Background: an optimization exercise with open tools, aiming at small area. Do not read the settings as production practice. Where RTL was checked, it was by simulation tests only, not by an equivalence proof against the original. Not every run is shown, and edits may drop behaviour that the tests do not exercise. The RTL of runs 5 to 7 was laid out without a check of its function. No activity file was given, so power comes from the tool's default toggle rates.

### The metal 1 layer, run 1

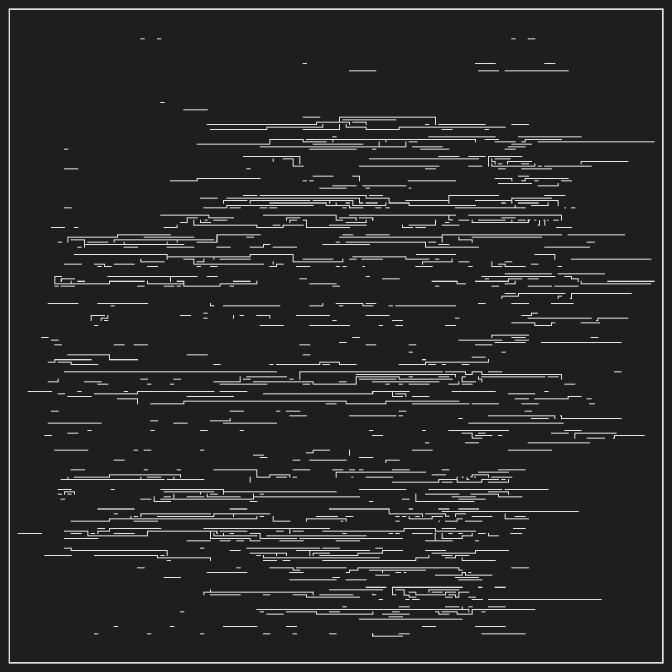
### The metal 2 layer, run 1

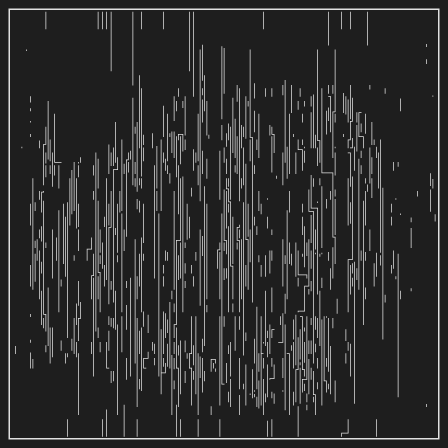
### The metal 3 layer, run 1

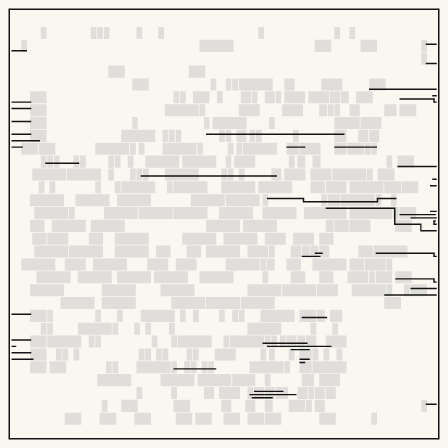
<file path="flow/constraint.sdc">
create_clock -name core_clock -period 8.0 [get_ports {clk}]
set_input_delay 1.6000 -clock core_clock [delete_from_list [all_inputs] [get_ports {clk}]]
set_output_delay 1.6000 -clock core_clock [all_outputs]
set_load 0.01 [all_outputs]
</file>
<file path="flow/design.v">
`timescale 1ns / 1ps
module Perceptron (
    input clk,
    input reset,
    input  [7:0] input1,
    input  [7:0] input2,
    input  [7:0] weight1,
    input  [7:0] weight2,
    input  [7:0] bias,
    output reg [15:0] output_neuron
);
    wire nz;
    reg  nz_q;
    wire t1, t2, t3, t4, g5, g6, g7, t8, t9, t10, s11, c12, g13, t14, t15, t16, t17, t18, t19, t20, t21, t22, t23, t24, g25, g26, g27, t28, t29, t30, s31, c32, g33, t34, t35, t36, t37, t38, t39, t40, t41, t42, t43, t44, t45, t46, t47, t48, t49, t50, t51, t52, t53, t54, t55, t56, t57, t58, t59, t60, t61, t62, t63, t64, t65, t66, t67, g68, g69, g70, t71, t72, t73, s74, c75, g76, t77, t78, t79, t80, t81, t82, t83, t84, t85, t86, t87, g88, g89, g90, t91, t92, t93, s94, c95, g96, t97, t98, t99, t100, t101, t102, t103, t104, t105, t106, t107, t108, t109, t110, t111, t112, t113, t114, t115, t116, t117, t118, t119, t120, t121, t122, t123, t124, t125, t126, t127, t128, t129, t130, t131, t132, t133, t134, s135, c136, s137, c138, s139, c140, s141, c142, s143, c144, s145, c146, s147, c148, s149, c150, s151, c152, s153, c154, s155, c156, s157, c158, s159, c160, s161, c162, s163, c164, s165, c166, s167, c168, s169, c170, s171, c172, s173, c174, s175, c176, s177, c178, s179, c180, s181, c182, s183, c184, s185, c186, s187, c188, s189, c190, s191, c192, s193, c194, s195, c196, s197, c198, s199, c200, s201, c202, s203, c204, s205, c206, s207, c208, s209, c210, s211, c212, s213, c214, s215, c216, s217, c218, s219, c220, s221, c222, s223, c224, s225, c226, s227, c228, s229, c230, s231, c232, s233, c234, s235, c236, s237, c238, s239, c240, s241, c242, s243, c244, s245, c246, s247, c248, s249, c250, s251, c252, s253, c254, s255, c256, s257, c258, s259, c260, s261, c262, s263, c264, s265, c266, s267, c268, s269, c270, s271, c272, s273, c274, s275, c276, s277, c278, o279, o280, o281, o282, o283, o284, o285, o286, o287, o288, o289, o290, o291, o292, o293, o294;
    assign t1 = ~((weight1[0] & input1[0]));
    assign t2 = ~(((weight1[1] & input1[0]) | (weight1[0] & input1[1])));
    assign t3 = ~(((weight1[2] & input1[0]) | (weight1[1] & input1[1]) | (weight1[0] & input1[2])));
    assign t4 = ~(((weight1[3] & input1[0]) | (weight1[2] & input1[1]) | (weight1[1] & input1[2]) | (weight1[0] & input1[3])));
    assign g5 = (weight1[0] & input1[4]);
    assign g6 = (weight1[0] & input1[5]) ^ (weight1[1] & input1[4]);
    assign g7 = (weight1[0] & input1[5]) & (weight1[1] & input1[4]);
    assign t8 = ~((weight1[0] & input1[6]));
    assign t9 = ~((weight1[1] & input1[5]));
    assign t10 = ~((weight1[2] & input1[4]));
    FullAdder us11 (.a(t8), .b(t9), .ci(t10), .s(s11), .co(c12));
    assign g13 = ~s11 ^ g7;
    assign t14 = ~(~s11 & g7);
    assign t15 = ~((weight1[0] & input1[7]));
    assign t16 = ~((weight1[1] & input1[6]));
    assign t17 = ~((weight1[1] & input1[7]));
    assign t18 = ~((weight1[2] & input1[5]));
    assign t19 = ~((weight1[2] & input1[6]));
    assign t20 = ~((weight1[2] & input1[7]));
    assign t21 = ~((weight1[3] & input1[4]));
    assign t22 = ~((weight1[3] & input1[5]));
    assign t23 = ~((weight1[3] & input1[6]));
    assign t24 = ~((weight1[3] & input1[7]));
    assign g25 = (weight1[4] & input1[0]);
    assign g26 = (weight1[4] & input1[1]) ^ (weight1[5] & input1[0]);
    assign g27 = (weight1[4] & input1[1]) & (weight1[5] & input1[0]);
    assign t28 = ~((weight1[4] & input1[2]));
    assign t29 = ~((weight1[5] & input1[1]));
    assign t30 = ~((weight1[6] & input1[0]));
    FullAdder us31 (.a(t28), .b(t29), .ci(t30), .s(s31), .co(c32));
    assign g33 = ~s31 ^ g27;
    assign t34 = ~(~s31 & g27);
    assign t35 = ~((weight1[4] & input1[3]));
    assign t36 = ~((weight1[5] & input1[2]));
    assign t37 = ~((weight1[5] & input1[3]));
    assign t38 = ~((weight1[6] & input1[1]));
    assign t39 = ~((weight1[6] & input1[2]));
    assign t40 = ~((weight1[6] & input1[3]));
    assign t41 = ~((weight1[7] & input1[0]));
    assign t42 = ~((weight1[7] & input1[1]));
    assign t43 = ~((weight1[7] & input1[2]));
    assign t44 = ~((weight1[7] & input1[3]));
    assign t45 = ~(((weight1[3] & input1[1]) | (weight1[2] & input1[2]) | (weight1[1] & input1[3])) | g5 | g25);
    assign t46 = ~(((weight1[2] & input1[3]) ^ (weight1[3] & input1[2]) ^ ((weight1[1] & input1[3]) | (weight1[3] & input1[1]) & (weight1[2] & input1[2]))) | g6 | g26);
    assign t47 = ~((((weight1[3] & input1[3]) & ~(weight1[2] & input1[2])) | (~(weight1[3] & input1[3]) & (weight1[2] & input1[2]) & ((weight1[1] & input1[3]) | (weight1[3] & input1[1])))) | g13 | g33);
    assign t48 = ~((weight1[4] & input1[4]));
    assign t49 = ~((weight1[4] & input1[5]));
    assign t50 = ~((weight1[4] & input1[6]));
    assign t51 = ~((weight1[4] & input1[7]));
    assign t52 = ~((weight1[5] & input1[4]));
    assign t53 = ~((weight1[5] & input1[5]));
    assign t54 = ~((weight1[5] & input1[6]));
    assign t55 = ~((weight1[5] & input1[7]));
    assign t56 = ~((weight1[6] & input1[4]));
    assign t57 = ~((weight1[6] & input1[5]));
    assign t58 = ~((weight1[6] & input1[6]));
    assign t59 = ~((weight1[6] & input1[7]));
    assign t60 = ~((weight1[7] & input1[4]));
    assign t61 = ~((weight1[7] & input1[5]));
    assign t62 = ~((weight1[7] & input1[6]));
    assign t63 = ~((weight1[7] & input1[7]));
    assign t64 = ~((weight2[0] & input2[0]));
    assign t65 = ~(((weight2[1] & input2[0]) | (weight2[0] & input2[1])));
    assign t66 = ~(((weight2[2] & input2[0]) | (weight2[1] & input2[1]) | (weight2[0] & input2[2])));
    assign t67 = ~(((weight2[3] & input2[0]) | (weight2[2] & input2[1]) | (weight2[1] & input2[2]) | (weight2[0] & input2[3])));
    assign g68 = (weight2[0] & input2[4]);
    assign g69 = (weight2[0] & input2[5]) ^ (weight2[1] & input2[4]);
    assign g70 = (weight2[0] & input2[5]) & (weight2[1] & input2[4]);
    assign t71 = ~((weight2[0] & input2[6]));
    assign t72 = ~((weight2[1] & input2[5]));
    assign t73 = ~((weight2[2] & input2[4]));
    FullAdder us74 (.a(t71), .b(t72), .ci(t73), .s(s74), .co(c75));
    assign g76 = ~s74 ^ g70;
    assign t77 = ~(~s74 & g70);
    assign t78 = ~((weight2[0] & input2[7]));
    assign t79 = ~((weight2[1] & input2[6]));
    assign t80 = ~((weight2[1] & input2[7]));
    assign t81 = ~((weight2[2] & input2[5]));
    assign t82 = ~((weight2[2] & input2[6]));
    assign t83 = ~((weight2[2] & input2[7]));
    assign t84 = ~((weight2[3] & input2[4]));
    assign t85 = ~((weight2[3] & input2[5]));
    assign t86 = ~((weight2[3] & input2[6]));
    assign t87 = ~((weight2[3] & input2[7]));
    assign g88 = (weight2[4] & input2[0]);
    assign g89 = (weight2[4] & input2[1]) ^ (weight2[5] & input2[0]);
    assign g90 = (weight2[4] & input2[1]) & (weight2[5] & input2[0]);
    assign t91 = ~((weight2[4] & input2[2]));
    assign t92 = ~((weight2[5] & input2[1]));
    assign t93 = ~((weight2[6] & input2[0]));
    FullAdder us94 (.a(t91), .b(t92), .ci(t93), .s(s94), .co(c95));
    assign g96 = ~s94 ^ g90;
    assign t97 = ~(~s94 & g90);
    assign t98 = ~((weight2[4] & input2[3]));
    assign t99 = ~((weight2[5] & input2[2]));
    assign t100 = ~((weight2[5] & input2[3]));
    assign t101 = ~((weight2[6] & input2[1]));
    assign t102 = ~((weight2[6] & input2[2]));
    assign t103 = ~((weight2[6] & input2[3]));
    assign t104 = ~((weight2[7] & input2[0]));
    assign t105 = ~((weight2[7] & input2[1]));
    assign t106 = ~((weight2[7] & input2[2]));
    assign t107 = ~((weight2[7] & input2[3]));
    assign t108 = ~(((weight2[3] & input2[1]) | (weight2[2] & input2[2]) | (weight2[1] & input2[3])) | g68 | g88);
    assign t109 = ~(((weight2[2] & input2[3]) ^ (weight2[3] & input2[2]) ^ ((weight2[1] & input2[3]) | (weight2[3] & input2[1]) & (weight2[2] & input2[2]))) | g69 | g89);
    assign t110 = ~((((weight2[3] & input2[3]) & ~(weight2[2] & input2[2])) | (~(weight2[3] & input2[3]) & (weight2[2] & input2[2]) & ((weight2[1] & input2[3]) | (weight2[3] & input2[1])))) | g76 | g96);
    assign t111 = ~((weight2[4] & input2[4]));
    assign t112 = ~((weight2[4] & input2[5]));
    assign t113 = ~((weight2[4] & input2[6]));
    assign t114 = ~((weight2[4] & input2[7]));
    assign t115 = ~((weight2[5] & input2[4]));
    assign t116 = ~((weight2[5] & input2[5]));
    assign t117 = ~((weight2[5] & input2[6]));
    assign t118 = ~((weight2[5] & input2[7]));
    assign t119 = ~((weight2[6] & input2[4]));
    assign t120 = ~((weight2[6] & input2[5]));
    assign t121 = ~((weight2[6] & input2[6]));
    assign t122 = ~((weight2[6] & input2[7]));
    assign t123 = ~((weight2[7] & input2[4]));
    assign t124 = ~((weight2[7] & input2[5]));
    assign t125 = ~((weight2[7] & input2[6]));
    assign t126 = ~((weight2[7] & input2[7]));
    assign t127 = ~(bias[0]);
    assign t128 = ~(bias[1]);
    assign t129 = ~(bias[2]);
    assign t130 = ~(bias[3]);
    assign t131 = ~(bias[4]);
    assign t132 = ~(bias[5]);
    assign t133 = ~(bias[6]);
    assign t134 = ~(bias[7]);
    FullAdder us135 (.a(t1), .b(t64), .ci(t127), .s(s135), .co(c136));
    FullAdder us137 (.a(t128), .b(t2), .ci(t65), .s(s137), .co(c138));
    FullAdder us139 (.a(t129), .b(t3), .ci(t66), .s(s139), .co(c140));
    FullAdder us141 (.a(t130), .b(t4), .ci(t67), .s(s141), .co(c142));
    FullAdder us143 (.a(t131), .b(t45), .ci(t108), .s(s143), .co(c144));
    FullAdder us145 (.a(t132), .b(t46), .ci(t109), .s(s145), .co(c146));
    FullAdder us147 (.a(t133), .b(t47), .ci(t110), .s(s147), .co(c148));
    FullAdder us149 (.a(t14), .b(t15), .ci(t16), .s(s149), .co(c150));
    FullAdder us151 (.a(t18), .b(t21), .ci(t34), .s(s151), .co(c152));
    FullAdder us153 (.a(t35), .b(t36), .ci(t38), .s(s153), .co(c154));
    FullAdder us155 (.a(t41), .b(t77), .ci(t78), .s(s155), .co(c156));
    FullAdder us157 (.a(t79), .b(t81), .ci(t84), .s(s157), .co(c158));
    FullAdder us159 (.a(t97), .b(t98), .ci(t99), .s(s159), .co(c160));
    FullAdder us161 (.a(t101), .b(t104), .ci(t134), .s(s161), .co(c162));
    FullAdder us163 (.a(c12), .b(c32), .ci(c75), .s(s163), .co(c164));
    FullAdder us165 (.a(c95), .b(s149), .ci(s151), .s(s165), .co(c166));
    FullAdder us167 (.a(s153), .b(s155), .ci(s157), .s(s167), .co(c168));
    FullAdder us169 (.a(s159), .b(s161), .ci(c148), .s(s169), .co(c170));
    FullAdder us171 (.a(s163), .b(s165), .ci(s167), .s(s171), .co(c172));
    FullAdder us173 (.a(t17), .b(t19), .ci(t22), .s(s173), .co(c174));
    FullAdder us175 (.a(t37), .b(t39), .ci(t42), .s(s175), .co(c176));
    FullAdder us177 (.a(t48), .b(t80), .ci(t82), .s(s177), .co(c178));
    FullAdder us179 (.a(t85), .b(t100), .ci(t102), .s(s179), .co(c180));
    FullAdder us181 (.a(t105), .b(t111), .ci(c150), .s(s181), .co(c182));
    FullAdder us183 (.a(c152), .b(c154), .ci(c156), .s(s183), .co(c184));
    FullAdder us185 (.a(c158), .b(c160), .ci(c162), .s(s185), .co(c186));
    FullAdder us187 (.a(s173), .b(s175), .ci(s177), .s(s187), .co(c188));
    FullAdder us189 (.a(s179), .b(c164), .ci(c166), .s(s189), .co(c190));
    FullAdder us191 (.a(c168), .b(s181), .ci(s183), .s(s191), .co(c192));
    FullAdder us193 (.a(s185), .b(s187), .ci(c170), .s(s193), .co(c194));
    FullAdder us195 (.a(s189), .b(s191), .ci(c172), .s(s195), .co(c196));
    FullAdder us197 (.a(t20), .b(t23), .ci(t40), .s(s197), .co(c198));
    FullAdder us199 (.a(t43), .b(t49), .ci(t52), .s(s199), .co(c200));
    FullAdder us201 (.a(t83), .b(t86), .ci(t103), .s(s201), .co(c202));
    FullAdder us203 (.a(t106), .b(t112), .ci(t115), .s(s203), .co(c204));
    FullAdder us205 (.a(c174), .b(c176), .ci(c178), .s(s205), .co(c206));
    FullAdder us207 (.a(c180), .b(s197), .ci(s199), .s(s207), .co(c208));
    FullAdder us209 (.a(s201), .b(s203), .ci(c182), .s(s209), .co(c210));
    FullAdder us211 (.a(c184), .b(c186), .ci(c188), .s(s211), .co(c212));
    FullAdder us213 (.a(s205), .b(s207), .ci(c190), .s(s213), .co(c214));
    FullAdder us215 (.a(c192), .b(s209), .ci(s211), .s(s215), .co(c216));
    FullAdder us217 (.a(c194), .b(s213), .ci(c196), .s(s217), .co(c218));
    FullAdder us219 (.a(t24), .b(t44), .ci(t50), .s(s219), .co(c220));
    FullAdder us221 (.a(t53), .b(t56), .ci(t87), .s(s221), .co(c222));
    FullAdder us223 (.a(t107), .b(t113), .ci(t116), .s(s223), .co(c224));
    FullAdder us225 (.a(t119), .b(c198), .ci(c200), .s(s225), .co(c226));
    FullAdder us227 (.a(c202), .b(c204), .ci(s219), .s(s227), .co(c228));
    FullAdder us229 (.a(s221), .b(s223), .ci(c206), .s(s229), .co(c230));
    FullAdder us231 (.a(c208), .b(s225), .ci(s227), .s(s231), .co(c232));
    FullAdder us233 (.a(c210), .b(c212), .ci(s229), .s(s233), .co(c234));
    FullAdder us235 (.a(s231), .b(c214), .ci(c216), .s(s235), .co(c236));
    FullAdder us237 (.a(s233), .b(c218), .ci(s235), .s(s237), .co(c238));
    FullAdder us239 (.a(t51), .b(t54), .ci(t57), .s(s239), .co(c240));
    FullAdder us241 (.a(t60), .b(t114), .ci(t117), .s(s241), .co(c242));
    FullAdder us243 (.a(t120), .b(t123), .ci(c220), .s(s243), .co(c244));
    FullAdder us245 (.a(c222), .b(c224), .ci(s239), .s(s245), .co(c246));
    FullAdder us247 (.a(s241), .b(c226), .ci(c228), .s(s247), .co(c248));
    FullAdder us249 (.a(s243), .b(s245), .ci(c230), .s(s249), .co(c250));
    FullAdder us251 (.a(s247), .b(c232), .ci(s249), .s(s251), .co(c252));
    FullAdder us253 (.a(c234), .b(c236), .ci(s251), .s(s253), .co(c254));
    FullAdder us255 (.a(t55), .b(t58), .ci(t61), .s(s255), .co(c256));
    FullAdder us257 (.a(t118), .b(t121), .ci(t124), .s(s257), .co(c258));
    FullAdder us259 (.a(c240), .b(c242), .ci(s255), .s(s259), .co(c260));
    FullAdder us261 (.a(s257), .b(c244), .ci(c246), .s(s261), .co(c262));
    FullAdder us263 (.a(s259), .b(c248), .ci(s261), .s(s263), .co(c264));
    FullAdder us265 (.a(c250), .b(s263), .ci(c252), .s(s265), .co(c266));
    FullAdder us267 (.a(t59), .b(t62), .ci(t122), .s(s267), .co(c268));
    FullAdder us269 (.a(t125), .b(c256), .ci(c258), .s(s269), .co(c270));
    FullAdder us271 (.a(s267), .b(c260), .ci(s269), .s(s271), .co(c272));
    FullAdder us273 (.a(c262), .b(s271), .ci(c264), .s(s273), .co(c274));
    FullAdder us275 (.a(t63), .b(t126), .ci(c268), .s(s275), .co(c276));
    FullAdder us277 (.a(c270), .b(s275), .ci(c272), .s(s277), .co(c278));
    assign o279 = ~s135;
    assign o280 = ~(c136 & s137);
    assign o281 = ~(c138 & s139);
    assign o282 = ~(c140 & s141);
    assign o283 = ~(c142 & s143);
    assign o284 = ~(c144 & s145);
    assign o285 = ~(c146 & s147);
    assign o286 = ~(s169 & s171);
    assign o287 = ~(s193 & s195);
    assign o288 = ~(s215 & s217);
    assign o289 = ~s237;
    assign o290 = ~(c238 & s253);
    assign o291 = ~(c254 & s265);
    assign o292 = ~(c266 & s273);
    assign o293 = ~(c274 & s277);
    assign o294 = ~(c276 & c278);
    assign nz = (~s135 ^ 1'b0) | ((c136 ^ s137) ^ o279) | ((c138 ^ s139) ^ o280) | ((c140 ^ s141) ^ o281) | ((c142 ^ s143) ^ o282) | ((c144 ^ s145) ^ o283) | ((c146 ^ s147) ^ o284) | ((s169 ^ s171) ^ o285) | ((s193 ^ s195) ^ o286) | ((s215 ^ s217) ^ o287) | (~s237 ^ o288) | ((c238 ^ s253) ^ o289) | ((c254 ^ s265) ^ o290) | ((c266 ^ s273) ^ o291) | ((c274 ^ s277) ^ o292) | ((c276 ^ c278) ^ o293);
    always @(posedge clk or posedge reset) begin
        if (reset) begin
            nz_q <= 1'b0;
            output_neuron <= 16'd0;
        end else begin
            nz_q <= nz;
            output_neuron <= {15'd0, nz_q};
        end
    end
endmodule
module FullAdder (input a, input b, input ci, output s, output co);
    assign {co, s} = a + b + ci;
endmodule
module Xnor2 (input a, input b, output y);
    assign y = ~(a ^ b);
endmodule
module Or2 (input a, input b, output y);
    assign y = a | b;
endmodule
module HalfAdder (input a, input b, output s, output co);
    assign {co, s} = a + b;
endmodule
</file>
<file path="flow/config.mk">
export PLATFORM = sky130hd
export DESIGN_NAME = Perceptron
export DESIGN_NICKNAME = Perceptron
export VERILOG_FILES = /design/flow/design.v
export SDC_FILE = /design/flow/constraint.sdc
export NUM_CORES = 4
export LEC_CHECK = 0
export CAP_MARGIN = 20
export CORE_MARGIN = 2
export CORE_UTILIZATION = 40
export CTS_BUF_LIST = sky130_fd_sc_hd__clkbuf_1
export SLEW_MARGIN = 20
export SYNTH_HIERARCHICAL = 1
</file>
<file path="flow/run.sh">
#!/bin/bash
# synth_recipe.tcl (not shown) runs the flow's synth.tcl, then flattens the netlist and writes it again
# the make line also repeats each setting of config.mk as NAME=value (left out here)
make -C /OpenROAD-flow-scripts/flow DESIGN_CONFIG=/design/flow/config.mk WORK_HOME=/design/flow/orfs CLKGATE_MAP_FILE= SYNTH_SCRIPT=/design/flow/synth_recipe.tcl finish
</file>
==> metrics.md, run 1 <==
| Metric | Value |
|---|---|
| CP bufs+invs | `3` |
| Post-DRT Antenna Nets | `0` |
| Worst hold path stage count | `0` |
| Slew headroom | `64.25%` |
| Layout cells sized above 1 | `2.941%` |
| Flops & latches, synth | `2` |
| Reg clk slew, reported paths | `0.05 ns` |
| Die Wd | `90.56 um` |
| Setup Skew | `0.003034 ns` |
| CP max FO | `11` |
| # setup viols final | `0` |
| GR Util All Layers | `between 10% and 20%` |
| Die H | `around 91 um` |
| Die Area | `8200 sq um` |
| CP Capture Point | `nz_q` |
| Crit path DAT | `a little under 7 ns` |
| Clock buffer depth | `2` |
| Drt first pass iters | `4` |
| Placer Congestion | `0.9417` |
| Final TNS setup | `0 ns` |
| DRC errors left | `0` |
| Hold-fix buffers, CTS | `0` |
| Finished Layout Cells | `439` |
| CTS resizes | `0` |
| Critical path's slowest cell | `clkdlybuf4s50_1` |
| Area Overhead vs Synth | `12.61%` |
| Instance count on the critical path | `17` |
| Final Hold Fails | `0` |
| H-tree depth | `1` |
| Post-CTS setup buffer count | `0` |
| Crit path max-delay family | `adder cells` |
| Max_cap viols | `0` |
| Slew @ Worst Pin | `0.5362 ns` |
| CP Capture Type | `flip-flop` |
| Vias in the first global route | `2,252` |
| PwrDens | `165.5 nW/um^2` |
| Clock insertion delay at the later pin of the skew report | `around 0.22 ns` |
| I/O pins | `58` |
| Reg area | `50.05 sq um` |
| Number of nets in the layout | `about 480` |
| Footprint of the multi-input gates | `2694 sq um` |
| Reg2reg path depth | `0` |
| CTS sink count | `2` |
| Largest net degree at the start of global routing | `13` |
| Hold Path Origin | `nz_q` |
| Status | `no timing/DRC/antenna violations` |
| Avg Cell Area, Syn | `~9.4 sq um` |
| Reg2reg end | `output_neuron[0]` |
| # fillers | `722` |
| Synth warnings | `7` |
| RSZ-0062 raised after global routing | `false` |
| CP peak stage delay | `roughly 0.76 ns` |
| Grt total ovfl | `0` |
| Average wire per standard cell | `15.65 um` |
| Max rail drop VDD | `0.1793 mV` |
| Period utilisation layout | `between 80 and 90%` |
| PortBufs | `42` |
| Setup slack, reg-to-reg | `7.53 ns` |
| Mapped Cells | `319` |
| CTS buffer count | `3` |
| Initial antenna violation count | `0` |
| CTS tree | `built` |
| Fmax | `around 150 MHz` |
About 'The metal 1 layer':
- wire length on this layer: 2,880 um
- main direction: horizontal
- share of all routed wire: 42%
- nets with wire on the layer: 403
drt total wl: 6.871 mm
grt met1 use: 24.21%
Vias: 2,243

About 'The metal 2 layer':
- longest straight run: 37.7 um
- nets with wire on the layer: 419
- wire length on this layer: 3,660 um
- main direction: vertical
- share of all routed wire: 53%
GR Util met2: 30.66%

About 'The metal 3 layer':
- longest straight run: 29.0 um
- share of all routed wire: 4.9%

==> run 1: report_power, final <==
group	switching, mW	internal, mW	leakage (nW)
combinational	0.288	0.248	1.27
sequential	0.00000148	0.0102	0.0175
clock	0.00636	0.00611	0.00354
==> run 1: cell usage in the layout, fill, tap and decap left out, types with 4 or more instances in the layout <==
cell type	netlist	routed
nand2_1	96	96
fa_1	76	76
clkdlybuf4s50_1	0	42
ha_1	21	21
inv_1	18	18
conb_1	1	15
xor2_1	10	10
and2_1	8	8
a22oi_1	5	5
nand3_1	4	4
and3_1	4	4
==> run 1: layer usage <==
metal	wire (um)	global-route usage, %	vias up
li1	-	-	1017
met1	2878	24.21	1154
met2	3655	30.66	72
met3	336	2.421	0
met4	0	0.3846	0
met5	0	0	-
==> run 1: worst min-delay path by stage <==
| stage | slack, ns | to |
|---|---|---|
| after global routing | 0.38 | output_neuron[0] |
| after detailed placement | 0.34 | output_neuron[0] |
| final | 0.35 | output_neuron[0] |
| after floorplan | 0.33 | output_neuron[0] |
| after global placement | 0.34 | output_neuron[0] |
| after CTS | 0.35 | output_neuron[0] |
==> run 1: sequential cells by signal, summed over array words and instances, names as in the netlist <==
register / count
nz_q: 1
output_neuron: 1
==> run 1: cells in the mapped netlist <==
master      n  area, sq um
o21ai_1     1        5.000
nor4_1      2        12.51
a222oi_1    2        20.02
nor3b_2     1        12.51
nand3_1     4        20.02
a31oi_1     2        12.51
nand2_2     2        12.51
buf_2       7        35.03
a21oi_1     3        15.01
buf_4      18        135.1
and2_1      8        50.05
nor4_2      2        25.02
nand4_1     3        18.77
xnor2_1     3        26.28
nor3_1      2        10.01
a22oi_1     5        37.54
ha_1       21        262.8
inv_1      18        67.56
clkbuf_1   12        45.04
fa_1       76         1521
conb_1      1        3.750
a211oi_1    3        22.52
nand2_1    96        360.4
buf_6       2        22.52
a31oi_2     1        12.51
xor2_1     10        87.58
a2111oi_2   1        15.01
nand3b_1    1        7.510
nor2_1      2        7.510
dfrtp_1     2        50.05
nand2b_1    1        6.260
o21ai_0     1        5.000
a22oi_2     1        12.51
nand2b_4    1        13.76
and3_1      4        25.02
==> run 1: kinds of logic (layout without fill, tap and decap cells) <==
logic type / count (synthesis) / after routing / share of synthesized area, %
compound gates: 20 / 20 / 5.260
xor+xnor: 13 / 13 / 3.800
fa+ha+maj: 97 / 97 / 59.54
buf+inv: 57 / 64 / 10.19
flops: 2 / 2 / 1.670
other cells: 1 / 15 / 0.1251
simple gates: 129 / 129 / 19.42
==> run 1: Yosys stat by module, one instance, submodules excluded <==
module | area [sq um] | flip-flops and latches
Perceptron | 1475 | 2
FullAdder | 20.02 | 0
==> run 1: cell type report <==
type | instances | area share [%]
Sequential cell | 2 | 1.483
Timing Repair Buffer | 43 | 12.68
Clock buffer | 3 | 0.3337
Inverter | 18 | 2.002
Tap cell | 99 | 3.671
Multi-Input combinational cell | 274 | 79.83
==> run 1: stage by stage <==
stage / utilization, % / instance area (sq um) / hold slack, ns / total power, mW
6_report: 46.52 / 3374 / 0.3510 / 0.5586
2_1_floorplan: - / 3049 / 0.3312 / 0.4177
4_1_cts: 46.52 / 3374 / 0.3484 / 0.5650
3_5_place_dp: 46.37 / 3363 / 0.3355 / 0.5480
3_3_place_gp: 46.37 / 3363 / 0.3396 / 0.5363
5_1_grt: 46.52 / 3374 / 0.3791 / 0.6379
### Signal wires by layer, run 1

Scale bar: 20 um.
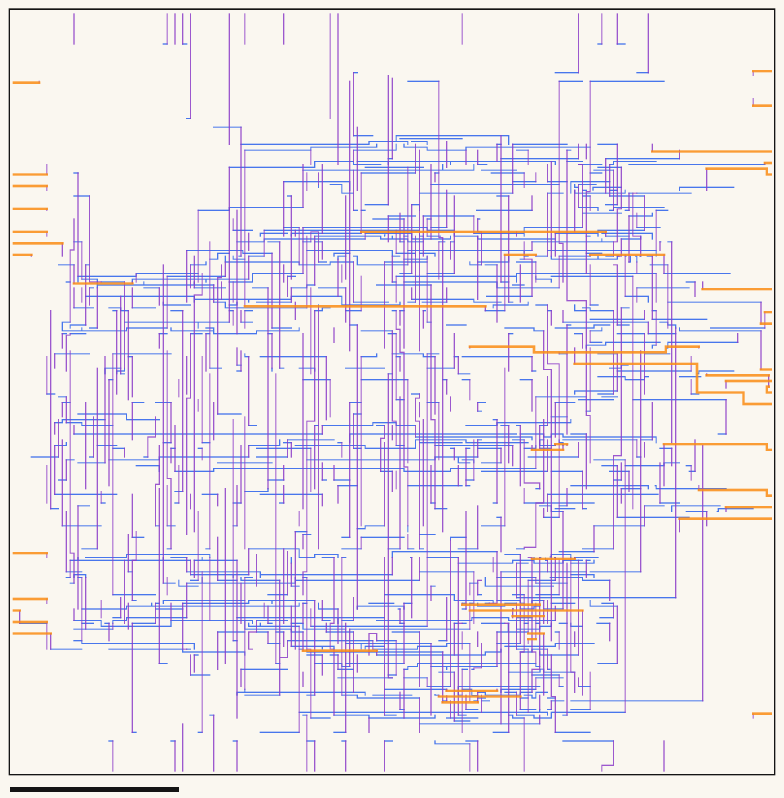

--- run 2 (diff from run 1) ---
==> flow/flow/run.sh (new file) <==
#!/bin/bash
# Layout flow: the standard ORFS flow, with two changes to how the layout
# is made:
#  - the port buffers that global placement inserts are the smallest buffer
#    (sky130_fd_sc_hd__buf_1) instead of the delay buffer buffer_ports picks;
#  - the tie-low cell that drives the constant outputs is not duplicated for
#    every port.
# Everything else (synthesis, floorplan, power grid, taps, CTS, routing) is
# standard.sh unchanged. make's full output goes to flow_make.log here; ORFS's
# per-step logs stay under orfs/logs.
set -euo pipefail
bash standard.sh \
  "BUFFER_PORTS_ARGS=-buffer_cell sky130_fd_sc_hd__buf_1" \
  SKIP_REPAIR_TIE_FANOUT=1 \
  finish > flow_make.log 2>&1
==> flow/standard.sh (new file) <==
#!/bin/bash
# synth_recipe.tcl (not shown) runs the flow's synth.tcl, then flattens the netlist and writes it again
# the make line also repeats each setting of config.mk as NAME=value (left out here)
make -C /OpenROAD-flow-scripts/flow DESIGN_CONFIG=/design/flow/config.mk WORK_HOME=/design/flow/orfs CLKGATE_MAP_FILE= SYNTH_SCRIPT=/design/flow/synth_recipe.tcl "${@:-finish}"
removed: flow/run.sh
### Signal wires by layer, run 2

Scale bar: 20 um.
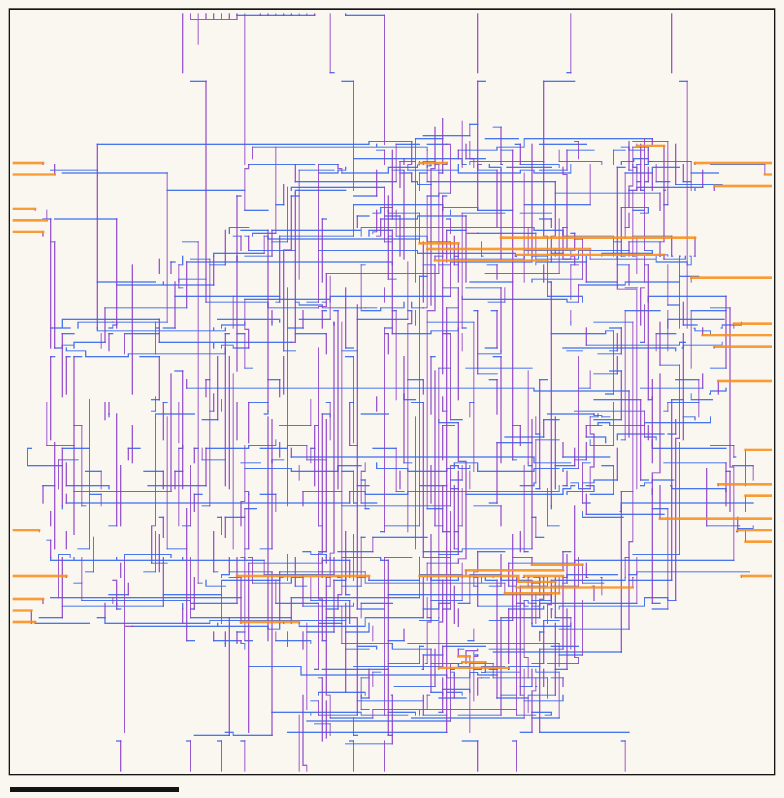
- purple: M2 (wire length 3,690 um)
- orange: M3 (wire length 300 um)
- blue: M1 (wire length 2,800 um)
GR Util All Layers: 17.24%
drt total wl: 6.781 mm
Vias: 2,231

==> run 2 against run 1 <==
Largest power group unchanged. First-iteration DRC count down 22%. Clock power about the same. Highest routed layer unchanged. Global-route usage is 0.15 points lower. Largest cell class unchanged.
==> metrics.md, run 2 <==
| Metric | Value |
|---|---|
| Layout cells sized above 1 | `2.769%` |
| Period utilisation layout | `79.29%` |
| # setup viols final | `0` |
| Avg Cell Area, Syn | `9.394 sq um` |
| Hold WC Path Type | `flip-flop to flip-flop` |
| Post-DRT Antenna Nets | `0` |
| PortBufs | `42` |
| Final Critical Period | `6.343 ns` |
| Max rail drop VDD | `0.1377 mV` |
| Reg clk slew, reported paths | `0.06 ns` |
| Row count | `31` |
| Status | `no timing/DRC/antenna violations` |
| Yosys top cell by area | `fa_1` |
| Flops & latches, synth | `2` |
| Async SR Flop Fraction | `100.0%` |
| Top_reg_cell synth | `dfrtp_1` |
| Final Hold Fails | `0` |
| Max_cap viols | `0` |
| Crit-path cells | `buf_1 > nand2_1 > fa_1 > inv_1 > ha_1 > inv_1 > fa_1 > fa_1 > fa_1 > fa_1 > fa_1 > fa_1 > ha_1 > xor2_1 > nand4_1 > nor3_1 > nand3_1` |
| CTS buffer count | `3` |
| Crit path max-delay family | `adder cells` |
| Grt total ovfl | `0` |
| Vias/cell | `5.262` |
| Slew headroom | `60.08%` |
| Initial antenna violation count | `0` |
| Static Leakage | `1.129 nW` |
| Final TNS setup | `0 ns` |
| Fmax | `roughly 160 MHz` |
| Most frequent cells in the layout | `96 x nand2_1, 76 x fa_1, 42 x buf_1` |
| PwrDens | `approximately 180 nW/um^2` |
| CP bufs+invs | `3` |
| Largest net degree at the start of global routing | `16` |
| Hold slack | `0.3680 ns` |
| # fillers | `740` |
| Synth warnings | `7` |
| Die H | `a little over 90 um` |
| Area Overhead vs Synth | `1.837%` |
| Synth area leaders | `fa_1 51%, nand2_1 12%, ha_1 8.8%, buf_4 4.5%, xor2_1 2.9%` |
| CP peak stage delay | `0.56 ns` |
| Starting Density | `41.31%` |
| CTS tree | `built` |
| Clock insertion delay at the later pin of the skew report | `0.21 ns` |
| Crit path DAT | `6.43 ns` |
| 1st-iter DRT viols | `73` |
| Die Area | `between 8000 and 9000 sq um` |
| Post-synth top cells | `96 x nand2_1, 76 x fa_1, 21 x ha_1` |
| Setup Skew | `0.006760 ns` |
| Die Wd | `90.56 um` |
| Drt first pass iters | `5` |
| Vias in the first global route | `2,217` |
| CTS resizes | `0` |
| CTS sink count | `2` |
| Hold Path Origin | `nz_q` |
| Post-CTS setup buffer count | `0` |
| CP max FO | `11` |
| Hold-fix buffers, CTS | `0` |
| DRC errors left | `0` |
| Ant diodes | `0` |
| RSZ-0062 raised after global routing | `false` |
| Largest regs | `nz_q (1), output_neuron (1)` |
| Max-slew violations | `0` |
| Number of nets in the layout | `466` |
| Top cell type's share of synthesized area | `50.77%` |
| Critical path's slowest cell | `fa_1` |
| Tot Pwr | `554.4 uW` |
| Mapped Cells | `319` |
| Post-synth EDFFs | `0` |
| CP Capture Type | `flip-flop` |
| I/O pins | `58` |
| Clock buffer depth | `2` |
| Cell with the most instances after synthesis | `nand2_1` |
| H-tree depth | `1` |
| Placer Congestion | `0.8131` |
| Slew @ Worst Pin | `0.5988 ns` |
| Commonest non-fill, non-tap cell in the layout | `nand2_1` |
### Routing congestion, run 2

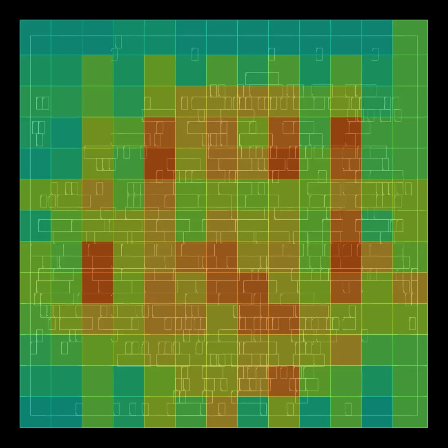
GR Util met3: 0.5008%
average wire per standard cell: 15.99 um
gr busiest metal: met2
grt met1 use: 24.42%
Final Util: 42.07%

-- run 2: changes by cell type in the layout (fill, tap and decap cells not counted), sizes merged --
cell           before  now
clkdlybuf4s50      42    0
conb               15    1
buf                 1   42
-- run 2: worst paths after layout --
| path | endpoint | slack, ns | cells past startpoint |
|---|---|---|---|
| max in group asynchronous | output_neuron[0] | 6.69 | 2 |
| min in group asynchronous | nz_q | 1.20 | 2 |
| max reg2reg | output_neuron[0] | 7.52 | 0 |
| min reg2reg | output_neuron[0] | 0.37 | 0 |
| min | output_neuron[0] | 0.37 | 0 |
| max | nz_q | 1.66 | 17 |
-- run 2: per-module statistics from Yosys (local to each module, per instance) --
module,cells,copies in the design,area (sq um),flip-flops and latches
Perceptron,243,1,1475,2
FullAdder,1,76,20.02,0
-- run 2: cells by family after synthesis --
family	count (synthesis)	synth area share [%]
other cells	1	0.1251
fa+ha+maj	97	59.54
simple gates	129	19.42
xor+xnor	13	3.800
buf+inv	57	10.19
compound gates	20	5.260
flops	2	1.670
-- run 2: routing by layer --
metal  track usage [%]  vias up  wire, um
li1                  -     1002         -
met1             24.42     1159      2795
met2             30.78       70      3685
met3            0.5008        0       300
met4             1.538        0         0
met5                 0        -         0
-- run 2: metrics by stage --
| step | cells | area, sq um |
|---|---|---|
| floorplan | 319 | 2997 |
| global placement | 421 | 3040 |
| detailed placement | 421 | 3040 |
| CTS | 424 | 3052 |
| global route | 424 | 3052 |
| finish | 424 | 3052 |
-- run 2: cell type report --
cell class / count / area, sq um / area share [%]
Clock buffer: 3 / 11.26 / 0.3690
Inverter: 18 / 67.56 / 2.214
Multi-Input combinational cell: 260 / 2641 / 86.55
Sequential cell: 2 / 50.05 / 1.640
Tap cell: 99 / 123.9 / 4.059
Timing Repair Buffer: 42 / 157.7 / 5.166
-- run 2: report_power, final --
| part | leakage [nW] | switching (mW) | internal, mW |
|---|---|---|---|
| sequential | 0.0175 | 0.00000197 | 0.0102 |
| clock | 0.00354 | 0.00622 | 0.00613 |
| combinational | 1.11 | 0.295 | 0.237 |
### The metal 2 layer, run 2

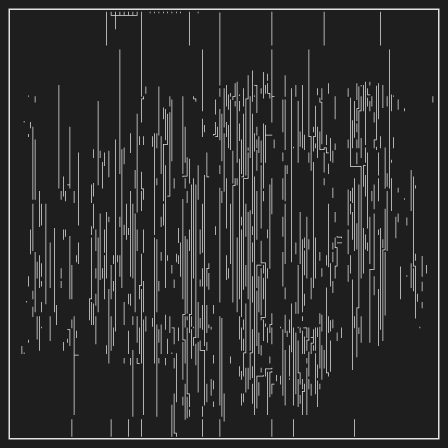

--- run 3 (changed files replaced; the others as in run 2) ---
==> flow/design.v <==
`timescale 1ns / 1ps
module Perceptron (
    input clk,
    input reset,
    input  [7:0] input1,
    input  [7:0] input2,
    input  [7:0] weight1,
    input  [7:0] weight2,
    input  [7:0] bias,
    output reg [15:0] output_neuron
);
    wire nz;
    reg  nz_q;
    wire t1, t2, t3, t4, g5, g6, t7, t8, t9, s10, c11, g12, g13, t14, t15, t16, t17, t18, t19, t20, t21, t22, t23, t24, g25, g26, t27, t28, t29, s30, c31, g32, g33, t34, t35, t36, t37, t38, t39, t40, t41, t42, t43, t44, t45, t46, t47, t48, t49, t50, t51, t52, t53, t54, t55, t56, t57, t58, t59, t60, t61, t62, t63, t64, t65, t66, t67, g68, g69, t70, t71, t72, s73, c74, g75, g76, t77, t78, t79, t80, t81, t82, t83, t84, t85, t86, t87, g88, g89, t90, t91, t92, s93, c94, g95, g96, t97, t98, t99, t100, t101, t102, t103, t104, t105, t106, t107, t108, t109, t110, t111, t112, t113, t114, t115, t116, t117, t118, t119, t120, t121, t122, t123, t124, t125, t126, t127, t128, t129, t130, t131, t132, t133, t134, s135, c136, s137, c138, s139, c140, s141, c142, s143, c144, s145, c146, s147, c148, s149, c150, s151, c152, s153, c154, s155, c156, s157, c158, s159, c160, s161, c162, s163, c164, s165, c166, s167, c168, s169, c170, s171, c172, s173, c174, s175, c176, s177, c178, s179, c180, s181, c182, s183, c184, s185, c186, s187, c188, s189, c190, s191, c192, s193, c194, s195, c196, s197, c198, s199, c200, s201, c202, s203, c204, s205, c206, s207, c208, s209, c210, s211, c212, s213, c214, s215, c216, s217, c218, s219, c220, s221, c222, s223, c224, s225, c226, s227, c228, s229, c230, s231, c232, s233, c234, s235, c236, s237, c238, s239, c240, s241, c242, s243, c244, s245, c246, s247, c248, s249, c250, s251, c252, s253, c254, s255, c256, s257, c258, s259, c260, s261, c262, s263, c264, s265, c266, s267, c268, s269, c270, s271, c272, s273, c274, s275, c276, s277, c278, o279, o280, o281, o282, o283, o284, o285, o286, o287, o288, o289, o290, o291, o292, o293, o294;
    assign t1 = ~((weight1[0] & input1[0]));
    assign t2 = ~(((weight1[1] & input1[0]) | (weight1[0] & input1[1])));
    assign t3 = ~(((weight1[2] & input1[0]) | (weight1[1] & input1[1]) | (weight1[0] & input1[2])));
    assign t4 = ~(((weight1[3] & input1[0]) | (weight1[2] & input1[1]) | (weight1[1] & input1[2]) | (weight1[0] & input1[3])));
    assign g5 = (weight1[0] & input1[4]);
    assign g6 = (weight1[0] & input1[5]) ^ (weight1[1] & input1[4]);
    assign t7 = ~((weight1[0] & input1[6]));
    assign t8 = ~((weight1[1] & input1[5]));
    assign t9 = ~((weight1[2] & input1[4]));
    FullAdder us10 (.a(t7), .b(t8), .ci(t9), .s(s10), .co(c11));
    Nand4 ug12 (.a(weight1[0]), .b(input1[5]), .c(weight1[1]), .d(input1[4]), .y(g12));
    Xor2 ug13 (.a(s10), .b(g12), .y(g13));
    Or2 ut14 (.a(s10), .b(g12), .y(t14));
    assign t15 = ~((weight1[0] & input1[7]));
    assign t16 = ~((weight1[1] & input1[6]));
    assign t17 = ~((weight1[1] & input1[7]));
    assign t18 = ~((weight1[2] & input1[5]));
    assign t19 = ~((weight1[2] & input1[6]));
    assign t20 = ~((weight1[2] & input1[7]));
    assign t21 = ~((weight1[3] & input1[4]));
    assign t22 = ~((weight1[3] & input1[5]));
    assign t23 = ~((weight1[3] & input1[6]));
    assign t24 = ~((weight1[3] & input1[7]));
    assign g25 = (weight1[4] & input1[0]);
    assign g26 = (weight1[4] & input1[1]) ^ (weight1[5] & input1[0]);
    assign t27 = ~((weight1[4] & input1[2]));
    assign t28 = ~((weight1[5] & input1[1]));
    assign t29 = ~((weight1[6] & input1[0]));
    FullAdder us30 (.a(t27), .b(t28), .ci(t29), .s(s30), .co(c31));
    Nand4 ug32 (.a(weight1[4]), .b(input1[1]), .c(weight1[5]), .d(input1[0]), .y(g32));
    Xor2 ug33 (.a(s30), .b(g32), .y(g33));
    Or2 ut34 (.a(s30), .b(g32), .y(t34));
    assign t35 = ~((weight1[4] & input1[3]));
    assign t36 = ~((weight1[5] & input1[2]));
    assign t37 = ~((weight1[5] & input1[3]));
    assign t38 = ~((weight1[6] & input1[1]));
    assign t39 = ~((weight1[6] & input1[2]));
    assign t40 = ~((weight1[6] & input1[3]));
    assign t41 = ~((weight1[7] & input1[0]));
    assign t42 = ~((weight1[7] & input1[1]));
    assign t43 = ~((weight1[7] & input1[2]));
    assign t44 = ~((weight1[7] & input1[3]));
    assign t45 = ~(((weight1[3] & input1[1]) | (weight1[2] & input1[2]) | (weight1[1] & input1[3])) | g5 | g25);
    assign t46 = ~(((weight1[2] & input1[3]) ^ (weight1[3] & input1[2]) ^ ((weight1[1] & input1[3]) | (weight1[3] & input1[1]) & (weight1[2] & input1[2]))) | g6 | g26);
    assign t47 = ~((((weight1[3] & input1[3]) & ~(weight1[2] & input1[2])) | (~(weight1[3] & input1[3]) & (weight1[2] & input1[2]) & ((weight1[1] & input1[3]) | (weight1[3] & input1[1])))) | g13 | g33);
    assign t48 = ~((weight1[4] & input1[4]));
    assign t49 = ~((weight1[4] & input1[5]));
    assign t50 = ~((weight1[4] & input1[6]));
    assign t51 = ~((weight1[4] & input1[7]));
    assign t52 = ~((weight1[5] & input1[4]));
    assign t53 = ~((weight1[5] & input1[5]));
    assign t54 = ~((weight1[5] & input1[6]));
    assign t55 = ~((weight1[5] & input1[7]));
    assign t56 = ~((weight1[6] & input1[4]));
    assign t57 = ~((weight1[6] & input1[5]));
    assign t58 = ~((weight1[6] & input1[6]));
    assign t59 = ~((weight1[6] & input1[7]));
    assign t60 = ~((weight1[7] & input1[4]));
    assign t61 = ~((weight1[7] & input1[5]));
    assign t62 = ~((weight1[7] & input1[6]));
    assign t63 = ~((weight1[7] & input1[7]));
    assign t64 = ~((weight2[0] & input2[0]));
    assign t65 = ~(((weight2[1] & input2[0]) | (weight2[0] & input2[1])));
    assign t66 = ~(((weight2[2] & input2[0]) | (weight2[1] & input2[1]) | (weight2[0] & input2[2])));
    assign t67 = ~(((weight2[3] & input2[0]) | (weight2[2] & input2[1]) | (weight2[1] & input2[2]) | (weight2[0] & input2[3])));
    assign g68 = (weight2[0] & input2[4]);
    assign g69 = (weight2[0] & input2[5]) ^ (weight2[1] & input2[4]);
    assign t70 = ~((weight2[0] & input2[6]));
    assign t71 = ~((weight2[1] & input2[5]));
    assign t72 = ~((weight2[2] & input2[4]));
    FullAdder us73 (.a(t70), .b(t71), .ci(t72), .s(s73), .co(c74));
    Nand4 ug75 (.a(weight2[0]), .b(input2[5]), .c(weight2[1]), .d(input2[4]), .y(g75));
    Xor2 ug76 (.a(s73), .b(g75), .y(g76));
    Or2 ut77 (.a(s73), .b(g75), .y(t77));
    assign t78 = ~((weight2[0] & input2[7]));
    assign t79 = ~((weight2[1] & input2[6]));
    assign t80 = ~((weight2[1] & input2[7]));
    assign t81 = ~((weight2[2] & input2[5]));
    assign t82 = ~((weight2[2] & input2[6]));
    assign t83 = ~((weight2[2] & input2[7]));
    assign t84 = ~((weight2[3] & input2[4]));
    assign t85 = ~((weight2[3] & input2[5]));
    assign t86 = ~((weight2[3] & input2[6]));
    assign t87 = ~((weight2[3] & input2[7]));
    assign g88 = (weight2[4] & input2[0]);
    assign g89 = (weight2[4] & input2[1]) ^ (weight2[5] & input2[0]);
    assign t90 = ~((weight2[4] & input2[2]));
    assign t91 = ~((weight2[5] & input2[1]));
    assign t92 = ~((weight2[6] & input2[0]));
    FullAdder us93 (.a(t90), .b(t91), .ci(t92), .s(s93), .co(c94));
    Nand4 ug95 (.a(weight2[4]), .b(input2[1]), .c(weight2[5]), .d(input2[0]), .y(g95));
    Xor2 ug96 (.a(s93), .b(g95), .y(g96));
    Or2 ut97 (.a(s93), .b(g95), .y(t97));
    assign t98 = ~((weight2[4] & input2[3]));
    assign t99 = ~((weight2[5] & input2[2]));
    assign t100 = ~((weight2[5] & input2[3]));
    assign t101 = ~((weight2[6] & input2[1]));
    assign t102 = ~((weight2[6] & input2[2]));
    assign t103 = ~((weight2[6] & input2[3]));
    assign t104 = ~((weight2[7] & input2[0]));
    assign t105 = ~((weight2[7] & input2[1]));
    assign t106 = ~((weight2[7] & input2[2]));
    assign t107 = ~((weight2[7] & input2[3]));
    assign t108 = ~(((weight2[3] & input2[1]) | (weight2[2] & input2[2]) | (weight2[1] & input2[3])) | g68 | g88);
    assign t109 = ~(((weight2[2] & input2[3]) ^ (weight2[3] & input2[2]) ^ ((weight2[1] & input2[3]) | (weight2[3] & input2[1]) & (weight2[2] & input2[2]))) | g69 | g89);
    assign t110 = ~((((weight2[3] & input2[3]) & ~(weight2[2] & input2[2])) | (~(weight2[3] & input2[3]) & (weight2[2] & input2[2]) & ((weight2[1] & input2[3]) | (weight2[3] & input2[1])))) | g76 | g96);
    assign t111 = ~((weight2[4] & input2[4]));
    assign t112 = ~((weight2[4] & input2[5]));
    assign t113 = ~((weight2[4] & input2[6]));
    assign t114 = ~((weight2[4] & input2[7]));
    assign t115 = ~((weight2[5] & input2[4]));
    assign t116 = ~((weight2[5] & input2[5]));
    assign t117 = ~((weight2[5] & input2[6]));
    assign t118 = ~((weight2[5] & input2[7]));
    assign t119 = ~((weight2[6] & input2[4]));
    assign t120 = ~((weight2[6] & input2[5]));
    assign t121 = ~((weight2[6] & input2[6]));
    assign t122 = ~((weight2[6] & input2[7]));
    assign t123 = ~((weight2[7] & input2[4]));
    assign t124 = ~((weight2[7] & input2[5]));
    assign t125 = ~((weight2[7] & input2[6]));
    assign t126 = ~((weight2[7] & input2[7]));
    assign t127 = ~(bias[0]);
    assign t128 = ~(bias[1]);
    assign t129 = ~(bias[2]);
    assign t130 = ~(bias[3]);
    assign t131 = ~(bias[4]);
    assign t132 = ~(bias[5]);
    assign t133 = ~(bias[6]);
    assign t134 = ~(bias[7]);
    FullAdder us135 (.a(t1), .b(t64), .ci(t127), .s(s135), .co(c136));
    FullAdder us137 (.a(t128), .b(t2), .ci(t65), .s(s137), .co(c138));
    FullAdder us139 (.a(t129), .b(t3), .ci(t66), .s(s139), .co(c140));
    FullAdder us141 (.a(t130), .b(t4), .ci(t67), .s(s141), .co(c142));
    FullAdder us143 (.a(t131), .b(t45), .ci(t108), .s(s143), .co(c144));
    FullAdder us145 (.a(t132), .b(t46), .ci(t109), .s(s145), .co(c146));
    FullAdder us147 (.a(t133), .b(t47), .ci(t110), .s(s147), .co(c148));
    FullAdder us149 (.a(t15), .b(t16), .ci(t18), .s(s149), .co(c150));
    FullAdder us151 (.a(t21), .b(t35), .ci(t36), .s(s151), .co(c152));
    FullAdder us153 (.a(t38), .b(t41), .ci(t78), .s(s153), .co(c154));
    FullAdder us155 (.a(t79), .b(t81), .ci(t84), .s(s155), .co(c156));
    FullAdder us157 (.a(t98), .b(t99), .ci(t101), .s(s157), .co(c158));
    FullAdder us159 (.a(t104), .b(t134), .ci(c11), .s(s159), .co(c160));
    FullAdder us161 (.a(c31), .b(c74), .ci(c94), .s(s161), .co(c162));
    FullAdder us163 (.a(s149), .b(s151), .ci(s153), .s(s163), .co(c164));
    FullAdder us165 (.a(s155), .b(s157), .ci(t14), .s(s165), .co(c166));
    FullAdder us167 (.a(t34), .b(t77), .ci(t97), .s(s167), .co(c168));
    FullAdder us169 (.a(c148), .b(s159), .ci(s161), .s(s169), .co(c170));
    FullAdder us171 (.a(s163), .b(s165), .ci(s167), .s(s171), .co(c172));
    FullAdder us173 (.a(t17), .b(t19), .ci(t22), .s(s173), .co(c174));
    FullAdder us175 (.a(t37), .b(t39), .ci(t42), .s(s175), .co(c176));
    FullAdder us177 (.a(t48), .b(t80), .ci(t82), .s(s177), .co(c178));
    FullAdder us179 (.a(t85), .b(t100), .ci(t102), .s(s179), .co(c180));
    FullAdder us181 (.a(t105), .b(t111), .ci(c150), .s(s181), .co(c182));
    FullAdder us183 (.a(c152), .b(c154), .ci(c156), .s(s183), .co(c184));
    FullAdder us185 (.a(c158), .b(s173), .ci(s175), .s(s185), .co(c186));
    FullAdder us187 (.a(s177), .b(s179), .ci(c160), .s(s187), .co(c188));
    FullAdder us189 (.a(c162), .b(c164), .ci(s181), .s(s189), .co(c190));
    FullAdder us191 (.a(s183), .b(s185), .ci(c166), .s(s191), .co(c192));
    FullAdder us193 (.a(c168), .b(c170), .ci(s187), .s(s193), .co(c194));
    FullAdder us195 (.a(s189), .b(c172), .ci(s191), .s(s195), .co(c196));
    FullAdder us197 (.a(t20), .b(t23), .ci(t40), .s(s197), .co(c198));
    FullAdder us199 (.a(t43), .b(t49), .ci(t52), .s(s199), .co(c200));
    FullAdder us201 (.a(t83), .b(t86), .ci(t103), .s(s201), .co(c202));
    FullAdder us203 (.a(t106), .b(t112), .ci(t115), .s(s203), .co(c204));
    FullAdder us205 (.a(c174), .b(c176), .ci(c178), .s(s205), .co(c206));
    FullAdder us207 (.a(c180), .b(s197), .ci(s199), .s(s207), .co(c208));
    FullAdder us209 (.a(s201), .b(s203), .ci(c182), .s(s209), .co(c210));
    FullAdder us211 (.a(c184), .b(c186), .ci(s205), .s(s211), .co(c212));
    FullAdder us213 (.a(s207), .b(c188), .ci(c190), .s(s213), .co(c214));
    FullAdder us215 (.a(s209), .b(s211), .ci(c192), .s(s215), .co(c216));
    FullAdder us217 (.a(c194), .b(s213), .ci(c196), .s(s217), .co(c218));
    FullAdder us219 (.a(t24), .b(t44), .ci(t50), .s(s219), .co(c220));
    FullAdder us221 (.a(t53), .b(t56), .ci(t87), .s(s221), .co(c222));
    FullAdder us223 (.a(t107), .b(t113), .ci(t116), .s(s223), .co(c224));
    FullAdder us225 (.a(t119), .b(c198), .ci(c200), .s(s225), .co(c226));
    FullAdder us227 (.a(c202), .b(c204), .ci(s219), .s(s227), .co(c228));
    FullAdder us229 (.a(s221), .b(s223), .ci(c206), .s(s229), .co(c230));
    FullAdder us231 (.a(c208), .b(s225), .ci(s227), .s(s231), .co(c232));
    FullAdder us233 (.a(c210), .b(c212), .ci(s229), .s(s233), .co(c234));
    FullAdder us235 (.a(s231), .b(c214), .ci(s233), .s(s235), .co(c236));
    FullAdder us237 (.a(c216), .b(s235), .ci(c218), .s(s237), .co(c238));
    FullAdder us239 (.a(t51), .b(t54), .ci(t57), .s(s239), .co(c240));
    FullAdder us241 (.a(t60), .b(t114), .ci(t117), .s(s241), .co(c242));
    FullAdder us243 (.a(t120), .b(t123), .ci(c220), .s(s243), .co(c244));
    FullAdder us245 (.a(c222), .b(c224), .ci(s239), .s(s245), .co(c246));
    FullAdder us247 (.a(s241), .b(c226), .ci(c228), .s(s247), .co(c248));
    FullAdder us249 (.a(s243), .b(s245), .ci(c230), .s(s249), .co(c250));
    FullAdder us251 (.a(c232), .b(s247), .ci(s249), .s(s251), .co(c252));
    FullAdder us253 (.a(c234), .b(c236), .ci(s251), .s(s253), .co(c254));
    FullAdder us255 (.a(t55), .b(t58), .ci(t61), .s(s255), .co(c256));
    FullAdder us257 (.a(t118), .b(t121), .ci(t124), .s(s257), .co(c258));
    FullAdder us259 (.a(c240), .b(c242), .ci(s255), .s(s259), .co(c260));
    FullAdder us261 (.a(s257), .b(c244), .ci(c246), .s(s261), .co(c262));
    FullAdder us263 (.a(s259), .b(c248), .ci(s261), .s(s263), .co(c264));
    FullAdder us265 (.a(c250), .b(s263), .ci(c252), .s(s265), .co(c266));
    FullAdder us267 (.a(t59), .b(t62), .ci(t122), .s(s267), .co(c268));
    FullAdder us269 (.a(t125), .b(c256), .ci(c258), .s(s269), .co(c270));
    FullAdder us271 (.a(s267), .b(c260), .ci(s269), .s(s271), .co(c272));
    FullAdder us273 (.a(c262), .b(s271), .ci(c264), .s(s273), .co(c274));
    FullAdder us275 (.a(t63), .b(t126), .ci(c268), .s(s275), .co(c276));
    FullAdder us277 (.a(c270), .b(s275), .ci(c272), .s(s277), .co(c278));
    assign o279 = ~s135;
    assign o280 = ~(c136 & s137);
    assign o281 = ~(c138 & s139);
    assign o282 = ~(c140 & s141);
    assign o283 = ~(c142 & s143);
    assign o284 = ~(c144 & s145);
    assign o285 = ~(c146 & s147);
    assign o286 = ~(s169 & s171);
    assign o287 = ~(s193 & s195);
    assign o288 = ~(s215 & s217);
    assign o289 = ~s237;
    assign o290 = ~(c238 & s253);
    assign o291 = ~(c254 & s265);
    assign o292 = ~(c266 & s273);
    assign o293 = ~(c274 & s277);
    assign o294 = ~(c276 & c278);
    assign nz = (~s135 ^ 1'b0) | ((c136 ^ s137) ^ o279) | ((c138 ^ s139) ^ o280) | ((c140 ^ s141) ^ o281) | ((c142 ^ s143) ^ o282) | ((c144 ^ s145) ^ o283) | ((c146 ^ s147) ^ o284) | ((s169 ^ s171) ^ o285) | ((s193 ^ s195) ^ o286) | ((s215 ^ s217) ^ o287) | (~s237 ^ o288) | ((c238 ^ s253) ^ o289) | ((c254 ^ s265) ^ o290) | ((c266 ^ s273) ^ o291) | ((c274 ^ s277) ^ o292) | ((c276 ^ c278) ^ o293);
    always @(posedge clk or posedge reset) begin
        if (reset) begin
            nz_q <= 1'b0;
            output_neuron <= 16'd0;
        end else begin
            nz_q <= nz;
            output_neuron <= {15'd0, nz_q};
        end
    end
endmodule
module FullAdder (input a, input b, input ci, output s, output co);
    assign {co, s} = a + b + ci;
endmodule
module Xnor2 (input a, input b, output y);
    assign y = ~(a ^ b);
endmodule
module Or2 (input a, input b, output y);
    assign y = a | b;
endmodule
module Xor2 (input a, input b, output y);
    assign y = a ^ b;
endmodule
module Nand4 (input a, input b, input c, input d, output y);
    assign y = ~(a & b & c & d);
endmodule
module HalfAdder (input a, input b, output s, output co);
    assign {co, s} = a + b;
endmodule
### The metal 2 layer, run 3

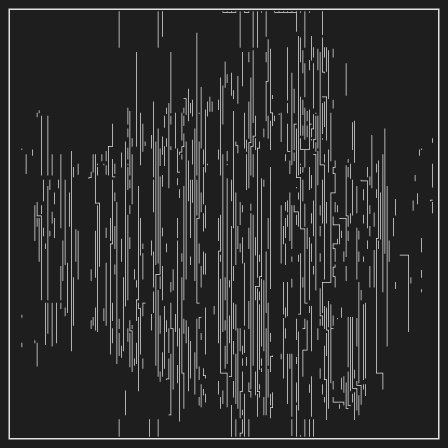
drt total wl: 6.980 mm
Vias: 2,199
GR Util met2: 33.02%

### Signal wires by layer, run 3

Scale bar: 20 um.
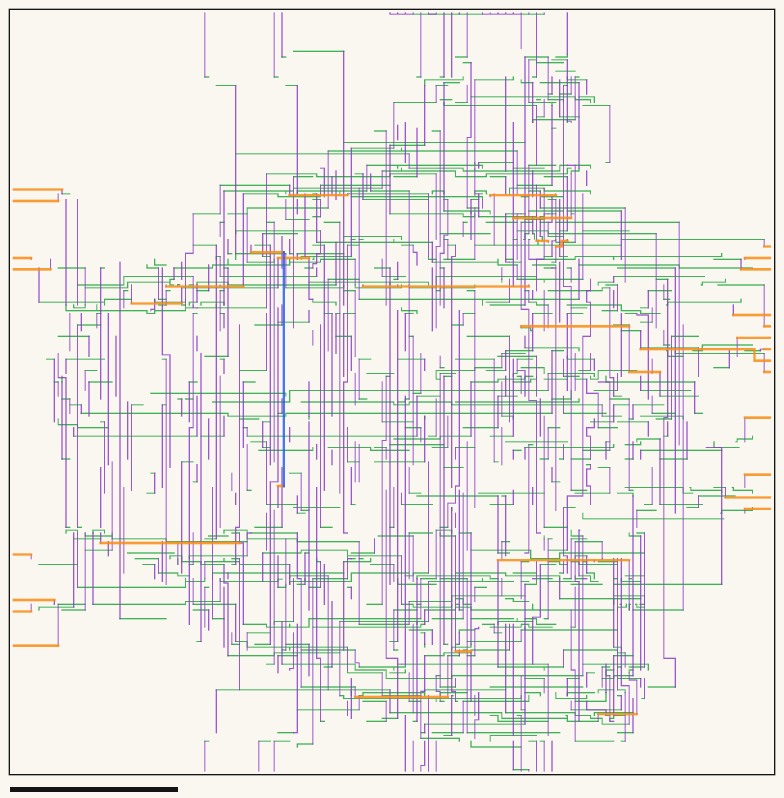
average wire per standard cell: 16.46 um
GR Util All Layers: 17.87%

==> run 3 against run 2 <==
Sequential power barely moved. Area after synthesis rose by 1.3%. Via count fell by 1.4%. Largest power group unchanged. Clock skew fell by 0.0057 ns. Die area rose by 1.2%. Cell count did not move.
==> metrics.md, run 3 <==
| Metric | Value |
|---|---|
| Post-CTS setup buffer count | `0` |
| Setup Skew | `around 0.0011 ns` |
| Hold WC Path Type | `flip-flop to flip-flop` |
| Flop pwr share | `1.8%` |
| Drt first pass iters | `4` |
| CTS buffer count | `3` |
| Most frequent cells in the layout | `102 x nand2_1, 76 x fa_1, 42 x buf_1` |
| Placed cell areas | `2999 sq um` |
| Final TNS setup | `0 ns` |
| HPWL Detailed | `5.992 mm` |
| CTS resizes | `0` |
| Fmax | `173.8 MHz` |
| Reg clk slew, reported paths | `0.05 ns` |
| Mapped Cells | `roughly 330` |
| CP max FO | `9` |
| Post-synth top cells | `102 x nand2_1, 76 x fa_1, 21 x buf_4` |
| Max-slew violations | `0` |
| Ant diodes | `0` |
| P_int | `269.1 uW` |
| Fin area | `3010 sq um` |
| Post-synth EDFFs | `0` |
| Top_reg_cell synth | `dfrtp_1` |
| Initial antenna violation count | `0` |
| Grt total ovfl | `0` |
| Crit path DAT | `5.85 ns` |
| Static Leakage | `1.057 nW` |
| # fillers | `767` |
| Net switching power | `approximately 310 uW` |
| Max_cap viols | `0` |
| Hold-fix buffers, CTS | `0` |
| Slew @ Worst Pin | `0.5369 ns` |
| Period utilisation layout | `between 70% and 80%` |
| Layout cells sized above 1 | `1.538%` |
| Flops & latches, synth | `2` |
| PwrDens | `between 150 and 200 nW/um^2` |
| Die H | `slightly above 90 um` |
| CP Capture Type | `flip-flop` |
| # setup viols final | `0` |
| Async SR Flop Fraction | `100.0%` |
| CTS tree | `built` |
| Vias/cell | `5.186` |
| Row count | `31` |
| Finished Layout Cells | `424` |
| Status | `no timing/DRC/antenna violations` |
| Largest net degree at the start of global routing | `16` |
| Final Hold Fails | `0` |
| Avg Cell Area, Syn | `about 9.3 sq um` |
| Number of nets in the layout | `458` |
| Starting Density | `41.63%` |
| Sw Ratio | `53.64%` |
| H-tree depth | `1` |
| 1st-iter DRT viols | `109` |
| Post-DRT Antenna Nets | `0` |
| Top cell type's share of synthesized area | `about half` |
| DRC errors left | `0` |
| Max rail drop VDD | `0.1947 mV` |
| Placed Instances | `421` |
| Synth area leaders | `fa_1 50%, nand2_1 13%, ha_1 5.4%, buf_4 5.2%, xor2_1 4.6%` |
| Final Critical Period | `5.755 ns` |
| Die Wd | `91.11 um` |
| PortBufs | `42` |
| Placer Congestion | `a little under 0.9` |
| Die Area | `8301 sq um` |
| Yosys top cell by area | `fa_1` |
| I/O pins | `58` |
| RSZ-0062 raised after global routing | `false` |
| Area Overhead vs Synth | `-0.8243%` |
| Slew headroom | `64.21%` |
| Clock power frac | `2.1%` |
| Synth warnings | `7` |
| Clock buffer depth | `2` |
## run 3: cell count changes after synthesis, moves of 4 or more
cell | previous run | this run
and2_1 | 8 | 0
buf_6 | 2 | 7
ha_1 | 21 | 13
inv_1 | 18 | 9
nand2_1 | 96 | 102
or2_1 | 0 | 4
xor2_1 | 10 | 16
## run 3: kinds of logic after synthesis
logic type / after synthesis / share of synthesized area (%)
AOI/OAI and AO/OA: 22 / 5.070
xor gates and xnor gates: 21 / 6.059
adders and majority gates: 89 / 55.48
buffers and inverters: 56 / 11.58
DFF: 2 / 1.649
other: 1 / 0.1235
and+or+nand+nor: 136 / 20.03
## run 3: final timing paths
check | start | endpoint | slack, ns | depth (start not counted)
max in group asynchronous | reset | nz_q | 6.69 | 2
worst max-delay path | weight2[4] | nz_q | 2.25 | 15
worst max register to register | nz_q | output_neuron[0] | 7.54 | 0
min in group asynchronous | reset | output_neuron[0] | 1.20 | 2
worst min register to register | nz_q | output_neuron[0] | 0.34 | 0
worst min-delay path | nz_q | output_neuron[0] | 0.34 | 0
## run 3: power groups by stage
stage          clock network, mW  logic (mW)  registers [mW]
2_1_floorplan                  0       0.439          0.0103
3_3_place_gp                   0       0.547          0.0103
3_5_place_dp                   0       0.561          0.0103
4_1_cts                   0.0130       0.566          0.0102
5_1_grt                   0.0137       0.646          0.0102
6_report                  0.0123       0.558          0.0102
## run 3: cell type report
class	instances	area, sq um	share of cell area (%)
Tap cell	99	123.9	4.115
Multi-Input combinational cell	269	2634	87.49
Inverter	9	33.78	1.122
Timing Repair Buffer	42	157.7	5.237
Sequential cell	2	50.05	1.663
Clock buffer	3	11.26	0.3741
## run 3: worst max-delay path, stage by stage
cell and delay [ns]:
buf_1 0.40, nand2_1 0.16, fa_1 0.59, xor2_1 0.15, nor4_1 0.08, fa_1 0.39
fa_1 0.46, fa_1 0.44, fa_1 0.45, fa_1 0.37, ha_1 0.21, xor2_1 0.16
nand4_1 0.10, nor3_1 0.19, nand3_1 0.09
## run 3: modules after synthesis (local to each module, per instance)
| module | cell area, sq um | cells inside |
|---|---|---|
| Or2 | 6.256 | 1 |
| Perceptron | 1429 | 239 |
| Nand4 | 6.256 | 1 |
| FullAdder | 20.02 | 1 |
| Xor2 | 8.758 | 1 |
## run 3: metal layers
layer  track usage (%)  part of all wire [%]
met1             24.31                    41
met2             33.02                    56
met3            0.9959                   3.1
met4             1.010                  0.39
met5                 0                     0
## run 3: per-stage QoR
step | utilization [%] | total power [mW] | hold WS, ns
finish | 41.28 | 0.5805 | 0.3432
detailed placement | 41.13 | 0.5712 | 0.3356
global placement | 41.13 | 0.5574 | 0.3359
floorplan | - | 0.4497 | 0.3312
CTS | 41.28 | 0.5891 | 0.3481
global route | 41.28 | 0.6696 | 0.3690
### The metal 1 layer, run 3

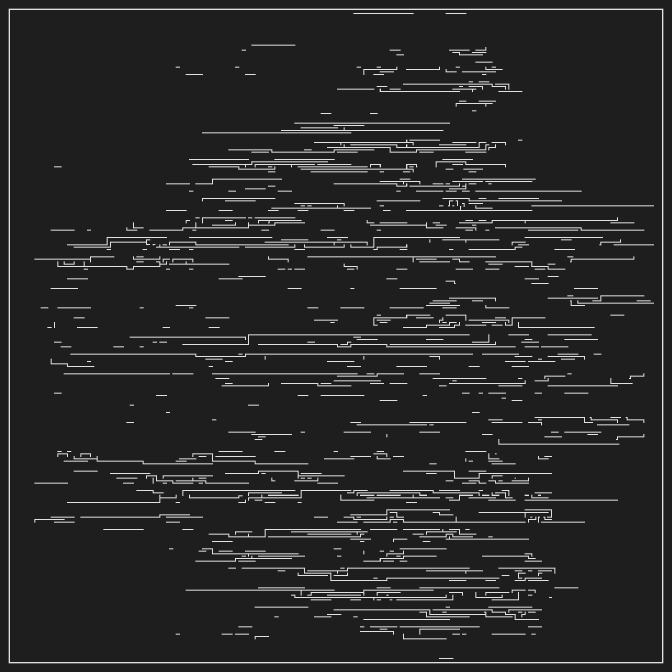

--- run 4 (diff from run 3) ---
--- a/flow/design.v
+++ b/flow/design.v
@@ -246,5 +246,2 @@
 endmodule
-module Xnor2 (input a, input b, output y);
-    assign y = ~(a ^ b);
-endmodule
 module Or2 (input a, input b, output y);
@@ -258,4 +255 @@
 endmodule
-module HalfAdder (input a, input b, output s, output co);
-    assign {co, s} = a + b;
-endmodule
==> flow/run.sh (new file) <==
#!/bin/bash
# synth_recipe.tcl (not shown) runs the flow's synth.tcl, then flattens the netlist and writes it again
# the make line also repeats each setting of config.mk as NAME=value (left out here)
make -C /OpenROAD-flow-scripts/flow DESIGN_CONFIG=/design/flow/config.mk WORK_HOME=/design/flow/orfs CLKGATE_MAP_FILE= SYNTH_SCRIPT=/design/flow/synth_recipe.tcl finish
removed: flow/flow/run.sh
removed: flow/standard.sh
### The metal 1 layer, run 4

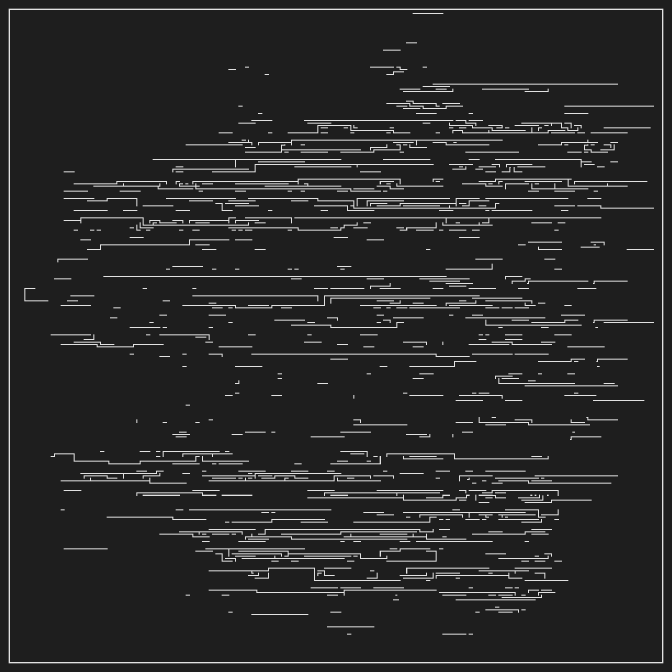
- main direction: horizontal
- share of all routed wire: 42%
- longest straight run: 47.8 um
grt met1 use: 23.88%
Vias: 2,221

==> run 4 against run 3 <==
Combinational power up 0.7%. Clock skew about the same. Power up 0.66%. Still clean. Sequential power about the same. Clock power down 4%. Highest routed layer is now met3. Area after synthesis unchanged.
==> metrics.md, run 4 <==
| Metric | Value |
|---|---|
| GR Util met3 | `~1.7%` |
| Avg Cell Area, Syn | `9.283 sq um` |
| Setup Skew | `0.001460 ns` |
| Area Overhead vs Synth | `9.563%` |
| Layout cells sized above 1 | `between 1 and 1.5%` |
| Hold-fix buffers, CTS | `0` |
| PortBufs | `42` |
| GR Util All Layers | `17.86%` |
| Final Critical Period | `6.106 ns` |
| Yosys top cell by area | `fa_1` |
| Top cell type's share of synthesized area | `50.12%` |
| Status | `no timing/DRC/antenna violations` |
| Drt first pass iters | `4` |
| Post-Synth Simple-Gate Area | `20.03%` |
| Ant diodes | `0` |
| # fillers | `750` |
| Synth area leaders | `fa_1 50%, nand2_1 13%, ha_1 5.4%, buf_4 5.2%, xor2_1 4.6%` |
| Max-slew violations | `0` |
| Average wire per standard cell | `approximately 16 um` |
| Mapped Cells | `327` |
| RSZ-0062 raised after global routing | `false` |
| GR Util met2 | `33.15%` |
| Placed Instances | `435` |
| Cell with the most instances after synthesis | `nand2_1` |
| Initial antenna violation count | `0` |
| Gr busiest metal | `met2` |
| Post-synth EDFFs | `0` |
| Starting Density | `41.63%` |
| I/O pins | `58` |
| Largest family of logic cells by synthesized area | `adder cells` |
| Slew @ Worst Pin | `between 0.5 and 0.6 ns` |
| Reg clk slew, reported paths | `0.05 ns` |
| Final TNS setup | `0 ns` |
| Commonest non-fill, non-tap cell in the layout | `nand2_1` |
| 1st-iter DRT viols | `107` |
| Row count | `31` |
| Crit path DAT | `6.18 ns` |
| Async SR Flop Fraction | `100.0%` |
| Synth Area in Adders | `55.48%` |
| CP max FO | `12` |
| Synth Area in XOR/XNOR | `6.059%` |
| Flops & latches, synth | `2` |
### The metal 2 layer, run 4

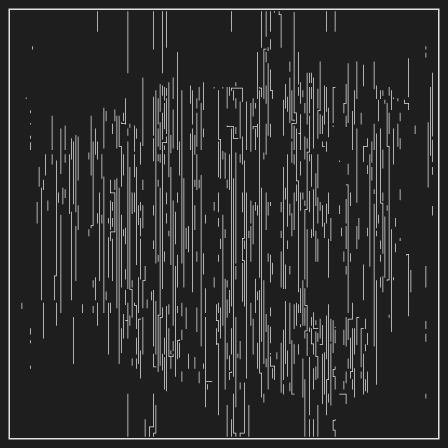
- longest straight run: 42.2 um
- main direction: vertical

[run 4: worst max-delay path, stage by stage]
cell	delay (ns)
clkdlybuf4s50_1	0.73
nand2_1	0.14
fa_1	0.56
xor2_1	0.15
nor4_1	0.10
fa_1	0.42
fa_1	0.45
fa_1	0.43
fa_1	0.44
fa_1	0.37
ha_1	0.21
xor2_1	0.18
nand4_1	0.10
nor3_1	0.20
nand3_1	0.09
[run 4: final cells by class]
cell class,count,area share (%)
well taps,99,3.725
flip-flops and latches,2,1.505
multi-input cells,283,80.78
inverters,9,1.016
repair buffers,42,12.64
clock buffers,3,0.3386
[run 4: cells by family after synthesis]
kind of cell,Yosys count
AO/OA/AOI/OAI,22
buffers and inverters,56
AND/OR/NAND/NOR,136
adder cells (fa/ha/maj),89
other,1
XOR/XNOR,21
flip-flops,2
[run 4: per-stage QoR]
stage	setup WS (ns)	cell area (sq um)	hold slack (ns)	total power [mW]	util [%]
floorplan	2.427	3088	0.3312	0.4497	-
global route	1.658	3326	0.3923	0.6812	45.61
CTS	1.913	3326	0.3431	0.5903	45.61
finish	1.894	3326	0.3527	0.5843	45.61
global placement	1.787	3314	0.3407	0.5646	45.45
detailed placement	1.687	3314	0.3397	0.5725	45.45
[run 4: report_power, final]
| part | leakage, nW | internal, mW | switching, mW |
|---|---|---|---|
| logic | 1.20 | 0.262 | 0.301 |
| clock network | 0.00354 | 0.00613 | 0.00572 |
| registers | 0.0175 | 0.0102 | 0.00000182 |
| total | 1.22 | 0.278 | 0.306 |
[run 4: path summary, 6_finish.rpt]
check,startpoint,endpoint,slack (ns),cells after the start
max in group asynchronous,reset,nz_q,6.34,2
max reg2reg,nz_q,output_neuron[0],7.53,0
min,nz_q,output_neuron[0],0.35,0
min in group asynchronous,reset,output_neuron[0],1.55,2
min reg2reg,nz_q,output_neuron[0],0.35,0
max,weight1[1],nz_q,1.89,15
[run 4: layer usage]
metal | part of all wire [%] | routed length, um
met1 | 42 | 2845
met5 | 0 | 0
met4 | 0 | 0
met3 | 3.8 | 263
met2 | 55 | 3737
[run 4: Yosys stat by module, one instance, submodules excluded]
| module | area [sq um] | cells | flip-flops and latches |
|---|---|---|---|
| Nand4 | 6.256 | 1 | 0 |
| Xor2 | 8.758 | 1 | 0 |
| FullAdder | 20.02 | 1 | 0 |
| Or2 | 6.256 | 1 | 0 |
| Perceptron | 1429 | 239 | 2 |
### Routing congestion, run 4

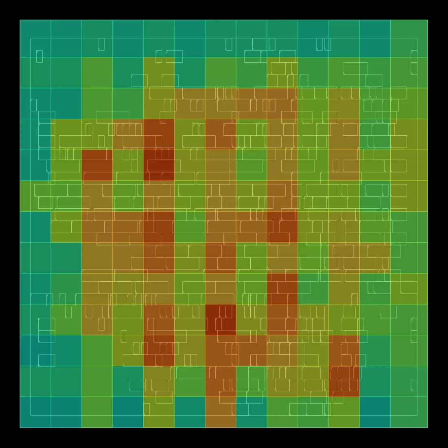

--- run 5 (changed files replaced; the others as in run 4) ---
==> flow/design.v <==
`timescale 1ns / 1ps
module Perceptron (
    input clk,
    input reset,
    input  [7:0] input1,
    input [7:0] input2,
    input  [7:0] weight1,
    input  [7:0] weight2,
    input [7:0] bias,
    output reg [15:0] output_neuron
);
    wire [15:0] product1, product2;
    reg  [15:0] sum;
    ApproxMultiplier mult1 (
        .A(input1),
        .B(weight1),
        .result(product1)
    );
    ApproxMultiplier mult2 (
        .A(input2),
        .B(weight2),
        .result(product2)
    );
    always @(posedge clk or posedge reset) begin
        if (reset) begin
            sum <= 16'd0;
            output_neuron <= 16'd0;
        end else begin
            sum <= product1 + product2 + bias;
            output_neuron <= log_sigmoid(sum);
        end
    end
    function [15:0] log_sigmoid;
        input [15:0] x;
        begin
            log_sigmoid = (x > 0) ? 16'd1 : 16'd0;
        end
    endfunction
endmodule
module ApproxMultiplier (
    input  [7:0] A,
    input  [7:0] B,
    output wire [15:0] result
);
    wire [3:0] AL_BL [0:3];
    wire [3:0] AH_BH [0:3];
	wire [3:0] AH_BL [0:3];
	wire [3:0] AL_BH [0:3];
    wire [7:0] result1;
    wire [7:0] result2;
    wire [7:0] result3;
    wire [7:0] result4;
    assign  AL_BL[0] =  A[3:0] & {4{B[0]}};
    assign  AL_BL[1] = A[3:0] & {4{B[1]}};
    assign  AL_BL[2] = A[3:0] & {4{B[2]}};
    assign  AL_BL[3] = A[3:0] & {4{B[3]}};
    assign  AH_BH[0] = A[7:4] & {4{B[4]}};
    assign  AH_BH[1] = A[7:4] & {4{B[5]}};
    assign  AH_BH[2] = A[7:4] & {4{B[6]}};
    assign  AH_BH[3] = A[7:4] & {4{B[7]}};
    assign  AL_BH[0] =  {A[3:0] & {4{B[4]}}};
    assign  AL_BH[1] = {A[3:0] & {4{B[5]}}};
    assign  AL_BH[2] = {A[3:0] & {4{B[6]}}};
    assign  AL_BH[3] = {A[3:0] & {4{B[7]}}};
    assign  AH_BL[0] =  {A[7:4] & {4{B[0]}}};
    assign  AH_BL[1] = {A[7:4] & {4{B[1]}}};
    assign  AH_BL[2] = {A[7:4] & {4{B[2]}}};
    assign  AH_BL[3] = {A[7:4] & {4{B[3]}}};
    assign result1[0] = AL_BL[0][0];
	assign result1[1] = AL_BL[1][0] | AL_BL[0][1];
	assign result1[2] = AL_BL[2][0] | AL_BL[1][1] | AL_BL[0][2] ;
	assign result1[3] = AL_BL[3][0] | AL_BL[2][1] | AL_BL[1][2] | AL_BL[0][3];
	assign result1[4] = AL_BL[3][1] | AL_BL[2][2] | AL_BL[1][3] ;
	assign result1[5] = AL_BL[2][3] ^ AL_BL[3][2] ^ (AL_BL[1][3] | AL_BL[3][1] & AL_BL[2][2]); 
    assign result1[6] =(AL_BL[3][3] & (~(AL_BL[2][2]))) | ((~(AL_BL[3][3]) & (AL_BL[2][2])) & (AL_BL[1][3] | AL_BL[3][1]));
    assign result1[7] = AL_BL[3][3] & AL_BL[2][2];    
    assign result2[7:0] = AH_BL[0][3:0] + {AH_BL[1][3:0] , 1'b0} + {AH_BL[2][3:0], 2'b0} + {AH_BL[3][3:0], 3'b0};
    assign result3[7:0] = AL_BH[0][3:0] + {AL_BH[1][3:0] , 1'b0} + {AL_BH[2][3:0], 2'b0} + {AL_BH[3][3:0], 3'b0};        
    assign result4[7:0] = AH_BH[0][3:0] + {AH_BH[1][3:0] , 1'b0} + {AH_BH[2][3:0], 2'b0} + {AH_BH[3][3:0], 3'b0};  
    assign result = { {result4[7:0] , 1'b0} + result3[7:3] + result2[7:3] , result1[6] | result2[2] | result3[2] , result1[5] | result2[1] | result3[1] , result1[4] | result2[0] | result3[0] , result1[3:0]};
endmodule
==> flow/config.mk <==
export PLATFORM = sky130hd
export DESIGN_NAME = Perceptron
export DESIGN_NICKNAME = Perceptron
export VERILOG_FILES = /design/flow/design.v
export SDC_FILE = /design/flow/constraint.sdc
export NUM_CORES = 4
export LEC_CHECK = 0
export CAP_MARGIN = 20
export CORE_MARGIN = 2
export CORE_UTILIZATION = 40
export SLEW_MARGIN = 20
### Routing congestion, run 5

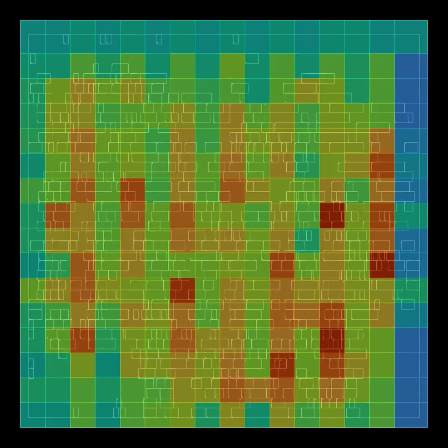
average wire per standard cell: 14.05 um
GR Util met2: 30.54%
Final Util: 46.82%

### The metal 1 layer, run 5

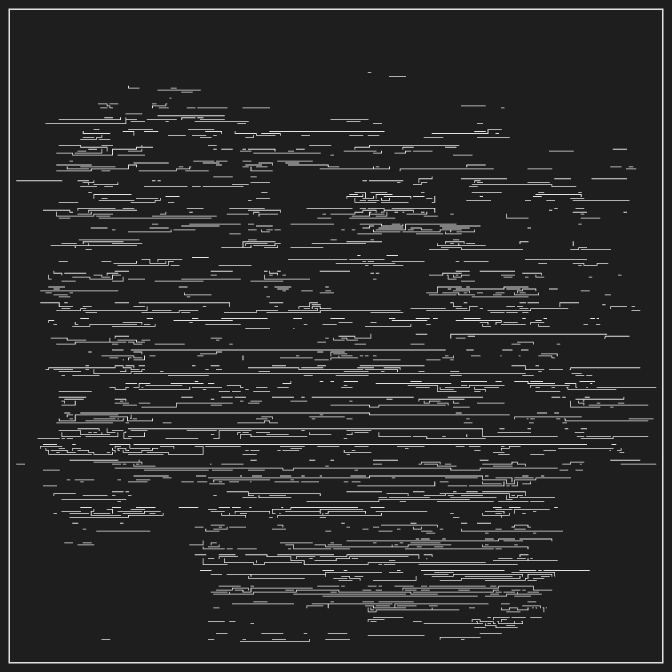
- nets with wire on the layer: 671
- longest straight run: 78.2 um
- main direction: horizontal
- wire length on this layer: 4,740 um
drt total wl: 10.02 mm
grt met1 use: 22.40%
Vias: 3,633

==> run 5 against run 4 <==
Sequential power grew to 16 times the previous value. Maximum frequency is 18% lower. First-iteration DRC count is 15% lower. Register-to-register slack worse by 0.50 ns. Clock power grew to 8.2 times the previous value. Cell count is 63% higher. Critical path type unchanged. Count of clock-buffer cells in the layout stayed put. Wire length is 46% higher. Synthesized cell count is 61% higher. Non-clock buffer count is 9 higher. Critical endpoint is now sum[15]. Largest power group unchanged. Combinational power grew to 2.7 times the previous value.
==> metrics.md, run 5 <==
| Metric | Value |
|---|---|
| Initial antenna violation count | `0` |
| Sw Ratio | `between 40% and 50%` |
| Hold-fix buffers, CTS | `0` |
| Synth warnings | `2` |
| CTS buffer count | `3` |
| Reg2reg path depth | `2` |
| Post-DRT Antenna Nets | `0` |
| CP Capture Type | `flip-flop` |
| Max-slew violations | `0` |
| CP startpoint | `weight1[1]` |
| Post-Route M1 WL | `4.744 mm` |
| PortBufs | `42` |
| Crit path DAT | `around 7.6 ns` |
| Mapped Cells | `between 500 and 600` |
| Finished Layout Cells | `a little over 700` |
| HPWL Detailed | `slightly below 9 mm` |
| Number of nets in the layout | `743` |
| Top Metal Used | `met4` |
| Tot Pwr | `1.788 mW` |
| Commonest non-fill, non-tap cell in the layout | `ha_1` |
| Flops & latches, synth | `17` |
| Post-synthesis compound-gate area fraction | `15.77%` |
| Ant diodes | `0` |
| Post-Synth Simple-Gate Area | `16.65%` |
| CP max FO | `12` |
| Setup slack, reg-to-reg | `7.03 ns` |
| Die Area | `between 10,000 and 15,000 sq um` |
| Placed cell areas | `5289 sq um` |
| Vias in the first global route | `3,825` |
| Async SR Flop Fraction | `100.0%` |
| Largest regs | `sum (16), output_neuron (1)` |
| Net switching power | `approximately 860 uW` |
| I/O pins | `slightly below 60` |
| # setup viols final | `0` |
| Placer Congestion | `0.8452` |
| PwrDens | `333.0 nW/um^2` |
| Fin area | `5369 sq um` |
| Setup Skew | `~0.0024 ns` |
| H-tree depth | `1` |
| CTS sink count | `17` |
| Dpl ws | `around 0.27 ns` |
| Synth Area in Adders | `42.26%` |
| GR Util All Layers | `16.75%` |
| Grt total ovfl | `0` |
| Crit path max-delay family | `adder cells` |
| Drt first pass iters | `5` |
| Max FFs per register | `16` |
| Met3 Routed Length | `224 um` |
| Most frequent cells in the layout | `81 x ha_1, 67 x and2_1, 49 x fa_1` |
| Die H | `112.6 um` |
| Slew @ Worst Pin | `0.7193 ns` |
| Synth Area in XOR/XNOR | `under 10%` |
| CTS resizes | `0` |
| Largest Register | `sum` |
| Placed Instances | `about 700` |
| Status | `no timing/DRC/antenna violations` |
| Reg2reg end | `output_neuron[0]` |
| Die Wd | `112.6 um` |
| Instance count on the critical path | `21` |
| Cell with the most instances after synthesis | `ha_1` |
| Yosys top cell by area | `ha_1` |
| Starting Density | `41.16%` |
run 5: cell types whose count changed after synthesis, sizes merged, moves of 6 or more:
| cell | change |
|---|---|
| o21ai | +6 |
| inv | +37 |
| and2 | +68 |
| a21o | +30 |
| ha | +68 |
| a21oi | +36 |
| fa | -27 |
| dfrtp | +15 |
| xor2 | +6 |
| nand2 | -65 |
| buf | -21 |
| xnor2 | +21 |
run 5: power by group through the flow:
stage | combinational (mW) | clock, mW | sequential (mW)
6_report | 1.53 | 0.0972 | 0.163
5_1_grt | 1.75 | 0.105 | 0.166
3_5_place_dp | 1.54 | 0 | 0.164
4_1_cts | 1.55 | 0.100 | 0.163
3_3_place_gp | 1.51 | 0 | 0.163
2_1_floorplan | 1.22 | 0 | 0.161
run 5: stage by stage:
| step | util (%) | hold WS, ns |
|---|---|---|
| after global placement | 46.12 | 0.4396 |
| after detailed placement | 46.12 | 0.4488 |
| after floorplan | - | 0.4232 |
| after global routing | 46.82 | 0.4721 |
| final | 46.82 | 0.4515 |
| after CTS | 46.82 | 0.4586 |
run 5: final cells by class:
class,count,area [sq um]
clock buffer,3,75.07
multi-input combinational,452,4024
sequential,17,425.4
fill,1111,6098
inverter,46,172.7
timing repair buffer,51,488.0
clock inverter,1,5.005
tap,143,178.9
run 5: per-layer routing:
| layer | vias to the layer above | global-route usage, % |
|---|---|---|
| met4 | 0 | 2.276 |
| met2 | 61 | 30.54 |
| li1 | 1845 | - |
| met3 | 6 | 1.026 |
| met5 | - | 0 |
| met1 | 1721 | 22.40 |
run 5: cell families after synthesis:
| group | Yosys count |
|---|---|
| AO/OA/AOI/OAI | 113 |
| XOR/XNOR | 49 |
| adder cells (fa/ha/maj) | 130 |
| buffers and inverters | 71 |
| flip-flops | 17 |
| other | 1 |
| AND/OR/NAND/NOR | 145 |
run 5: worst min path at each step:
stage / slack [ns] / cells after the start / to / start
after global placement: 0.44 / 2 / output_neuron[0] / sum[9]
after detailed placement: 0.45 / 2 / output_neuron[0] / sum[10]
after CTS: 0.46 / 2 / output_neuron[0] / sum[10]
after global routing: 0.47 / 2 / output_neuron[0] / sum[10]
after floorplan: 0.42 / 2 / output_neuron[0] / sum[14]
final: 0.45 / 2 / output_neuron[0] / sum[10]
run 5: worst min-delay path, cell delays in order, from the launching register on:
cell and delay, ns:
dfrtp_1 0.31, nor4_1 0.05, nand4_1 0.06
### Signal wires by layer, run 5

Scale bar: 20 um.
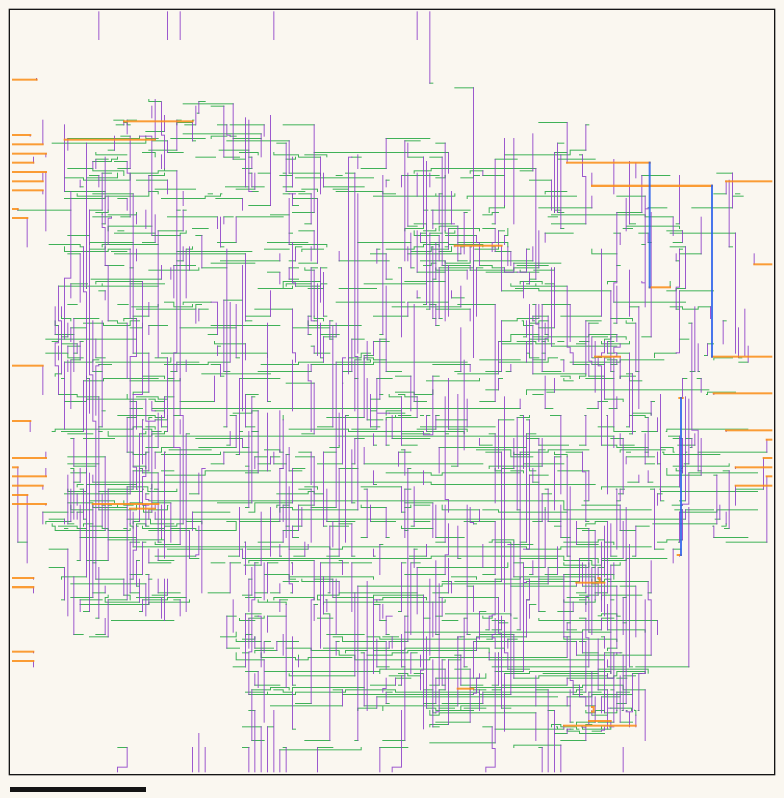

--- run 6 (changed files replaced; the others as in run 5) ---
==> flow/design.v <==
`timescale 1ns / 1ps
module Perceptron (
    input clk,
    input reset,
    input  [7:0] input1,
    input  [7:0] input2,
    input  [7:0] weight1,
    input  [7:0] weight2,
    input  [7:0] bias,
    output reg [15:0] output_neuron
);
    wire nz;
    reg  nz_q;
    wire t1, t2, t3, t4, g5, g6, g7, t8, t9, t10, s11, c12, g13, t14, t15, t16, t17, t18, t19, t20, t21, t22, t23, t24, g25, g26, g27, t28, t29, t30, s31, c32, g33, t34, t35, t36, t37, t38, t39, t40, t41, t42, t43, t44, t45, t46, t47, t48, t49, t50, t51, t52, t53, t54, t55, t56, t57, t58, t59, t60, t61, t62, t63, t64, t65, t66, t67, g68, g69, g70, t71, t72, t73, s74, c75, g76, t77, t78, t79, t80, t81, t82, t83, t84, t85, t86, t87, g88, g89, g90, t91, t92, t93, s94, c95, g96, t97, t98, t99, t100, t101, t102, t103, t104, t105, t106, t107, t108, t109, t110, t111, t112, t113, t114, t115, t116, t117, t118, t119, t120, t121, t122, t123, t124, t125, t126, t127, t128, t129, t130, t131, t132, t133, t134, s135, c136, s137, c138, s139, c140, s141, c142, s143, c144, s145, c146, s147, c148, s149, c150, s151, c152, s153, c154, s155, c156, s157, c158, s159, c160, s161, c162, s163, c164, s165, c166, s167, c168, s169, c170, s171, c172, s173, c174, s175, c176, s177, c178, s179, c180, s181, c182, s183, c184, s185, c186, s187, c188, s189, c190, s191, c192, s193, c194, s195, c196, s197, c198, s199, c200, s201, c202, s203, c204, s205, c206, s207, c208, s209, c210, s211, c212, s213, c214, s215, c216, s217, c218, s219, c220, s221, c222, s223, c224, s225, c226, s227, c228, s229, c230, s231, c232, s233, c234, s235, c236, s237, c238, s239, c240, s241, c242, s243, c244, s245, c246, s247, c248, s249, c250, s251, c252, s253, c254, s255, c256, s257, c258, s259, c260, s261, c262, s263, c264, s265, c266, s267, c268, s269, c270, s271, c272, s273, c274, s275, c276, s277, c278, s279, c280, s281, c282, s283, c284, s285, c286, s287, c288, s289, c290, s291, c292, s293, c294, s295, c296, s297, c298, s299, c300, o301, o302, o303, o304, o305, o306, o307, o308, o309, o310, o311, o312, o313, o314, o315, o316;
    assign t1 = ~((weight1[0] & input1[0]));
    assign t2 = ~(((weight1[1] & input1[0]) | (weight1[0] & input1[1])));
    assign t3 = ~(((weight1[2] & input1[0]) | (weight1[1] & input1[1]) | (weight1[0] & input1[2])));
    assign t4 = ~(((weight1[3] & input1[0]) | (weight1[2] & input1[1]) | (weight1[1] & input1[2]) | (weight1[0] & input1[3])));
    assign g5 = (weight1[0] & input1[4]);
    assign g6 = (weight1[0] & input1[5]) ^ (weight1[1] & input1[4]);
    assign g7 = (weight1[0] & input1[5]) & (weight1[1] & input1[4]);
    assign t8 = ~((weight1[0] & input1[6]));
    assign t9 = ~((weight1[1] & input1[5]));
    assign t10 = ~((weight1[2] & input1[4]));
    assign {c12, s11} = t8 + t9 + t10;
    assign g13 = ~s11 ^ g7;
    assign t14 = ~(~s11 & g7);
    assign t15 = ~((weight1[0] & input1[7]));
    assign t16 = ~((weight1[1] & input1[6]));
    assign t17 = ~((weight1[1] & input1[7]));
    assign t18 = ~((weight1[2] & input1[5]));
    assign t19 = ~((weight1[2] & input1[6]));
    assign t20 = ~((weight1[2] & input1[7]));
    assign t21 = ~((weight1[3] & input1[4]));
    assign t22 = ~((weight1[3] & input1[5]));
    assign t23 = ~((weight1[3] & input1[6]));
    assign t24 = ~((weight1[3] & input1[7]));
    assign g25 = (weight1[4] & input1[0]);
    assign g26 = (weight1[4] & input1[1]) ^ (weight1[5] & input1[0]);
    assign g27 = (weight1[4] & input1[1]) & (weight1[5] & input1[0]);
    assign t28 = ~((weight1[4] & input1[2]));
    assign t29 = ~((weight1[5] & input1[1]));
    assign t30 = ~((weight1[6] & input1[0]));
    assign {c32, s31} = t28 + t29 + t30;
    assign g33 = ~s31 ^ g27;
    assign t34 = ~(~s31 & g27);
    assign t35 = ~((weight1[4] & input1[3]));
    assign t36 = ~((weight1[5] & input1[2]));
    assign t37 = ~((weight1[5] & input1[3]));
    assign t38 = ~((weight1[6] & input1[1]));
    assign t39 = ~((weight1[6] & input1[2]));
    assign t40 = ~((weight1[6] & input1[3]));
    assign t41 = ~((weight1[7] & input1[0]));
    assign t42 = ~((weight1[7] & input1[1]));
    assign t43 = ~((weight1[7] & input1[2]));
    assign t44 = ~((weight1[7] & input1[3]));
    assign t45 = ~(((weight1[3] & input1[1]) | (weight1[2] & input1[2]) | (weight1[1] & input1[3])) | g5 | g25);
    assign t46 = ~(((weight1[2] & input1[3]) ^ (weight1[3] & input1[2]) ^ ((weight1[1] & input1[3]) | (weight1[3] & input1[1]) & (weight1[2] & input1[2]))) | g6 | g26);
    assign t47 = ~((((weight1[3] & input1[3]) & ~(weight1[2] & input1[2])) | (~(weight1[3] & input1[3]) & (weight1[2] & input1[2]) & ((weight1[1] & input1[3]) | (weight1[3] & input1[1])))) | g13 | g33);
    assign t48 = ~((weight1[4] & input1[4]));
    assign t49 = ~((weight1[4] & input1[5]));
    assign t50 = ~((weight1[4] & input1[6]));
    assign t51 = ~((weight1[4] & input1[7]));
    assign t52 = ~((weight1[5] & input1[4]));
    assign t53 = ~((weight1[5] & input1[5]));
    assign t54 = ~((weight1[5] & input1[6]));
    assign t55 = ~((weight1[5] & input1[7]));
    assign t56 = ~((weight1[6] & input1[4]));
    assign t57 = ~((weight1[6] & input1[5]));
    assign t58 = ~((weight1[6] & input1[6]));
    assign t59 = ~((weight1[6] & input1[7]));
    assign t60 = ~((weight1[7] & input1[4]));
    assign t61 = ~((weight1[7] & input1[5]));
    assign t62 = ~((weight1[7] & input1[6]));
    assign t63 = ~((weight1[7] & input1[7]));
    assign t64 = ~((weight2[0] & input2[0]));
    assign t65 = ~(((weight2[1] & input2[0]) | (weight2[0] & input2[1])));
    assign t66 = ~(((weight2[2] & input2[0]) | (weight2[1] & input2[1]) | (weight2[0] & input2[2])));
    assign t67 = ~(((weight2[3] & input2[0]) | (weight2[2] & input2[1]) | (weight2[1] & input2[2]) | (weight2[0] & input2[3])));
    assign g68 = (weight2[0] & input2[4]);
    assign g69 = (weight2[0] & input2[5]) ^ (weight2[1] & input2[4]);
    assign g70 = (weight2[0] & input2[5]) & (weight2[1] & input2[4]);
    assign t71 = ~((weight2[0] & input2[6]));
    assign t72 = ~((weight2[1] & input2[5]));
    assign t73 = ~((weight2[2] & input2[4]));
    assign {c75, s74} = t71 + t72 + t73;
    assign g76 = ~s74 ^ g70;
    assign t77 = ~(~s74 & g70);
    assign t78 = ~((weight2[0] & input2[7]));
    assign t79 = ~((weight2[1] & input2[6]));
    assign t80 = ~((weight2[1] & input2[7]));
    assign t81 = ~((weight2[2] & input2[5]));
    assign t82 = ~((weight2[2] & input2[6]));
    assign t83 = ~((weight2[2] & input2[7]));
    assign t84 = ~((weight2[3] & input2[4]));
    assign t85 = ~((weight2[3] & input2[5]));
    assign t86 = ~((weight2[3] & input2[6]));
    assign t87 = ~((weight2[3] & input2[7]));
    assign g88 = (weight2[4] & input2[0]);
    assign g89 = (weight2[4] & input2[1]) ^ (weight2[5] & input2[0]);
    assign g90 = (weight2[4] & input2[1]) & (weight2[5] & input2[0]);
    assign t91 = ~((weight2[4] & input2[2]));
    assign t92 = ~((weight2[5] & input2[1]));
    assign t93 = ~((weight2[6] & input2[0]));
    assign {c95, s94} = t91 + t92 + t93;
    assign g96 = ~s94 ^ g90;
    assign t97 = ~(~s94 & g90);
    assign t98 = ~((weight2[4] & input2[3]));
    assign t99 = ~((weight2[5] & input2[2]));
    assign t100 = ~((weight2[5] & input2[3]));
    assign t101 = ~((weight2[6] & input2[1]));
    assign t102 = ~((weight2[6] & input2[2]));
    assign t103 = ~((weight2[6] & input2[3]));
    assign t104 = ~((weight2[7] & input2[0]));
    assign t105 = ~((weight2[7] & input2[1]));
    assign t106 = ~((weight2[7] & input2[2]));
    assign t107 = ~((weight2[7] & input2[3]));
    assign t108 = ~(((weight2[3] & input2[1]) | (weight2[2] & input2[2]) | (weight2[1] & input2[3])) | g68 | g88);
    assign t109 = ~(((weight2[2] & input2[3]) ^ (weight2[3] & input2[2]) ^ ((weight2[1] & input2[3]) | (weight2[3] & input2[1]) & (weight2[2] & input2[2]))) | g69 | g89);
    assign t110 = ~((((weight2[3] & input2[3]) & ~(weight2[2] & input2[2])) | (~(weight2[3] & input2[3]) & (weight2[2] & input2[2]) & ((weight2[1] & input2[3]) | (weight2[3] & input2[1])))) | g76 | g96);
    assign t111 = ~((weight2[4] & input2[4]));
    assign t112 = ~((weight2[4] & input2[5]));
    assign t113 = ~((weight2[4] & input2[6]));
    assign t114 = ~((weight2[4] & input2[7]));
    assign t115 = ~((weight2[5] & input2[4]));
    assign t116 = ~((weight2[5] & input2[5]));
    assign t117 = ~((weight2[5] & input2[6]));
    assign t118 = ~((weight2[5] & input2[7]));
    assign t119 = ~((weight2[6] & input2[4]));
    assign t120 = ~((weight2[6] & input2[5]));
    assign t121 = ~((weight2[6] & input2[6]));
    assign t122 = ~((weight2[6] & input2[7]));
    assign t123 = ~((weight2[7] & input2[4]));
    assign t124 = ~((weight2[7] & input2[5]));
    assign t125 = ~((weight2[7] & input2[6]));
    assign t126 = ~((weight2[7] & input2[7]));
    assign t127 = ~(bias[0]);
    assign t128 = ~(bias[1]);
    assign t129 = ~(bias[2]);
    assign t130 = ~(bias[3]);
    assign t131 = ~(bias[4]);
    assign t132 = ~(bias[5]);
    assign t133 = ~(bias[6]);
    assign t134 = ~(bias[7]);
    assign {c136, s135} = c12 + t14 + t15;
    assign {c138, s137} = t16 + t18 + t21;
    assign {c140, s139} = c32 + t34 + t35;
    assign {c142, s141} = t36 + t38 + t41;
    assign {c144, s143} = c75 + t77 + t78;
    assign {c146, s145} = t79 + t81 + t84;
    assign {c148, s147} = c136 + c138 + c140;
    assign {c150, s149} = t17 + t19 + t22;
    assign {c152, s151} = t37 + t39 + t42;
    assign s153 = ~(t48 ^ t80);
    assign c154 = t48 | t80;
    assign {c156, s155} = t20 + t23 + t40;
    assign s157 = ~(t43 ^ t49);
    assign c158 = t43 | t49;
    assign {c160, s159} = c95 + t97 + t98;
    assign {c162, s161} = t99 + t101 + t104;
    assign {c164, s163} = c142 + c144 + c146;
    assign {c166, s165} = t82 + t85 + t100;
    assign {c168, s167} = t102 + t105 + t111;
    assign {c170, s169} = c148 + c150 + c152;
    assign {c172, s171} = c154 + t52 + t83;
    assign {c174, s173} = t86 + t103 + t106;
    assign s175 = ~(t112 ^ t115);
    assign c176 = t112 | t115;
    assign {c178, s177} = c156 + c158 + t24;
    assign {c180, s179} = t44 + t50 + t53;
    assign {c182, s181} = t56 + t87 + t107;
    assign s183 = ~(t113 ^ t116);
    assign c184 = t113 | t116;
    assign {c186, s185} = t51 + t54 + t57;
    assign s187 = ~(t60 ^ t114);
    assign c188 = t60 | t114;
    assign {c190, s189} = t134 + s135 + s137;
    assign s191 = ~(s139 ^ s141);
    assign c192 = s139 | s141;
    assign {c194, s193} = c160 + c162 + s147;
    assign {c196, s195} = s149 + s151 + s153;
    assign s197 = ~(s163 ^ s165);
    assign c198 = s163 | s165;
    assign {c200, s199} = c164 + c166 + c168;
    assign {c202, s201} = s155 + s157 + s169;
    assign {c204, s203} = s171 + s173 + s175;
    assign {c206, s205} = c170 + c172 + c174;
    assign {c208, s207} = c176 + t119 + s177;
    assign {c210, s209} = s179 + s181 + s183;
    assign {c212, s211} = c178 + c180 + c182;
    assign {c214, s213} = c184 + t117 + t120;
    assign {c216, s215} = t123 + s185 + s187;
    assign {c218, s217} = c186 + c188 + t55;
    assign {c220, s219} = t58 + t61 + t118;
    assign s221 = ~(t121 ^ t124);
    assign c222 = t121 | t124;
    assign s223 = ~(t59 ^ t62);
    assign c224 = t59 | t62;
    assign {c226, s225} = s143 + s145 + s159;
    assign {c228, s227} = c190 + c192 + s167;
    assign s229 = ~(s193 ^ s195);
    assign c230 = s193 | s195;
    assign {c232, s231} = c194 + c196 + c198;
    assign {c234, s233} = s199 + s201 + s203;
    assign {c236, s235} = c200 + c202 + c204;
    assign {c238, s237} = s205 + s207 + s209;
    assign {c240, s239} = c206 + c208 + c210;
    assign {c242, s241} = s211 + s213 + s215;
    assign {c244, s243} = c212 + c214 + c216;
    assign {c246, s245} = s217 + s219 + s221;
    assign {c248, s247} = c218 + c220 + c222;
    assign {c250, s249} = t122 + t125 + s223;
    assign s251 = ~(c224 ^ t63);
    assign c252 = c224 | t63;
    assign s253 = ~(s161 ^ s189);
    assign c254 = s161 | s189;
    assign {c256, s255} = c226 + s197 + s227;
    assign {c258, s257} = c228 + c230 + s231;
    assign {c260, s259} = c232 + c234 + s235;
    assign {c262, s261} = c236 + c238 + s239;
    assign {c264, s263} = c240 + c242 + s243;
    assign {c266, s265} = c244 + c246 + s247;
    assign {c268, s267} = c248 + c250 + t126;
    assign s269 = ~(t1 ^ t64);
    assign c270 = t1 | t64;
    assign {c272, s271} = t2 + t65 + t128;
    assign {c274, s273} = t3 + t66 + t129;
    assign {c276, s275} = t4 + t67 + t130;
    assign {c278, s277} = t45 + t108 + t131;
    assign {c280, s279} = t46 + t109 + t132;
    assign {c282, s281} = t47 + t110 + t133;
    assign {c284, s283} = s191 + s225 + s253;
    assign {c286, s285} = c254 + s229 + s255;
    assign {c288, s287} = c256 + s233 + s257;
    assign {c290, s289} = c258 + s237 + s259;
    assign {c292, s291} = c260 + s241 + s261;
    assign {c294, s293} = c262 + s245 + s263;
    assign {c296, s295} = c264 + s249 + s265;
    assign {c298, s297} = c266 + s251 + s267;
    assign s299 = ~(c268 ^ c252);
    assign c300 = c268 | c252;
    assign o301 = ~(t127 & s269);
    assign o302 = ~(c270 & s271);
    assign o303 = ~(c272 & s273);
    assign o304 = ~(c274 & s275);
    assign o305 = ~(c276 & s277);
    assign o306 = ~(c278 & s279);
    assign o307 = ~(c280 & s281);
    assign o308 = ~(c282 & s283);
    assign o309 = ~(c284 & s285);
    assign o310 = ~(c286 & s287);
    assign o311 = ~(c288 & s289);
    assign o312 = ~(c290 & s291);
    assign o313 = ~(c292 & s293);
    assign o314 = ~(c294 & s295);
    assign o315 = ~(c296 & s297);
    assign o316 = ~(c298 & s299);
    assign nz = ((t127 ^ s269) ^ 1'b0) | ((c270 ^ s271) ^ o301) | ((c272 ^ s273) ^ o302) | ((c274 ^ s275) ^ o303) | ((c276 ^ s277) ^ o304) | ((c278 ^ s279) ^ o305) | ((c280 ^ s281) ^ o306) | ((c282 ^ s283) ^ o307) | ((c284 ^ s285) ^ o308) | ((c286 ^ s287) ^ o309) | ((c288 ^ s289) ^ o310) | ((c290 ^ s291) ^ o311) | ((c292 ^ s293) ^ o312) | ((c294 ^ s295) ^ o313) | ((c296 ^ s297) ^ o314) | ((c298 ^ s299) ^ o315);
    always @(posedge clk or posedge reset) begin
        if (reset) begin
            nz_q <= 1'b0;
            output_neuron <= 16'd0;
        end else begin
            nz_q <= nz;
            output_neuron <= {15'd0, nz_q};
        end
    end
endmodule
### Signal wires by layer, run 6

Scale bar: 20 um.
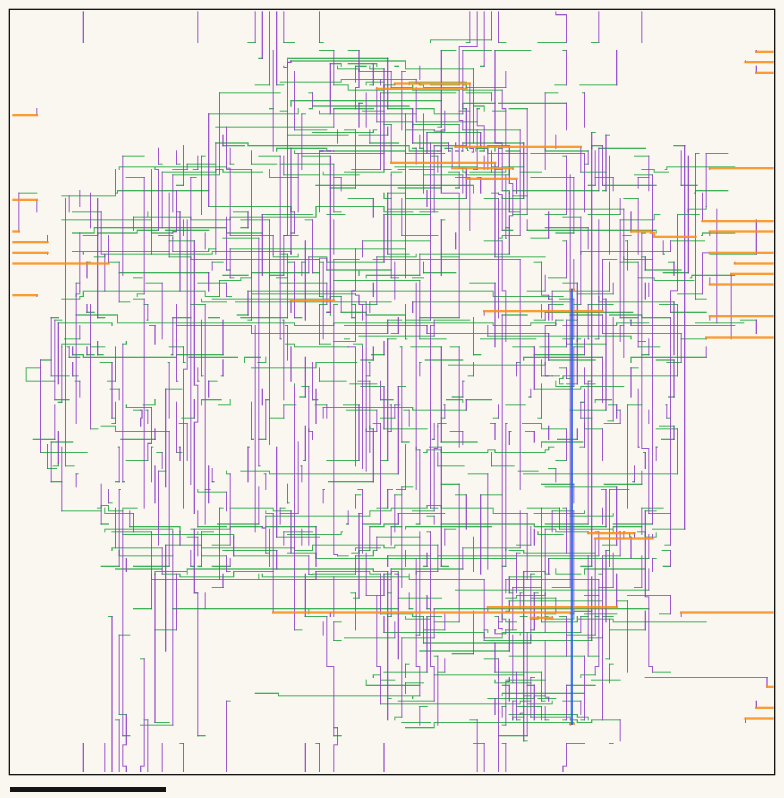
- green: M1 (wire length 3,550 um)
- purple: M2 (wire length 4,260 um)
- blue: M4 (wire length 55.8 um)
- orange: M3 (wire length 290 um)
average wire per standard cell: 15.35 um
Vias: 2,593
drt total wl: 8.153 mm

### The metal 3 layer, run 6

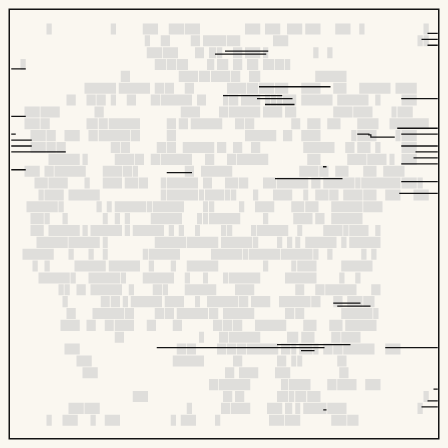
GR Util met3: 0.7158%

==> run 6 against run 5 <==
Register-to-register slack improved by 0.49 ns. Still clean on timing, DRC and antenna. First-iteration DRC count increased by 38%. Highest routed layer unchanged. Hold slack got worse by 0.084 ns. Power decreased by 62%. Global-route usage increased by 1.3 points. Synthesized cell count decreased by 27%. Largest cell class unchanged. Non-clock buffer count decreased by 2.
==> metrics.md, run 6 <==
| Metric | Value |
|---|---|
| Die H | `98.19 um` |
| Yosys top cell by area | `fa_1` |
| Top Metal Used | `met4` |
| Top cell type's share of synthesized area | `41.18%` |
| Vias in the first global route | `about 2,700` |
| Row count | `34` |
| Most frequent cells in the layout | `90 x and2_1, 81 x inv_1, 73 x fa_1` |
| I/O pins | `between 50 and 60` |
| Footprint of the multi-input gates | `3070 sq um` |
| Mapped Cells | `approximately 380` |
| Root Buffer | `clkbuf_8` |
| Period utilisation layout | `92.26%` |
| Number of nets in the layout | `576` |
| Die Wd | `98.19 um` |
| Finished Layout Cells | `~530` |
| Post-synth top cells | `90 x and2_1, 81 x inv_1, 73 x fa_1` |
| Clock insertion delay at the later pin of the skew report | `0.21 ns` |
| Post-Syn Area | `3548 sq um` |
| CTS resizes | `0` |
| Crit path DAT | `7.45 ns` |
| Req. time, crit path | `~8.1 ns` |
| Met2 wire len | `approximately 4.3 mm` |
| Placed Instances | `about 530` |
| Register area share after synthesis | `1.410%` |
| Worst setup SP type | `input pin` |
| Hold WC Path Type | `flip-flop to flip-flop` |
| Die Area | `9640 sq um` |
| Hold-fix buffers, CTS | `0` |
| Ant diodes | `0` |
| Synth area leaders | `fa_1 41%, and2_1 16%, ha_1 13%, inv_1 8.6%, buf_4 3.8%` |
| PwrDens | `roughly 170 nW/um^2` |
| Final Hold Fails | `0` |
| CTS sink count | `2` |
| Hold slack | `approximately 0.37 ns` |
| Post-DRT Antenna Nets | `0` |
| Core Area | `8678 sq um` |
| Grt total ovfl | `0` |
| 1st-iter DRT viols | `126` |
| Final Critical Period | `7.381 ns` |
| Final TNS setup | `0 ns` |
| RSZ-0062 raised after global routing | `false` |
| Final Util | `46.94%` |
| Reg area | `50.05 sq um` |
| Initial antenna violation count | `0` |
| Reg clk slew, reported paths | `0.03 ns` |
| Post-Route M1 WL | `between 3 and 4 mm` |
| Synth warnings | `1` |
| # fillers | `859` |
| H-tree depth | `1` |
| Setup Skew | `0.003406 ns` |
| Library cells used by synthesis | `39` |
| Max_cap viols | `0` |
| Max rail drop VDD | `between 0.1 and 0.15 mV` |
| Largest net degree at the start of global routing | `13` |
| Avg Cell Area, Syn | `9.289 sq um` |
| Async SR Flop Fraction | `100.0%` |
| Slew headroom | `66.20%` |
| Vias/cell | `4.883` |
| Placer Congestion | `0.8987` |
| Status | `no timing/DRC/antenna violations` |
| Cell with the most instances after synthesis | `and2_1` |
| CP Capture Type | `flip-flop` |
| Layout cells sized above 1 | `approximately 4.3%` |
| Slew @ Worst Pin | `0.5069 ns` |
| PortBufs | `42` |
| Post-CTS setup buffer count | `0` |
| # setup viols final | `0` |
| Commonest non-fill, non-tap cell in the layout | `and2_1` |
| Max-slew violations | `0` |
| CP max FO | `11` |
| Met3 Routed Length | `289 um` |
| Fin area | `4074 sq um` |
| Largest regs | `nz_q (1), output_neuron (1)` |
| Crit Path Class | `input pin to flip-flop` |
| Clock buffer depth | `2` |
| Flops & latches, synth | `2` |
| CTS buffer count | `3` |
| Top_reg_cell synth | `dfrtp_1` |
| Static Leakage | `about 2.0 nW` |
| Placed cell areas | `between 4000 and 5000 sq um` |
| Drt first pass iters | `4` |
| HPWL Detailed | `7.072 mm` |
| GR Util All Layers | `18.02%` |
| DRC errors left | `0` |
| Post-synth EDFFs | `0` |
| Starting Density | `40.89%` |
| Fmax | `about 140 MHz` |
| First-pass GRT wire length | `13.88 mm` |
| Area Overhead vs Synth | `14.81%` |
| CTS tree | `built` |
==> run 6: cell count changes after synthesis, moves of 6 or more <==
cell,change
ha_1,-45
a21oi_1,-37
inv_1,+35
a21o_1,-29
nand2_1,-26
fa_1,+24
and2_1,+23
xor2_1,-17
dfrtp_1,-15
xnor2_1,-14
clkbuf_1,-10
o21ai_0,-9
a211oi_1,-6
or2_2,-6
==> run 6: cells by family (layout without fill, tap and decap cells) <==
| logic type | count (synthesis) | in the layout | synth area share, % |
|---|---|---|---|
| fa+ha+maj | 109 | 109 | 53.88 |
| xor+xnor | 17 | 17 | 4.196 |
| flops | 2 | 2 | 1.410 |
| other cells | 1 | 15 | 0.1057 |
| mux | 1 | 1 | 0.4230 |
| buf+inv | 106 | 133 | 13.54 |
| simple gates | 126 | 126 | 21.76 |
| compound gates | 20 | 20 | 4.690 |
==> run 6: final timing paths <==
kind	endpoint	startpoint	slack [ns]	depth (start not counted)
setup / recovery	nz_q	weight1[2]	0.62	18
hold / removal	output_neuron[0]	nz_q	0.37	0
min in group asynchronous	nz_q	reset	1.54	2
hold reg to reg	output_neuron[0]	nz_q	0.37	0
setup reg to reg	output_neuron[0]	nz_q	7.52	0
max in group asynchronous	output_neuron[0]	reset	6.34	2
==> run 6: per-stage QoR <==
stage | total power [mW] | worst slack [ns]
floorplan | 0.4822 | 1.192
global placement | 0.6237 | 0.5155
detailed placement | 0.6367 | 0.3888
CTS | 0.6852 | 0.6142
global route | 0.7773 | 0.3936
finish | 0.6755 | 0.6191
==> run 6: report_power, final <==
group	switching [mW]	total, mW	internal, mW
Sequential	0.00000260	0.0102	0.0102
Combinational	0.331	0.625	0.294
Clock	0.00858	0.0405	0.0319
==> run 6: layout make-up <==
cell class,count,area share (%)
flip-flops and latches,2,1.229
well taps,108,3.317
inverters,81,7.463
multi-input cells,288,75.37
clock buffers,3,1.014
repair buffers,49,11.61
==> run 6: per-layer routing <==
layer  GRT usage (%)  vias up
met5               0        -
met4           2.424        0
met3          0.7158        2
met2           32.30       55
met1           25.06     1326
li1                -     1210
==> run 6: worst max-delay path, stage by stage <==
cell and delay (ns):
clkdlybuf4s50_1 0.69, and2_1 0.21, fa_1 0.42, ha_1 0.22, fa_1 0.39, fa_1 0.47, fa_1 0.46, fa_1 0.46
fa_1 0.55, inv_1 0.05, fa_1 0.50, inv_1 0.05, fa_1 0.49, inv_1 0.04, ha_1 0.28, xnor2_1 0.13
nor4_1 0.30, nand4_1 0.13
### The metal 1 layer, run 6

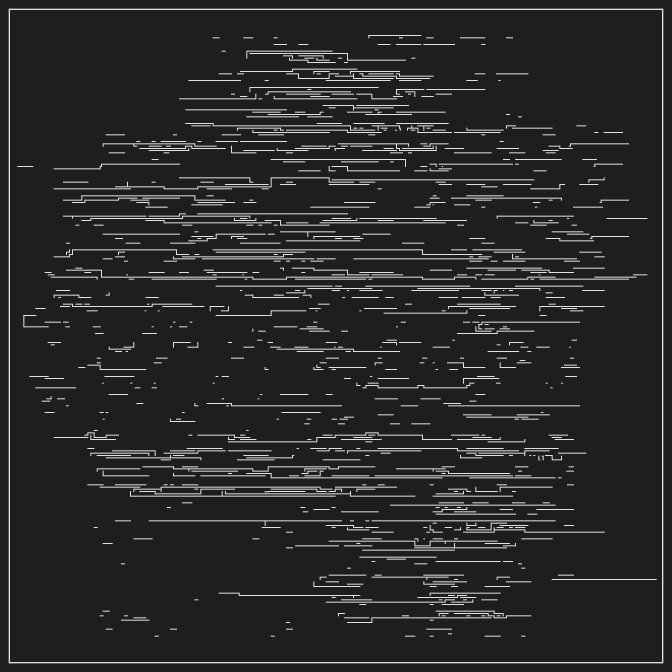

--- run 7 (diff from run 6) ---
--- a/flow/design.v
+++ b/flow/design.v
@@ -13,3 +13,3 @@
     reg  nz_q;
-    wire t1, t2, t3, t4, g5, g6, g7, t8, t9, t10, s11, c12, g13, t14, t15, t16, t17, t18, t19, t20, t21, t22, t23, t24, g25, g26, g27, t28, t29, t30, s31, c32, g33, t34, t35, t36, t37, t38, t39, t40, t41, t42, t43, t44, t45, t46, t47, t48, t49, t50, t51, t52, t53, t54, t55, t56, t57, t58, t59, t60, t61, t62, t63, t64, t65, t66, t67, g68, g69, g70, t71, t72, t73, s74, c75, g76, t77, t78, t79, t80, t81, t82, t83, t84, t85, t86, t87, g88, g89, g90, t91, t92, t93, s94, c95, g96, t97, t98, t99, t100, t101, t102, t103, t104, t105, t106, t107, t108, t109, t110, t111, t112, t113, t114, t115, t116, t117, t118, t119, t120, t121, t122, t123, t124, t125, t126, t127, t128, t129, t130, t131, t132, t133, t134, s135, c136, s137, c138, s139, c140, s141, c142, s143, c144, s145, c146, s147, c148, s149, c150, s151, c152, s153, c154, s155, c156, s157, c158, s159, c160, s161, c162, s163, c164, s165, c166, s167, c168, s169, c170, s171, c172, s173, c174, s175, c176, s177, c178, s179, c180, s181, c182, s183, c184, s185, c186, s187, c188, s189, c190, s191, c192, s193, c194, s195, c196, s197, c198, s199, c200, s201, c202, s203, c204, s205, c206, s207, c208, s209, c210, s211, c212, s213, c214, s215, c216, s217, c218, s219, c220, s221, c222, s223, c224, s225, c226, s227, c228, s229, c230, s231, c232, s233, c234, s235, c236, s237, c238, s239, c240, s241, c242, s243, c244, s245, c246, s247, c248, s249, c250, s251, c252, s253, c254, s255, c256, s257, c258, s259, c260, s261, c262, s263, c264, s265, c266, s267, c268, s269, c270, s271, c272, s273, c274, s275, c276, s277, c278, s279, c280, s281, c282, s283, c284, s285, c286, s287, c288, s289, c290, s291, c292, s293, c294, s295, c296, s297, c298, s299, c300, o301, o302, o303, o304, o305, o306, o307, o308, o309, o310, o311, o312, o313, o314, o315, o316;
+    wire t1, t2, t3, t4, g5, g6, g7, t8, t9, t10, s11, c12, g13, t14, t15, t16, t17, t18, t19, t20, t21, t22, t23, t24, g25, g26, g27, t28, t29, t30, s31, c32, g33, t34, t35, t36, t37, t38, t39, t40, t41, t42, t43, t44, t45, t46, t47, t48, t49, t50, t51, t52, t53, t54, t55, t56, t57, t58, t59, t60, t61, t62, t63, t64, t65, t66, t67, g68, g69, g70, t71, t72, t73, s74, c75, g76, t77, t78, t79, t80, t81, t82, t83, t84, t85, t86, t87, g88, g89, g90, t91, t92, t93, s94, c95, g96, t97, t98, t99, t100, t101, t102, t103, t104, t105, t106, t107, t108, t109, t110, t111, t112, t113, t114, t115, t116, t117, t118, t119, t120, t121, t122, t123, t124, t125, t126, t127, t128, t129, t130, t131, t132, t133, t134, s135, c136, s137, c138, s139, c140, s141, c142, s143, c144, s145, c146, s147, c148, s149, c150, s151, c152, s153, c154, s155, c156, s157, c158, s159, c160, s161, c162, s163, c164, s165, c166, s167, c168, s169, c170, s171, c172, s173, c174, s175, c176, s177, c178, s179, c180, s181, c182, s183, c184, s185, c186, s187, c188, s189, c190, s191, c192, s193, c194, s195, c196, s197, c198, s199, c200, s201, c202, s203, c204, s205, c206, s207, c208, s209, c210, s211, c212, s213, c214, s215, c216, s217, c218, s219, c220, s221, c222, s223, c224, s225, c226, s227, c228, s229, c230, s231, c232, s233, c234, s235, c236, s237, c238, s239, c240, s241, c242, s243, c244, s245, c246, s247, c248, s249, c250, s251, c252, s253, c254, s255, c256, s257, c258, s259, c260, s261, c262, s263, c264, s265, c266, s267, c268, s269, c270, s271, c272, s273, c274, s275, c276, s277, c278, s279, c280, s281, c282, s283, c284, s285, c286, s287, c288, s289, c290, s291, c292, s293, c294, s295, c296, s297, c298, s299, c300, s301, c302, s303, c304, s305, c306, s307, c308, s309, c310, s311, c312, s313, c314, s315, c316, s317, c318, s319, c320, s321, c322, s323, c324, s325, c326, s327, c328, s329, c330, s331, c332;
     assign t1 = ~((weight1[0] & input1[0]));
@@ -241,19 +241,20 @@
     assign c300 = c268 | c252;
-    assign o301 = ~(t127 & s269);
-    assign o302 = ~(c270 & s271);
-    assign o303 = ~(c272 & s273);
-    assign o304 = ~(c274 & s275);
-    assign o305 = ~(c276 & s277);
-    assign o306 = ~(c278 & s279);
-    assign o307 = ~(c280 & s281);
-    assign o308 = ~(c282 & s283);
-    assign o309 = ~(c284 & s285);
-    assign o310 = ~(c286 & s287);
-    assign o311 = ~(c288 & s289);
-    assign o312 = ~(c290 & s291);
-    assign o313 = ~(c292 & s293);
-    assign o314 = ~(c294 & s295);
-    assign o315 = ~(c296 & s297);
-    assign o316 = ~(c298 & s299);
-    assign nz = ((t127 ^ s269) ^ 1'b0) | ((c270 ^ s271) ^ o301) | ((c272 ^ s273) ^ o302) | ((c274 ^ s275) ^ o303) | ((c276 ^ s277) ^ o304) | ((c278 ^ s279) ^ o305) | ((c280 ^ s281) ^ o306) | ((c282 ^ s283) ^ o307) | ((c284 ^ s285) ^ o308) | ((c286 ^ s287) ^ o309) | ((c288 ^ s289) ^ o310) | ((c290 ^ s291) ^ o311) | ((c292 ^ s293) ^ o312) | ((c294 ^ s295) ^ o313) | ((c296 ^ s297) ^ o314) | ((c298 ^ s299) ^ o315);
+    assign s301 = ~(t127 ^ s269);
+    assign c302 = t127 | s269;
+    assign {c304, s303} = c270 + s271 + c302;
+    assign {c306, s305} = c272 + s273 + c304;
+    assign {c308, s307} = c274 + s275 + c306;
+    assign {c310, s309} = c276 + s277 + c308;
+    assign {c312, s311} = c278 + s279 + c310;
+    assign {c314, s313} = c280 + s281 + c312;
+    assign {c316, s315} = c282 + s283 + c314;
+    assign {c318, s317} = c284 + s285 + c316;
+    assign {c320, s319} = c286 + s287 + c318;
+    assign {c322, s321} = c288 + s289 + c320;
+    assign {c324, s323} = c290 + s291 + c322;
+    assign {c326, s325} = c292 + s293 + c324;
+    assign {c328, s327} = c294 + s295 + c326;
+    assign {c330, s329} = c296 + s297 + c328;
+    assign {c332, s331} = c298 + s299 + c330;
+    assign nz = ~s301 | ~s303 | ~s305 | ~s307 | ~s309 | ~s311 | ~s313 | ~s315 | ~s317 | ~s319 | ~s321 | ~s323 | ~s325 | ~s327 | ~s329 | ~s331;
     always @(posedge clk or posedge reset) begin
### The metal 1 layer, run 7

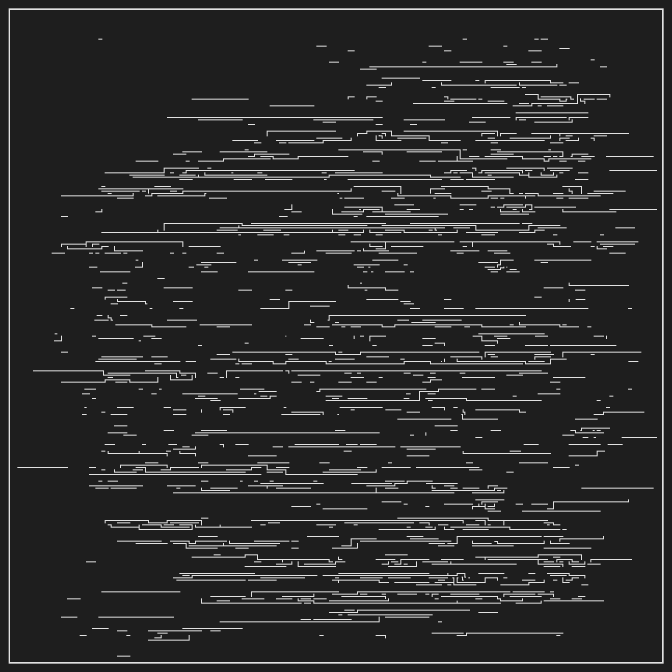
- main direction: horizontal
- longest straight run: 41.4 um
- wire length on this layer: 3,710 um
- nets with wire on the layer: 512
- share of all routed wire: 44%

### The metal 3 layer, run 7

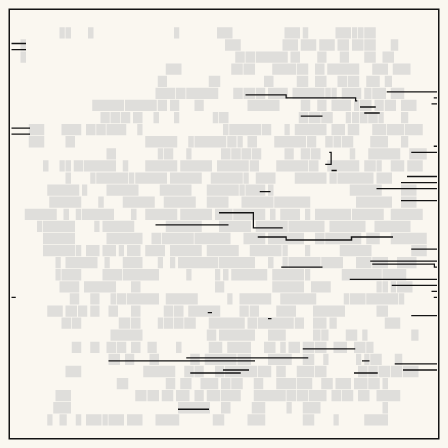
- longest straight run: 32.7 um
- share of all routed wire: 4.5%
- wire length on this layer: 376 um
- main direction: horizontal
- nets with wire on the layer: 40

==> run 7 against run 6 <==
Now fails the layout checks on negative setup slack. Worst setup slack got worse by 0.63 ns. Synthesized cell count shrank 12%. Area after synthesis decreased by 4.0%. Largest cell class unchanged. Power is 9.8% higher. Hold slack gained 0.028 ns. Sequential power about the same. Core utilization rose by 5.7 points. Sequential share of layout area fell by 0.070 points. First-iteration DRC count is 21% lower. Critical endpoint unchanged. Non-clock buffer count up 40.
==> metrics.md, run 7 <==
| Metric | Value |
|---|---|
| Status | `failed layout checks` |
| Failed Checks | `negative setup slack` |
| Vias/cell | `4.897` |
| Yosys top cell by area | `fa_1` |
| Final Critical Period | `8.010 ns` |
| Die H | `around 96 um` |
| Final Hold Fails | `0` |
| H-tree depth | `1` |
| Vias | `2,566` |
| Max-slew violations | `0` |
| Largest regs | `nz_q (1), output_neuron (1)` |
| Post-synth top cells | `90 x and2_1, 88 x fa_1, 50 x inv_1` |
| Post-synth EDFFs | `0` |
| Max rail drop VDD | `0.1411 mV` |
| Worst hold path stage count | `0` |
| Static Leakage | `2.038 nW` |
| Hold-fix buffers, CTS | `0` |
| Cell with the most instances after synthesis | `and2_1` |
| Root Buffer | `clkbuf_8` |
| Crit path top cell by count | `fa_2` |
| Met3 Routed Length | `~380 um` |
| # setup viols final | `1` |
| Die Wd | `96.28 um` |
| GR Util All Layers | `about a fifth` |
| Slew headroom | `61.37%` |
| Reg2reg path depth | `0` |
| # fillers | `roughly 770` |
| HPWL Detailed | `7.402 mm` |
| Starting Density | `~41%` |
| CTS tree | `built` |
| Fmax | `124.8 MHz` |
| Final Util | `a little over half` |
| Max_cap viols | `0` |
| Req. time, crit path | `8.05 ns` |
| Register area share after synthesis | `approximately 1.5%` |
| CTS buffer count | `3` |
| Clock buffer depth | `2` |
| CP max FO | `2` |
| Initial antenna violation count | `0` |
| RSZ-0062 raised after global routing | `true` |
| Placer Congestion | `0.8727` |
| PortBufs | `42` |
| Crit path DAT | `just over 8 ns` |
| Critical path's slowest cell | `fa_1` |
| PwrDens | `171.6 nW/um^2` |
| Grt total ovfl | `0` |
| Post-Syn Area | `3406 sq um` |
| Dpl ws | `-0.7030 ns` |
| Top cell type's share of synthesized area | `51.73%` |
| Placed Instances | `512` |
| Synth warnings | `1` |
| Reg clk slew, reported paths | `around 0.030 ns` |
| Layout cells sized above 1 | `approximately a quarter` |
| Area Overhead vs Synth | `26.89%` |
| Drt total wl | `8.347 mm` |
| Top Metal Used | `met4` |
| Top_reg_cell synth | `dfrtp_1` |
| CP Capture Type | `flip-flop` |
| Fin worst setup slack | `-0.01043 ns` |
| Async SR Flop Fraction | `100.0%` |
| Average wire per standard cell | `about 16 um` |
| First-pass GRT wire length | `roughly 14 mm` |
| Hold slack | `~0.40 ns` |
| Setup Skew | `0.006049 ns` |
| Library cells used by synthesis | `35` |
| Most frequent cells in the layout | `83 x and2_1, 68 x fa_1, 48 x inv_1` |
| Avg Cell Area, Syn | `10.11 sq um` |
| Clock insertion delay at the later pin of the skew report | `approximately 0.22 ns` |
| Instance count on the critical path | `21` |
| Core Area | `approximately 8200 sq um` |
| Number of nets in the layout | `573` |
| I/O pins | `slightly below 60` |
| Mapped Cells | `337` |
| Post-Route M1 WL | `3.712 mm` |
| Drt first pass iters | `4` |
| Die Area | `9269 sq um` |
| Synth area leaders | `fa_1 52%, and2_1 17%, ha_1 8.1%, inv_1 5.5%, buf_4 4.0%` |
| Flops & latches, synth | `2` |
| Post-DRT Antenna Nets | `0` |
| Finished Layout Cells | `between 500 and 600` |
| Commonest non-fill, non-tap cell in the layout | `and2_1` |
| Worst setup SP type | `input pin` |
| Slew @ Worst Pin | `0.5714 ns` |
| CTS sink count | `2` |
| Largest net degree at the start of global routing | `10` |
| Crit-path cells | `buf_8 > buf_6 > a222oi_1 > inv_1 > fa_1 > fa_2 > fa_2 > fa_2 > fa_2 > fa_2 > fa_2 > fa_2 > fa_2 > fa_2 > fa_2 > fa_2 > fa_2 > fa_2 > xor2_1 > xnor2_1 > nand4_1` |
| DRC errors left | `0` |
## run 7: cell count changes after synthesis, sizes merged, moves of 3 or more
cell / delta
inv: -31
a211o: +3
fa: +15
xor2: -3
and3: -3
ha: -14
nand3: +9
nor4: -3
nand2: -3
xnor2: -11
## run 7: path summary, 6_finish.rpt
check	slack, ns	to	from
worst max register to register	7.49	output_neuron[0]	nz_q
min in group asynchronous	1.57	nz_q	reset
worst min register to register	0.40	output_neuron[0]	nz_q
worst max-delay path	-0.01	nz_q	weight1[2]
worst min-delay path	0.40	output_neuron[0]	nz_q
max in group asynchronous	6.29	output_neuron[0]	reset
## run 7: logic make-up (layout without fill, tap and decap cells)
logic type / after synthesis / in the layout / share of synthesized area, %
compound gates: 20 / 20 / 4.703
xor+xnor: 3 / 3 / 0.7716
fa+ha+maj: 110 / 110 / 59.81
buf+inv: 74 / 142 / 10.51
flops: 2 / 2 / 1.470
mux: 1 / 1 / 0.4407
other cells: 1 / 15 / 0.1101
simple gates: 126 / 126 / 22.19
## run 7: timing repair
| action | CTS | global route |
|---|---|---|
| endpoints found under the setup margin | 1 | 1 |
| gates resized for setup | 64 | 28 |
| pin swaps | 38 | 19 |
| setup buffers | 3 | 6 |
| gates cloned | 0 | 0 |
## run 7: layout make-up
cell class              instances  area, sq um  share of cell area (%)
repair buffers                 89        783.3                   18.12
well taps                     105        131.4                   3.040
clock buffers                   3        41.29                  0.9554
multi-input cells             275         3128                   72.38
inverters                      50        187.7                   4.343
flip-flops and latches          2        50.05                   1.158
## run 7: metal layers
metal | track usage (%) | vias to the layer above
met4 | 2.619 | 0
li1 | - | 1183
met2 | 33.39 | 59
met3 | 2.819 | 8
met5 | 0 | -
met1 | 28.30 | 1316
## run 7: metrics by stage
step | setup TNS, ns | instance area, sq um
floorplan | 0 | 3503
global placement | -0.6068 | 4170
detailed placement | -0.7030 | 4170
CTS | 0 | 4248
global route | -0.1726 | 4322
finish | -0.01043 | 4322
## run 7: power breakdown
group / total (mW) / switching [mW] / internal, mW
Sequential: 0.0102 / 0.00000632 / 0.0102
Combinational: 0.690 / 0.346 / 0.344
Clock: 0.0412 / 0.00924 / 0.0319
Total: 0.742 / 0.355 / 0.386

port drivers added, routing unchanged:
Ports are ideal in the flow. The routed layouts listed here were re-timed in OpenROAD.
Step 1 assumes that a clkbuf_16 drives the clock port and a buf_2 every other input.
Step 2 times the ports against the registers' clock, not the clock port: input delays grow and output delays shrink by t, the midpoint of the rising clock arrivals with the driver on.
a / b / c = ideal ports / drivers / drivers and shift; a / b = the first two.
run	shift t [ns]	slack for setup (ns)	worst setup path at the end	latest minus earliest clock arrival (ns)
run 1	0.236	1.340 / 1.329 / 1.092	input to register	0.003 / 0.003
run 2	0.226	1.657 / 1.645 / 1.420	input to register	0.007 / 0.007
run 3	0.234	2.245 / 2.239 / 2.006	input to register	0.001 / 0.001
run 4	0.220	1.894 / 1.884 / 1.664	input to register	0.002 / 0.002
run 5	0.274	0.546 / 0.555 / 0.281	input to register	0.003 / 0.002
run 6	0.230	0.619 / 0.615 / 0.385	input to register	0.003 / 0.004
run 7	0.243	-0.010 / -0.020 / -0.263	input to register	0.006 / 0.006
For run 5, which loses most, drivers alone change the setup slack by +0.009 ns; drivers and shift together by -0.265 ns.
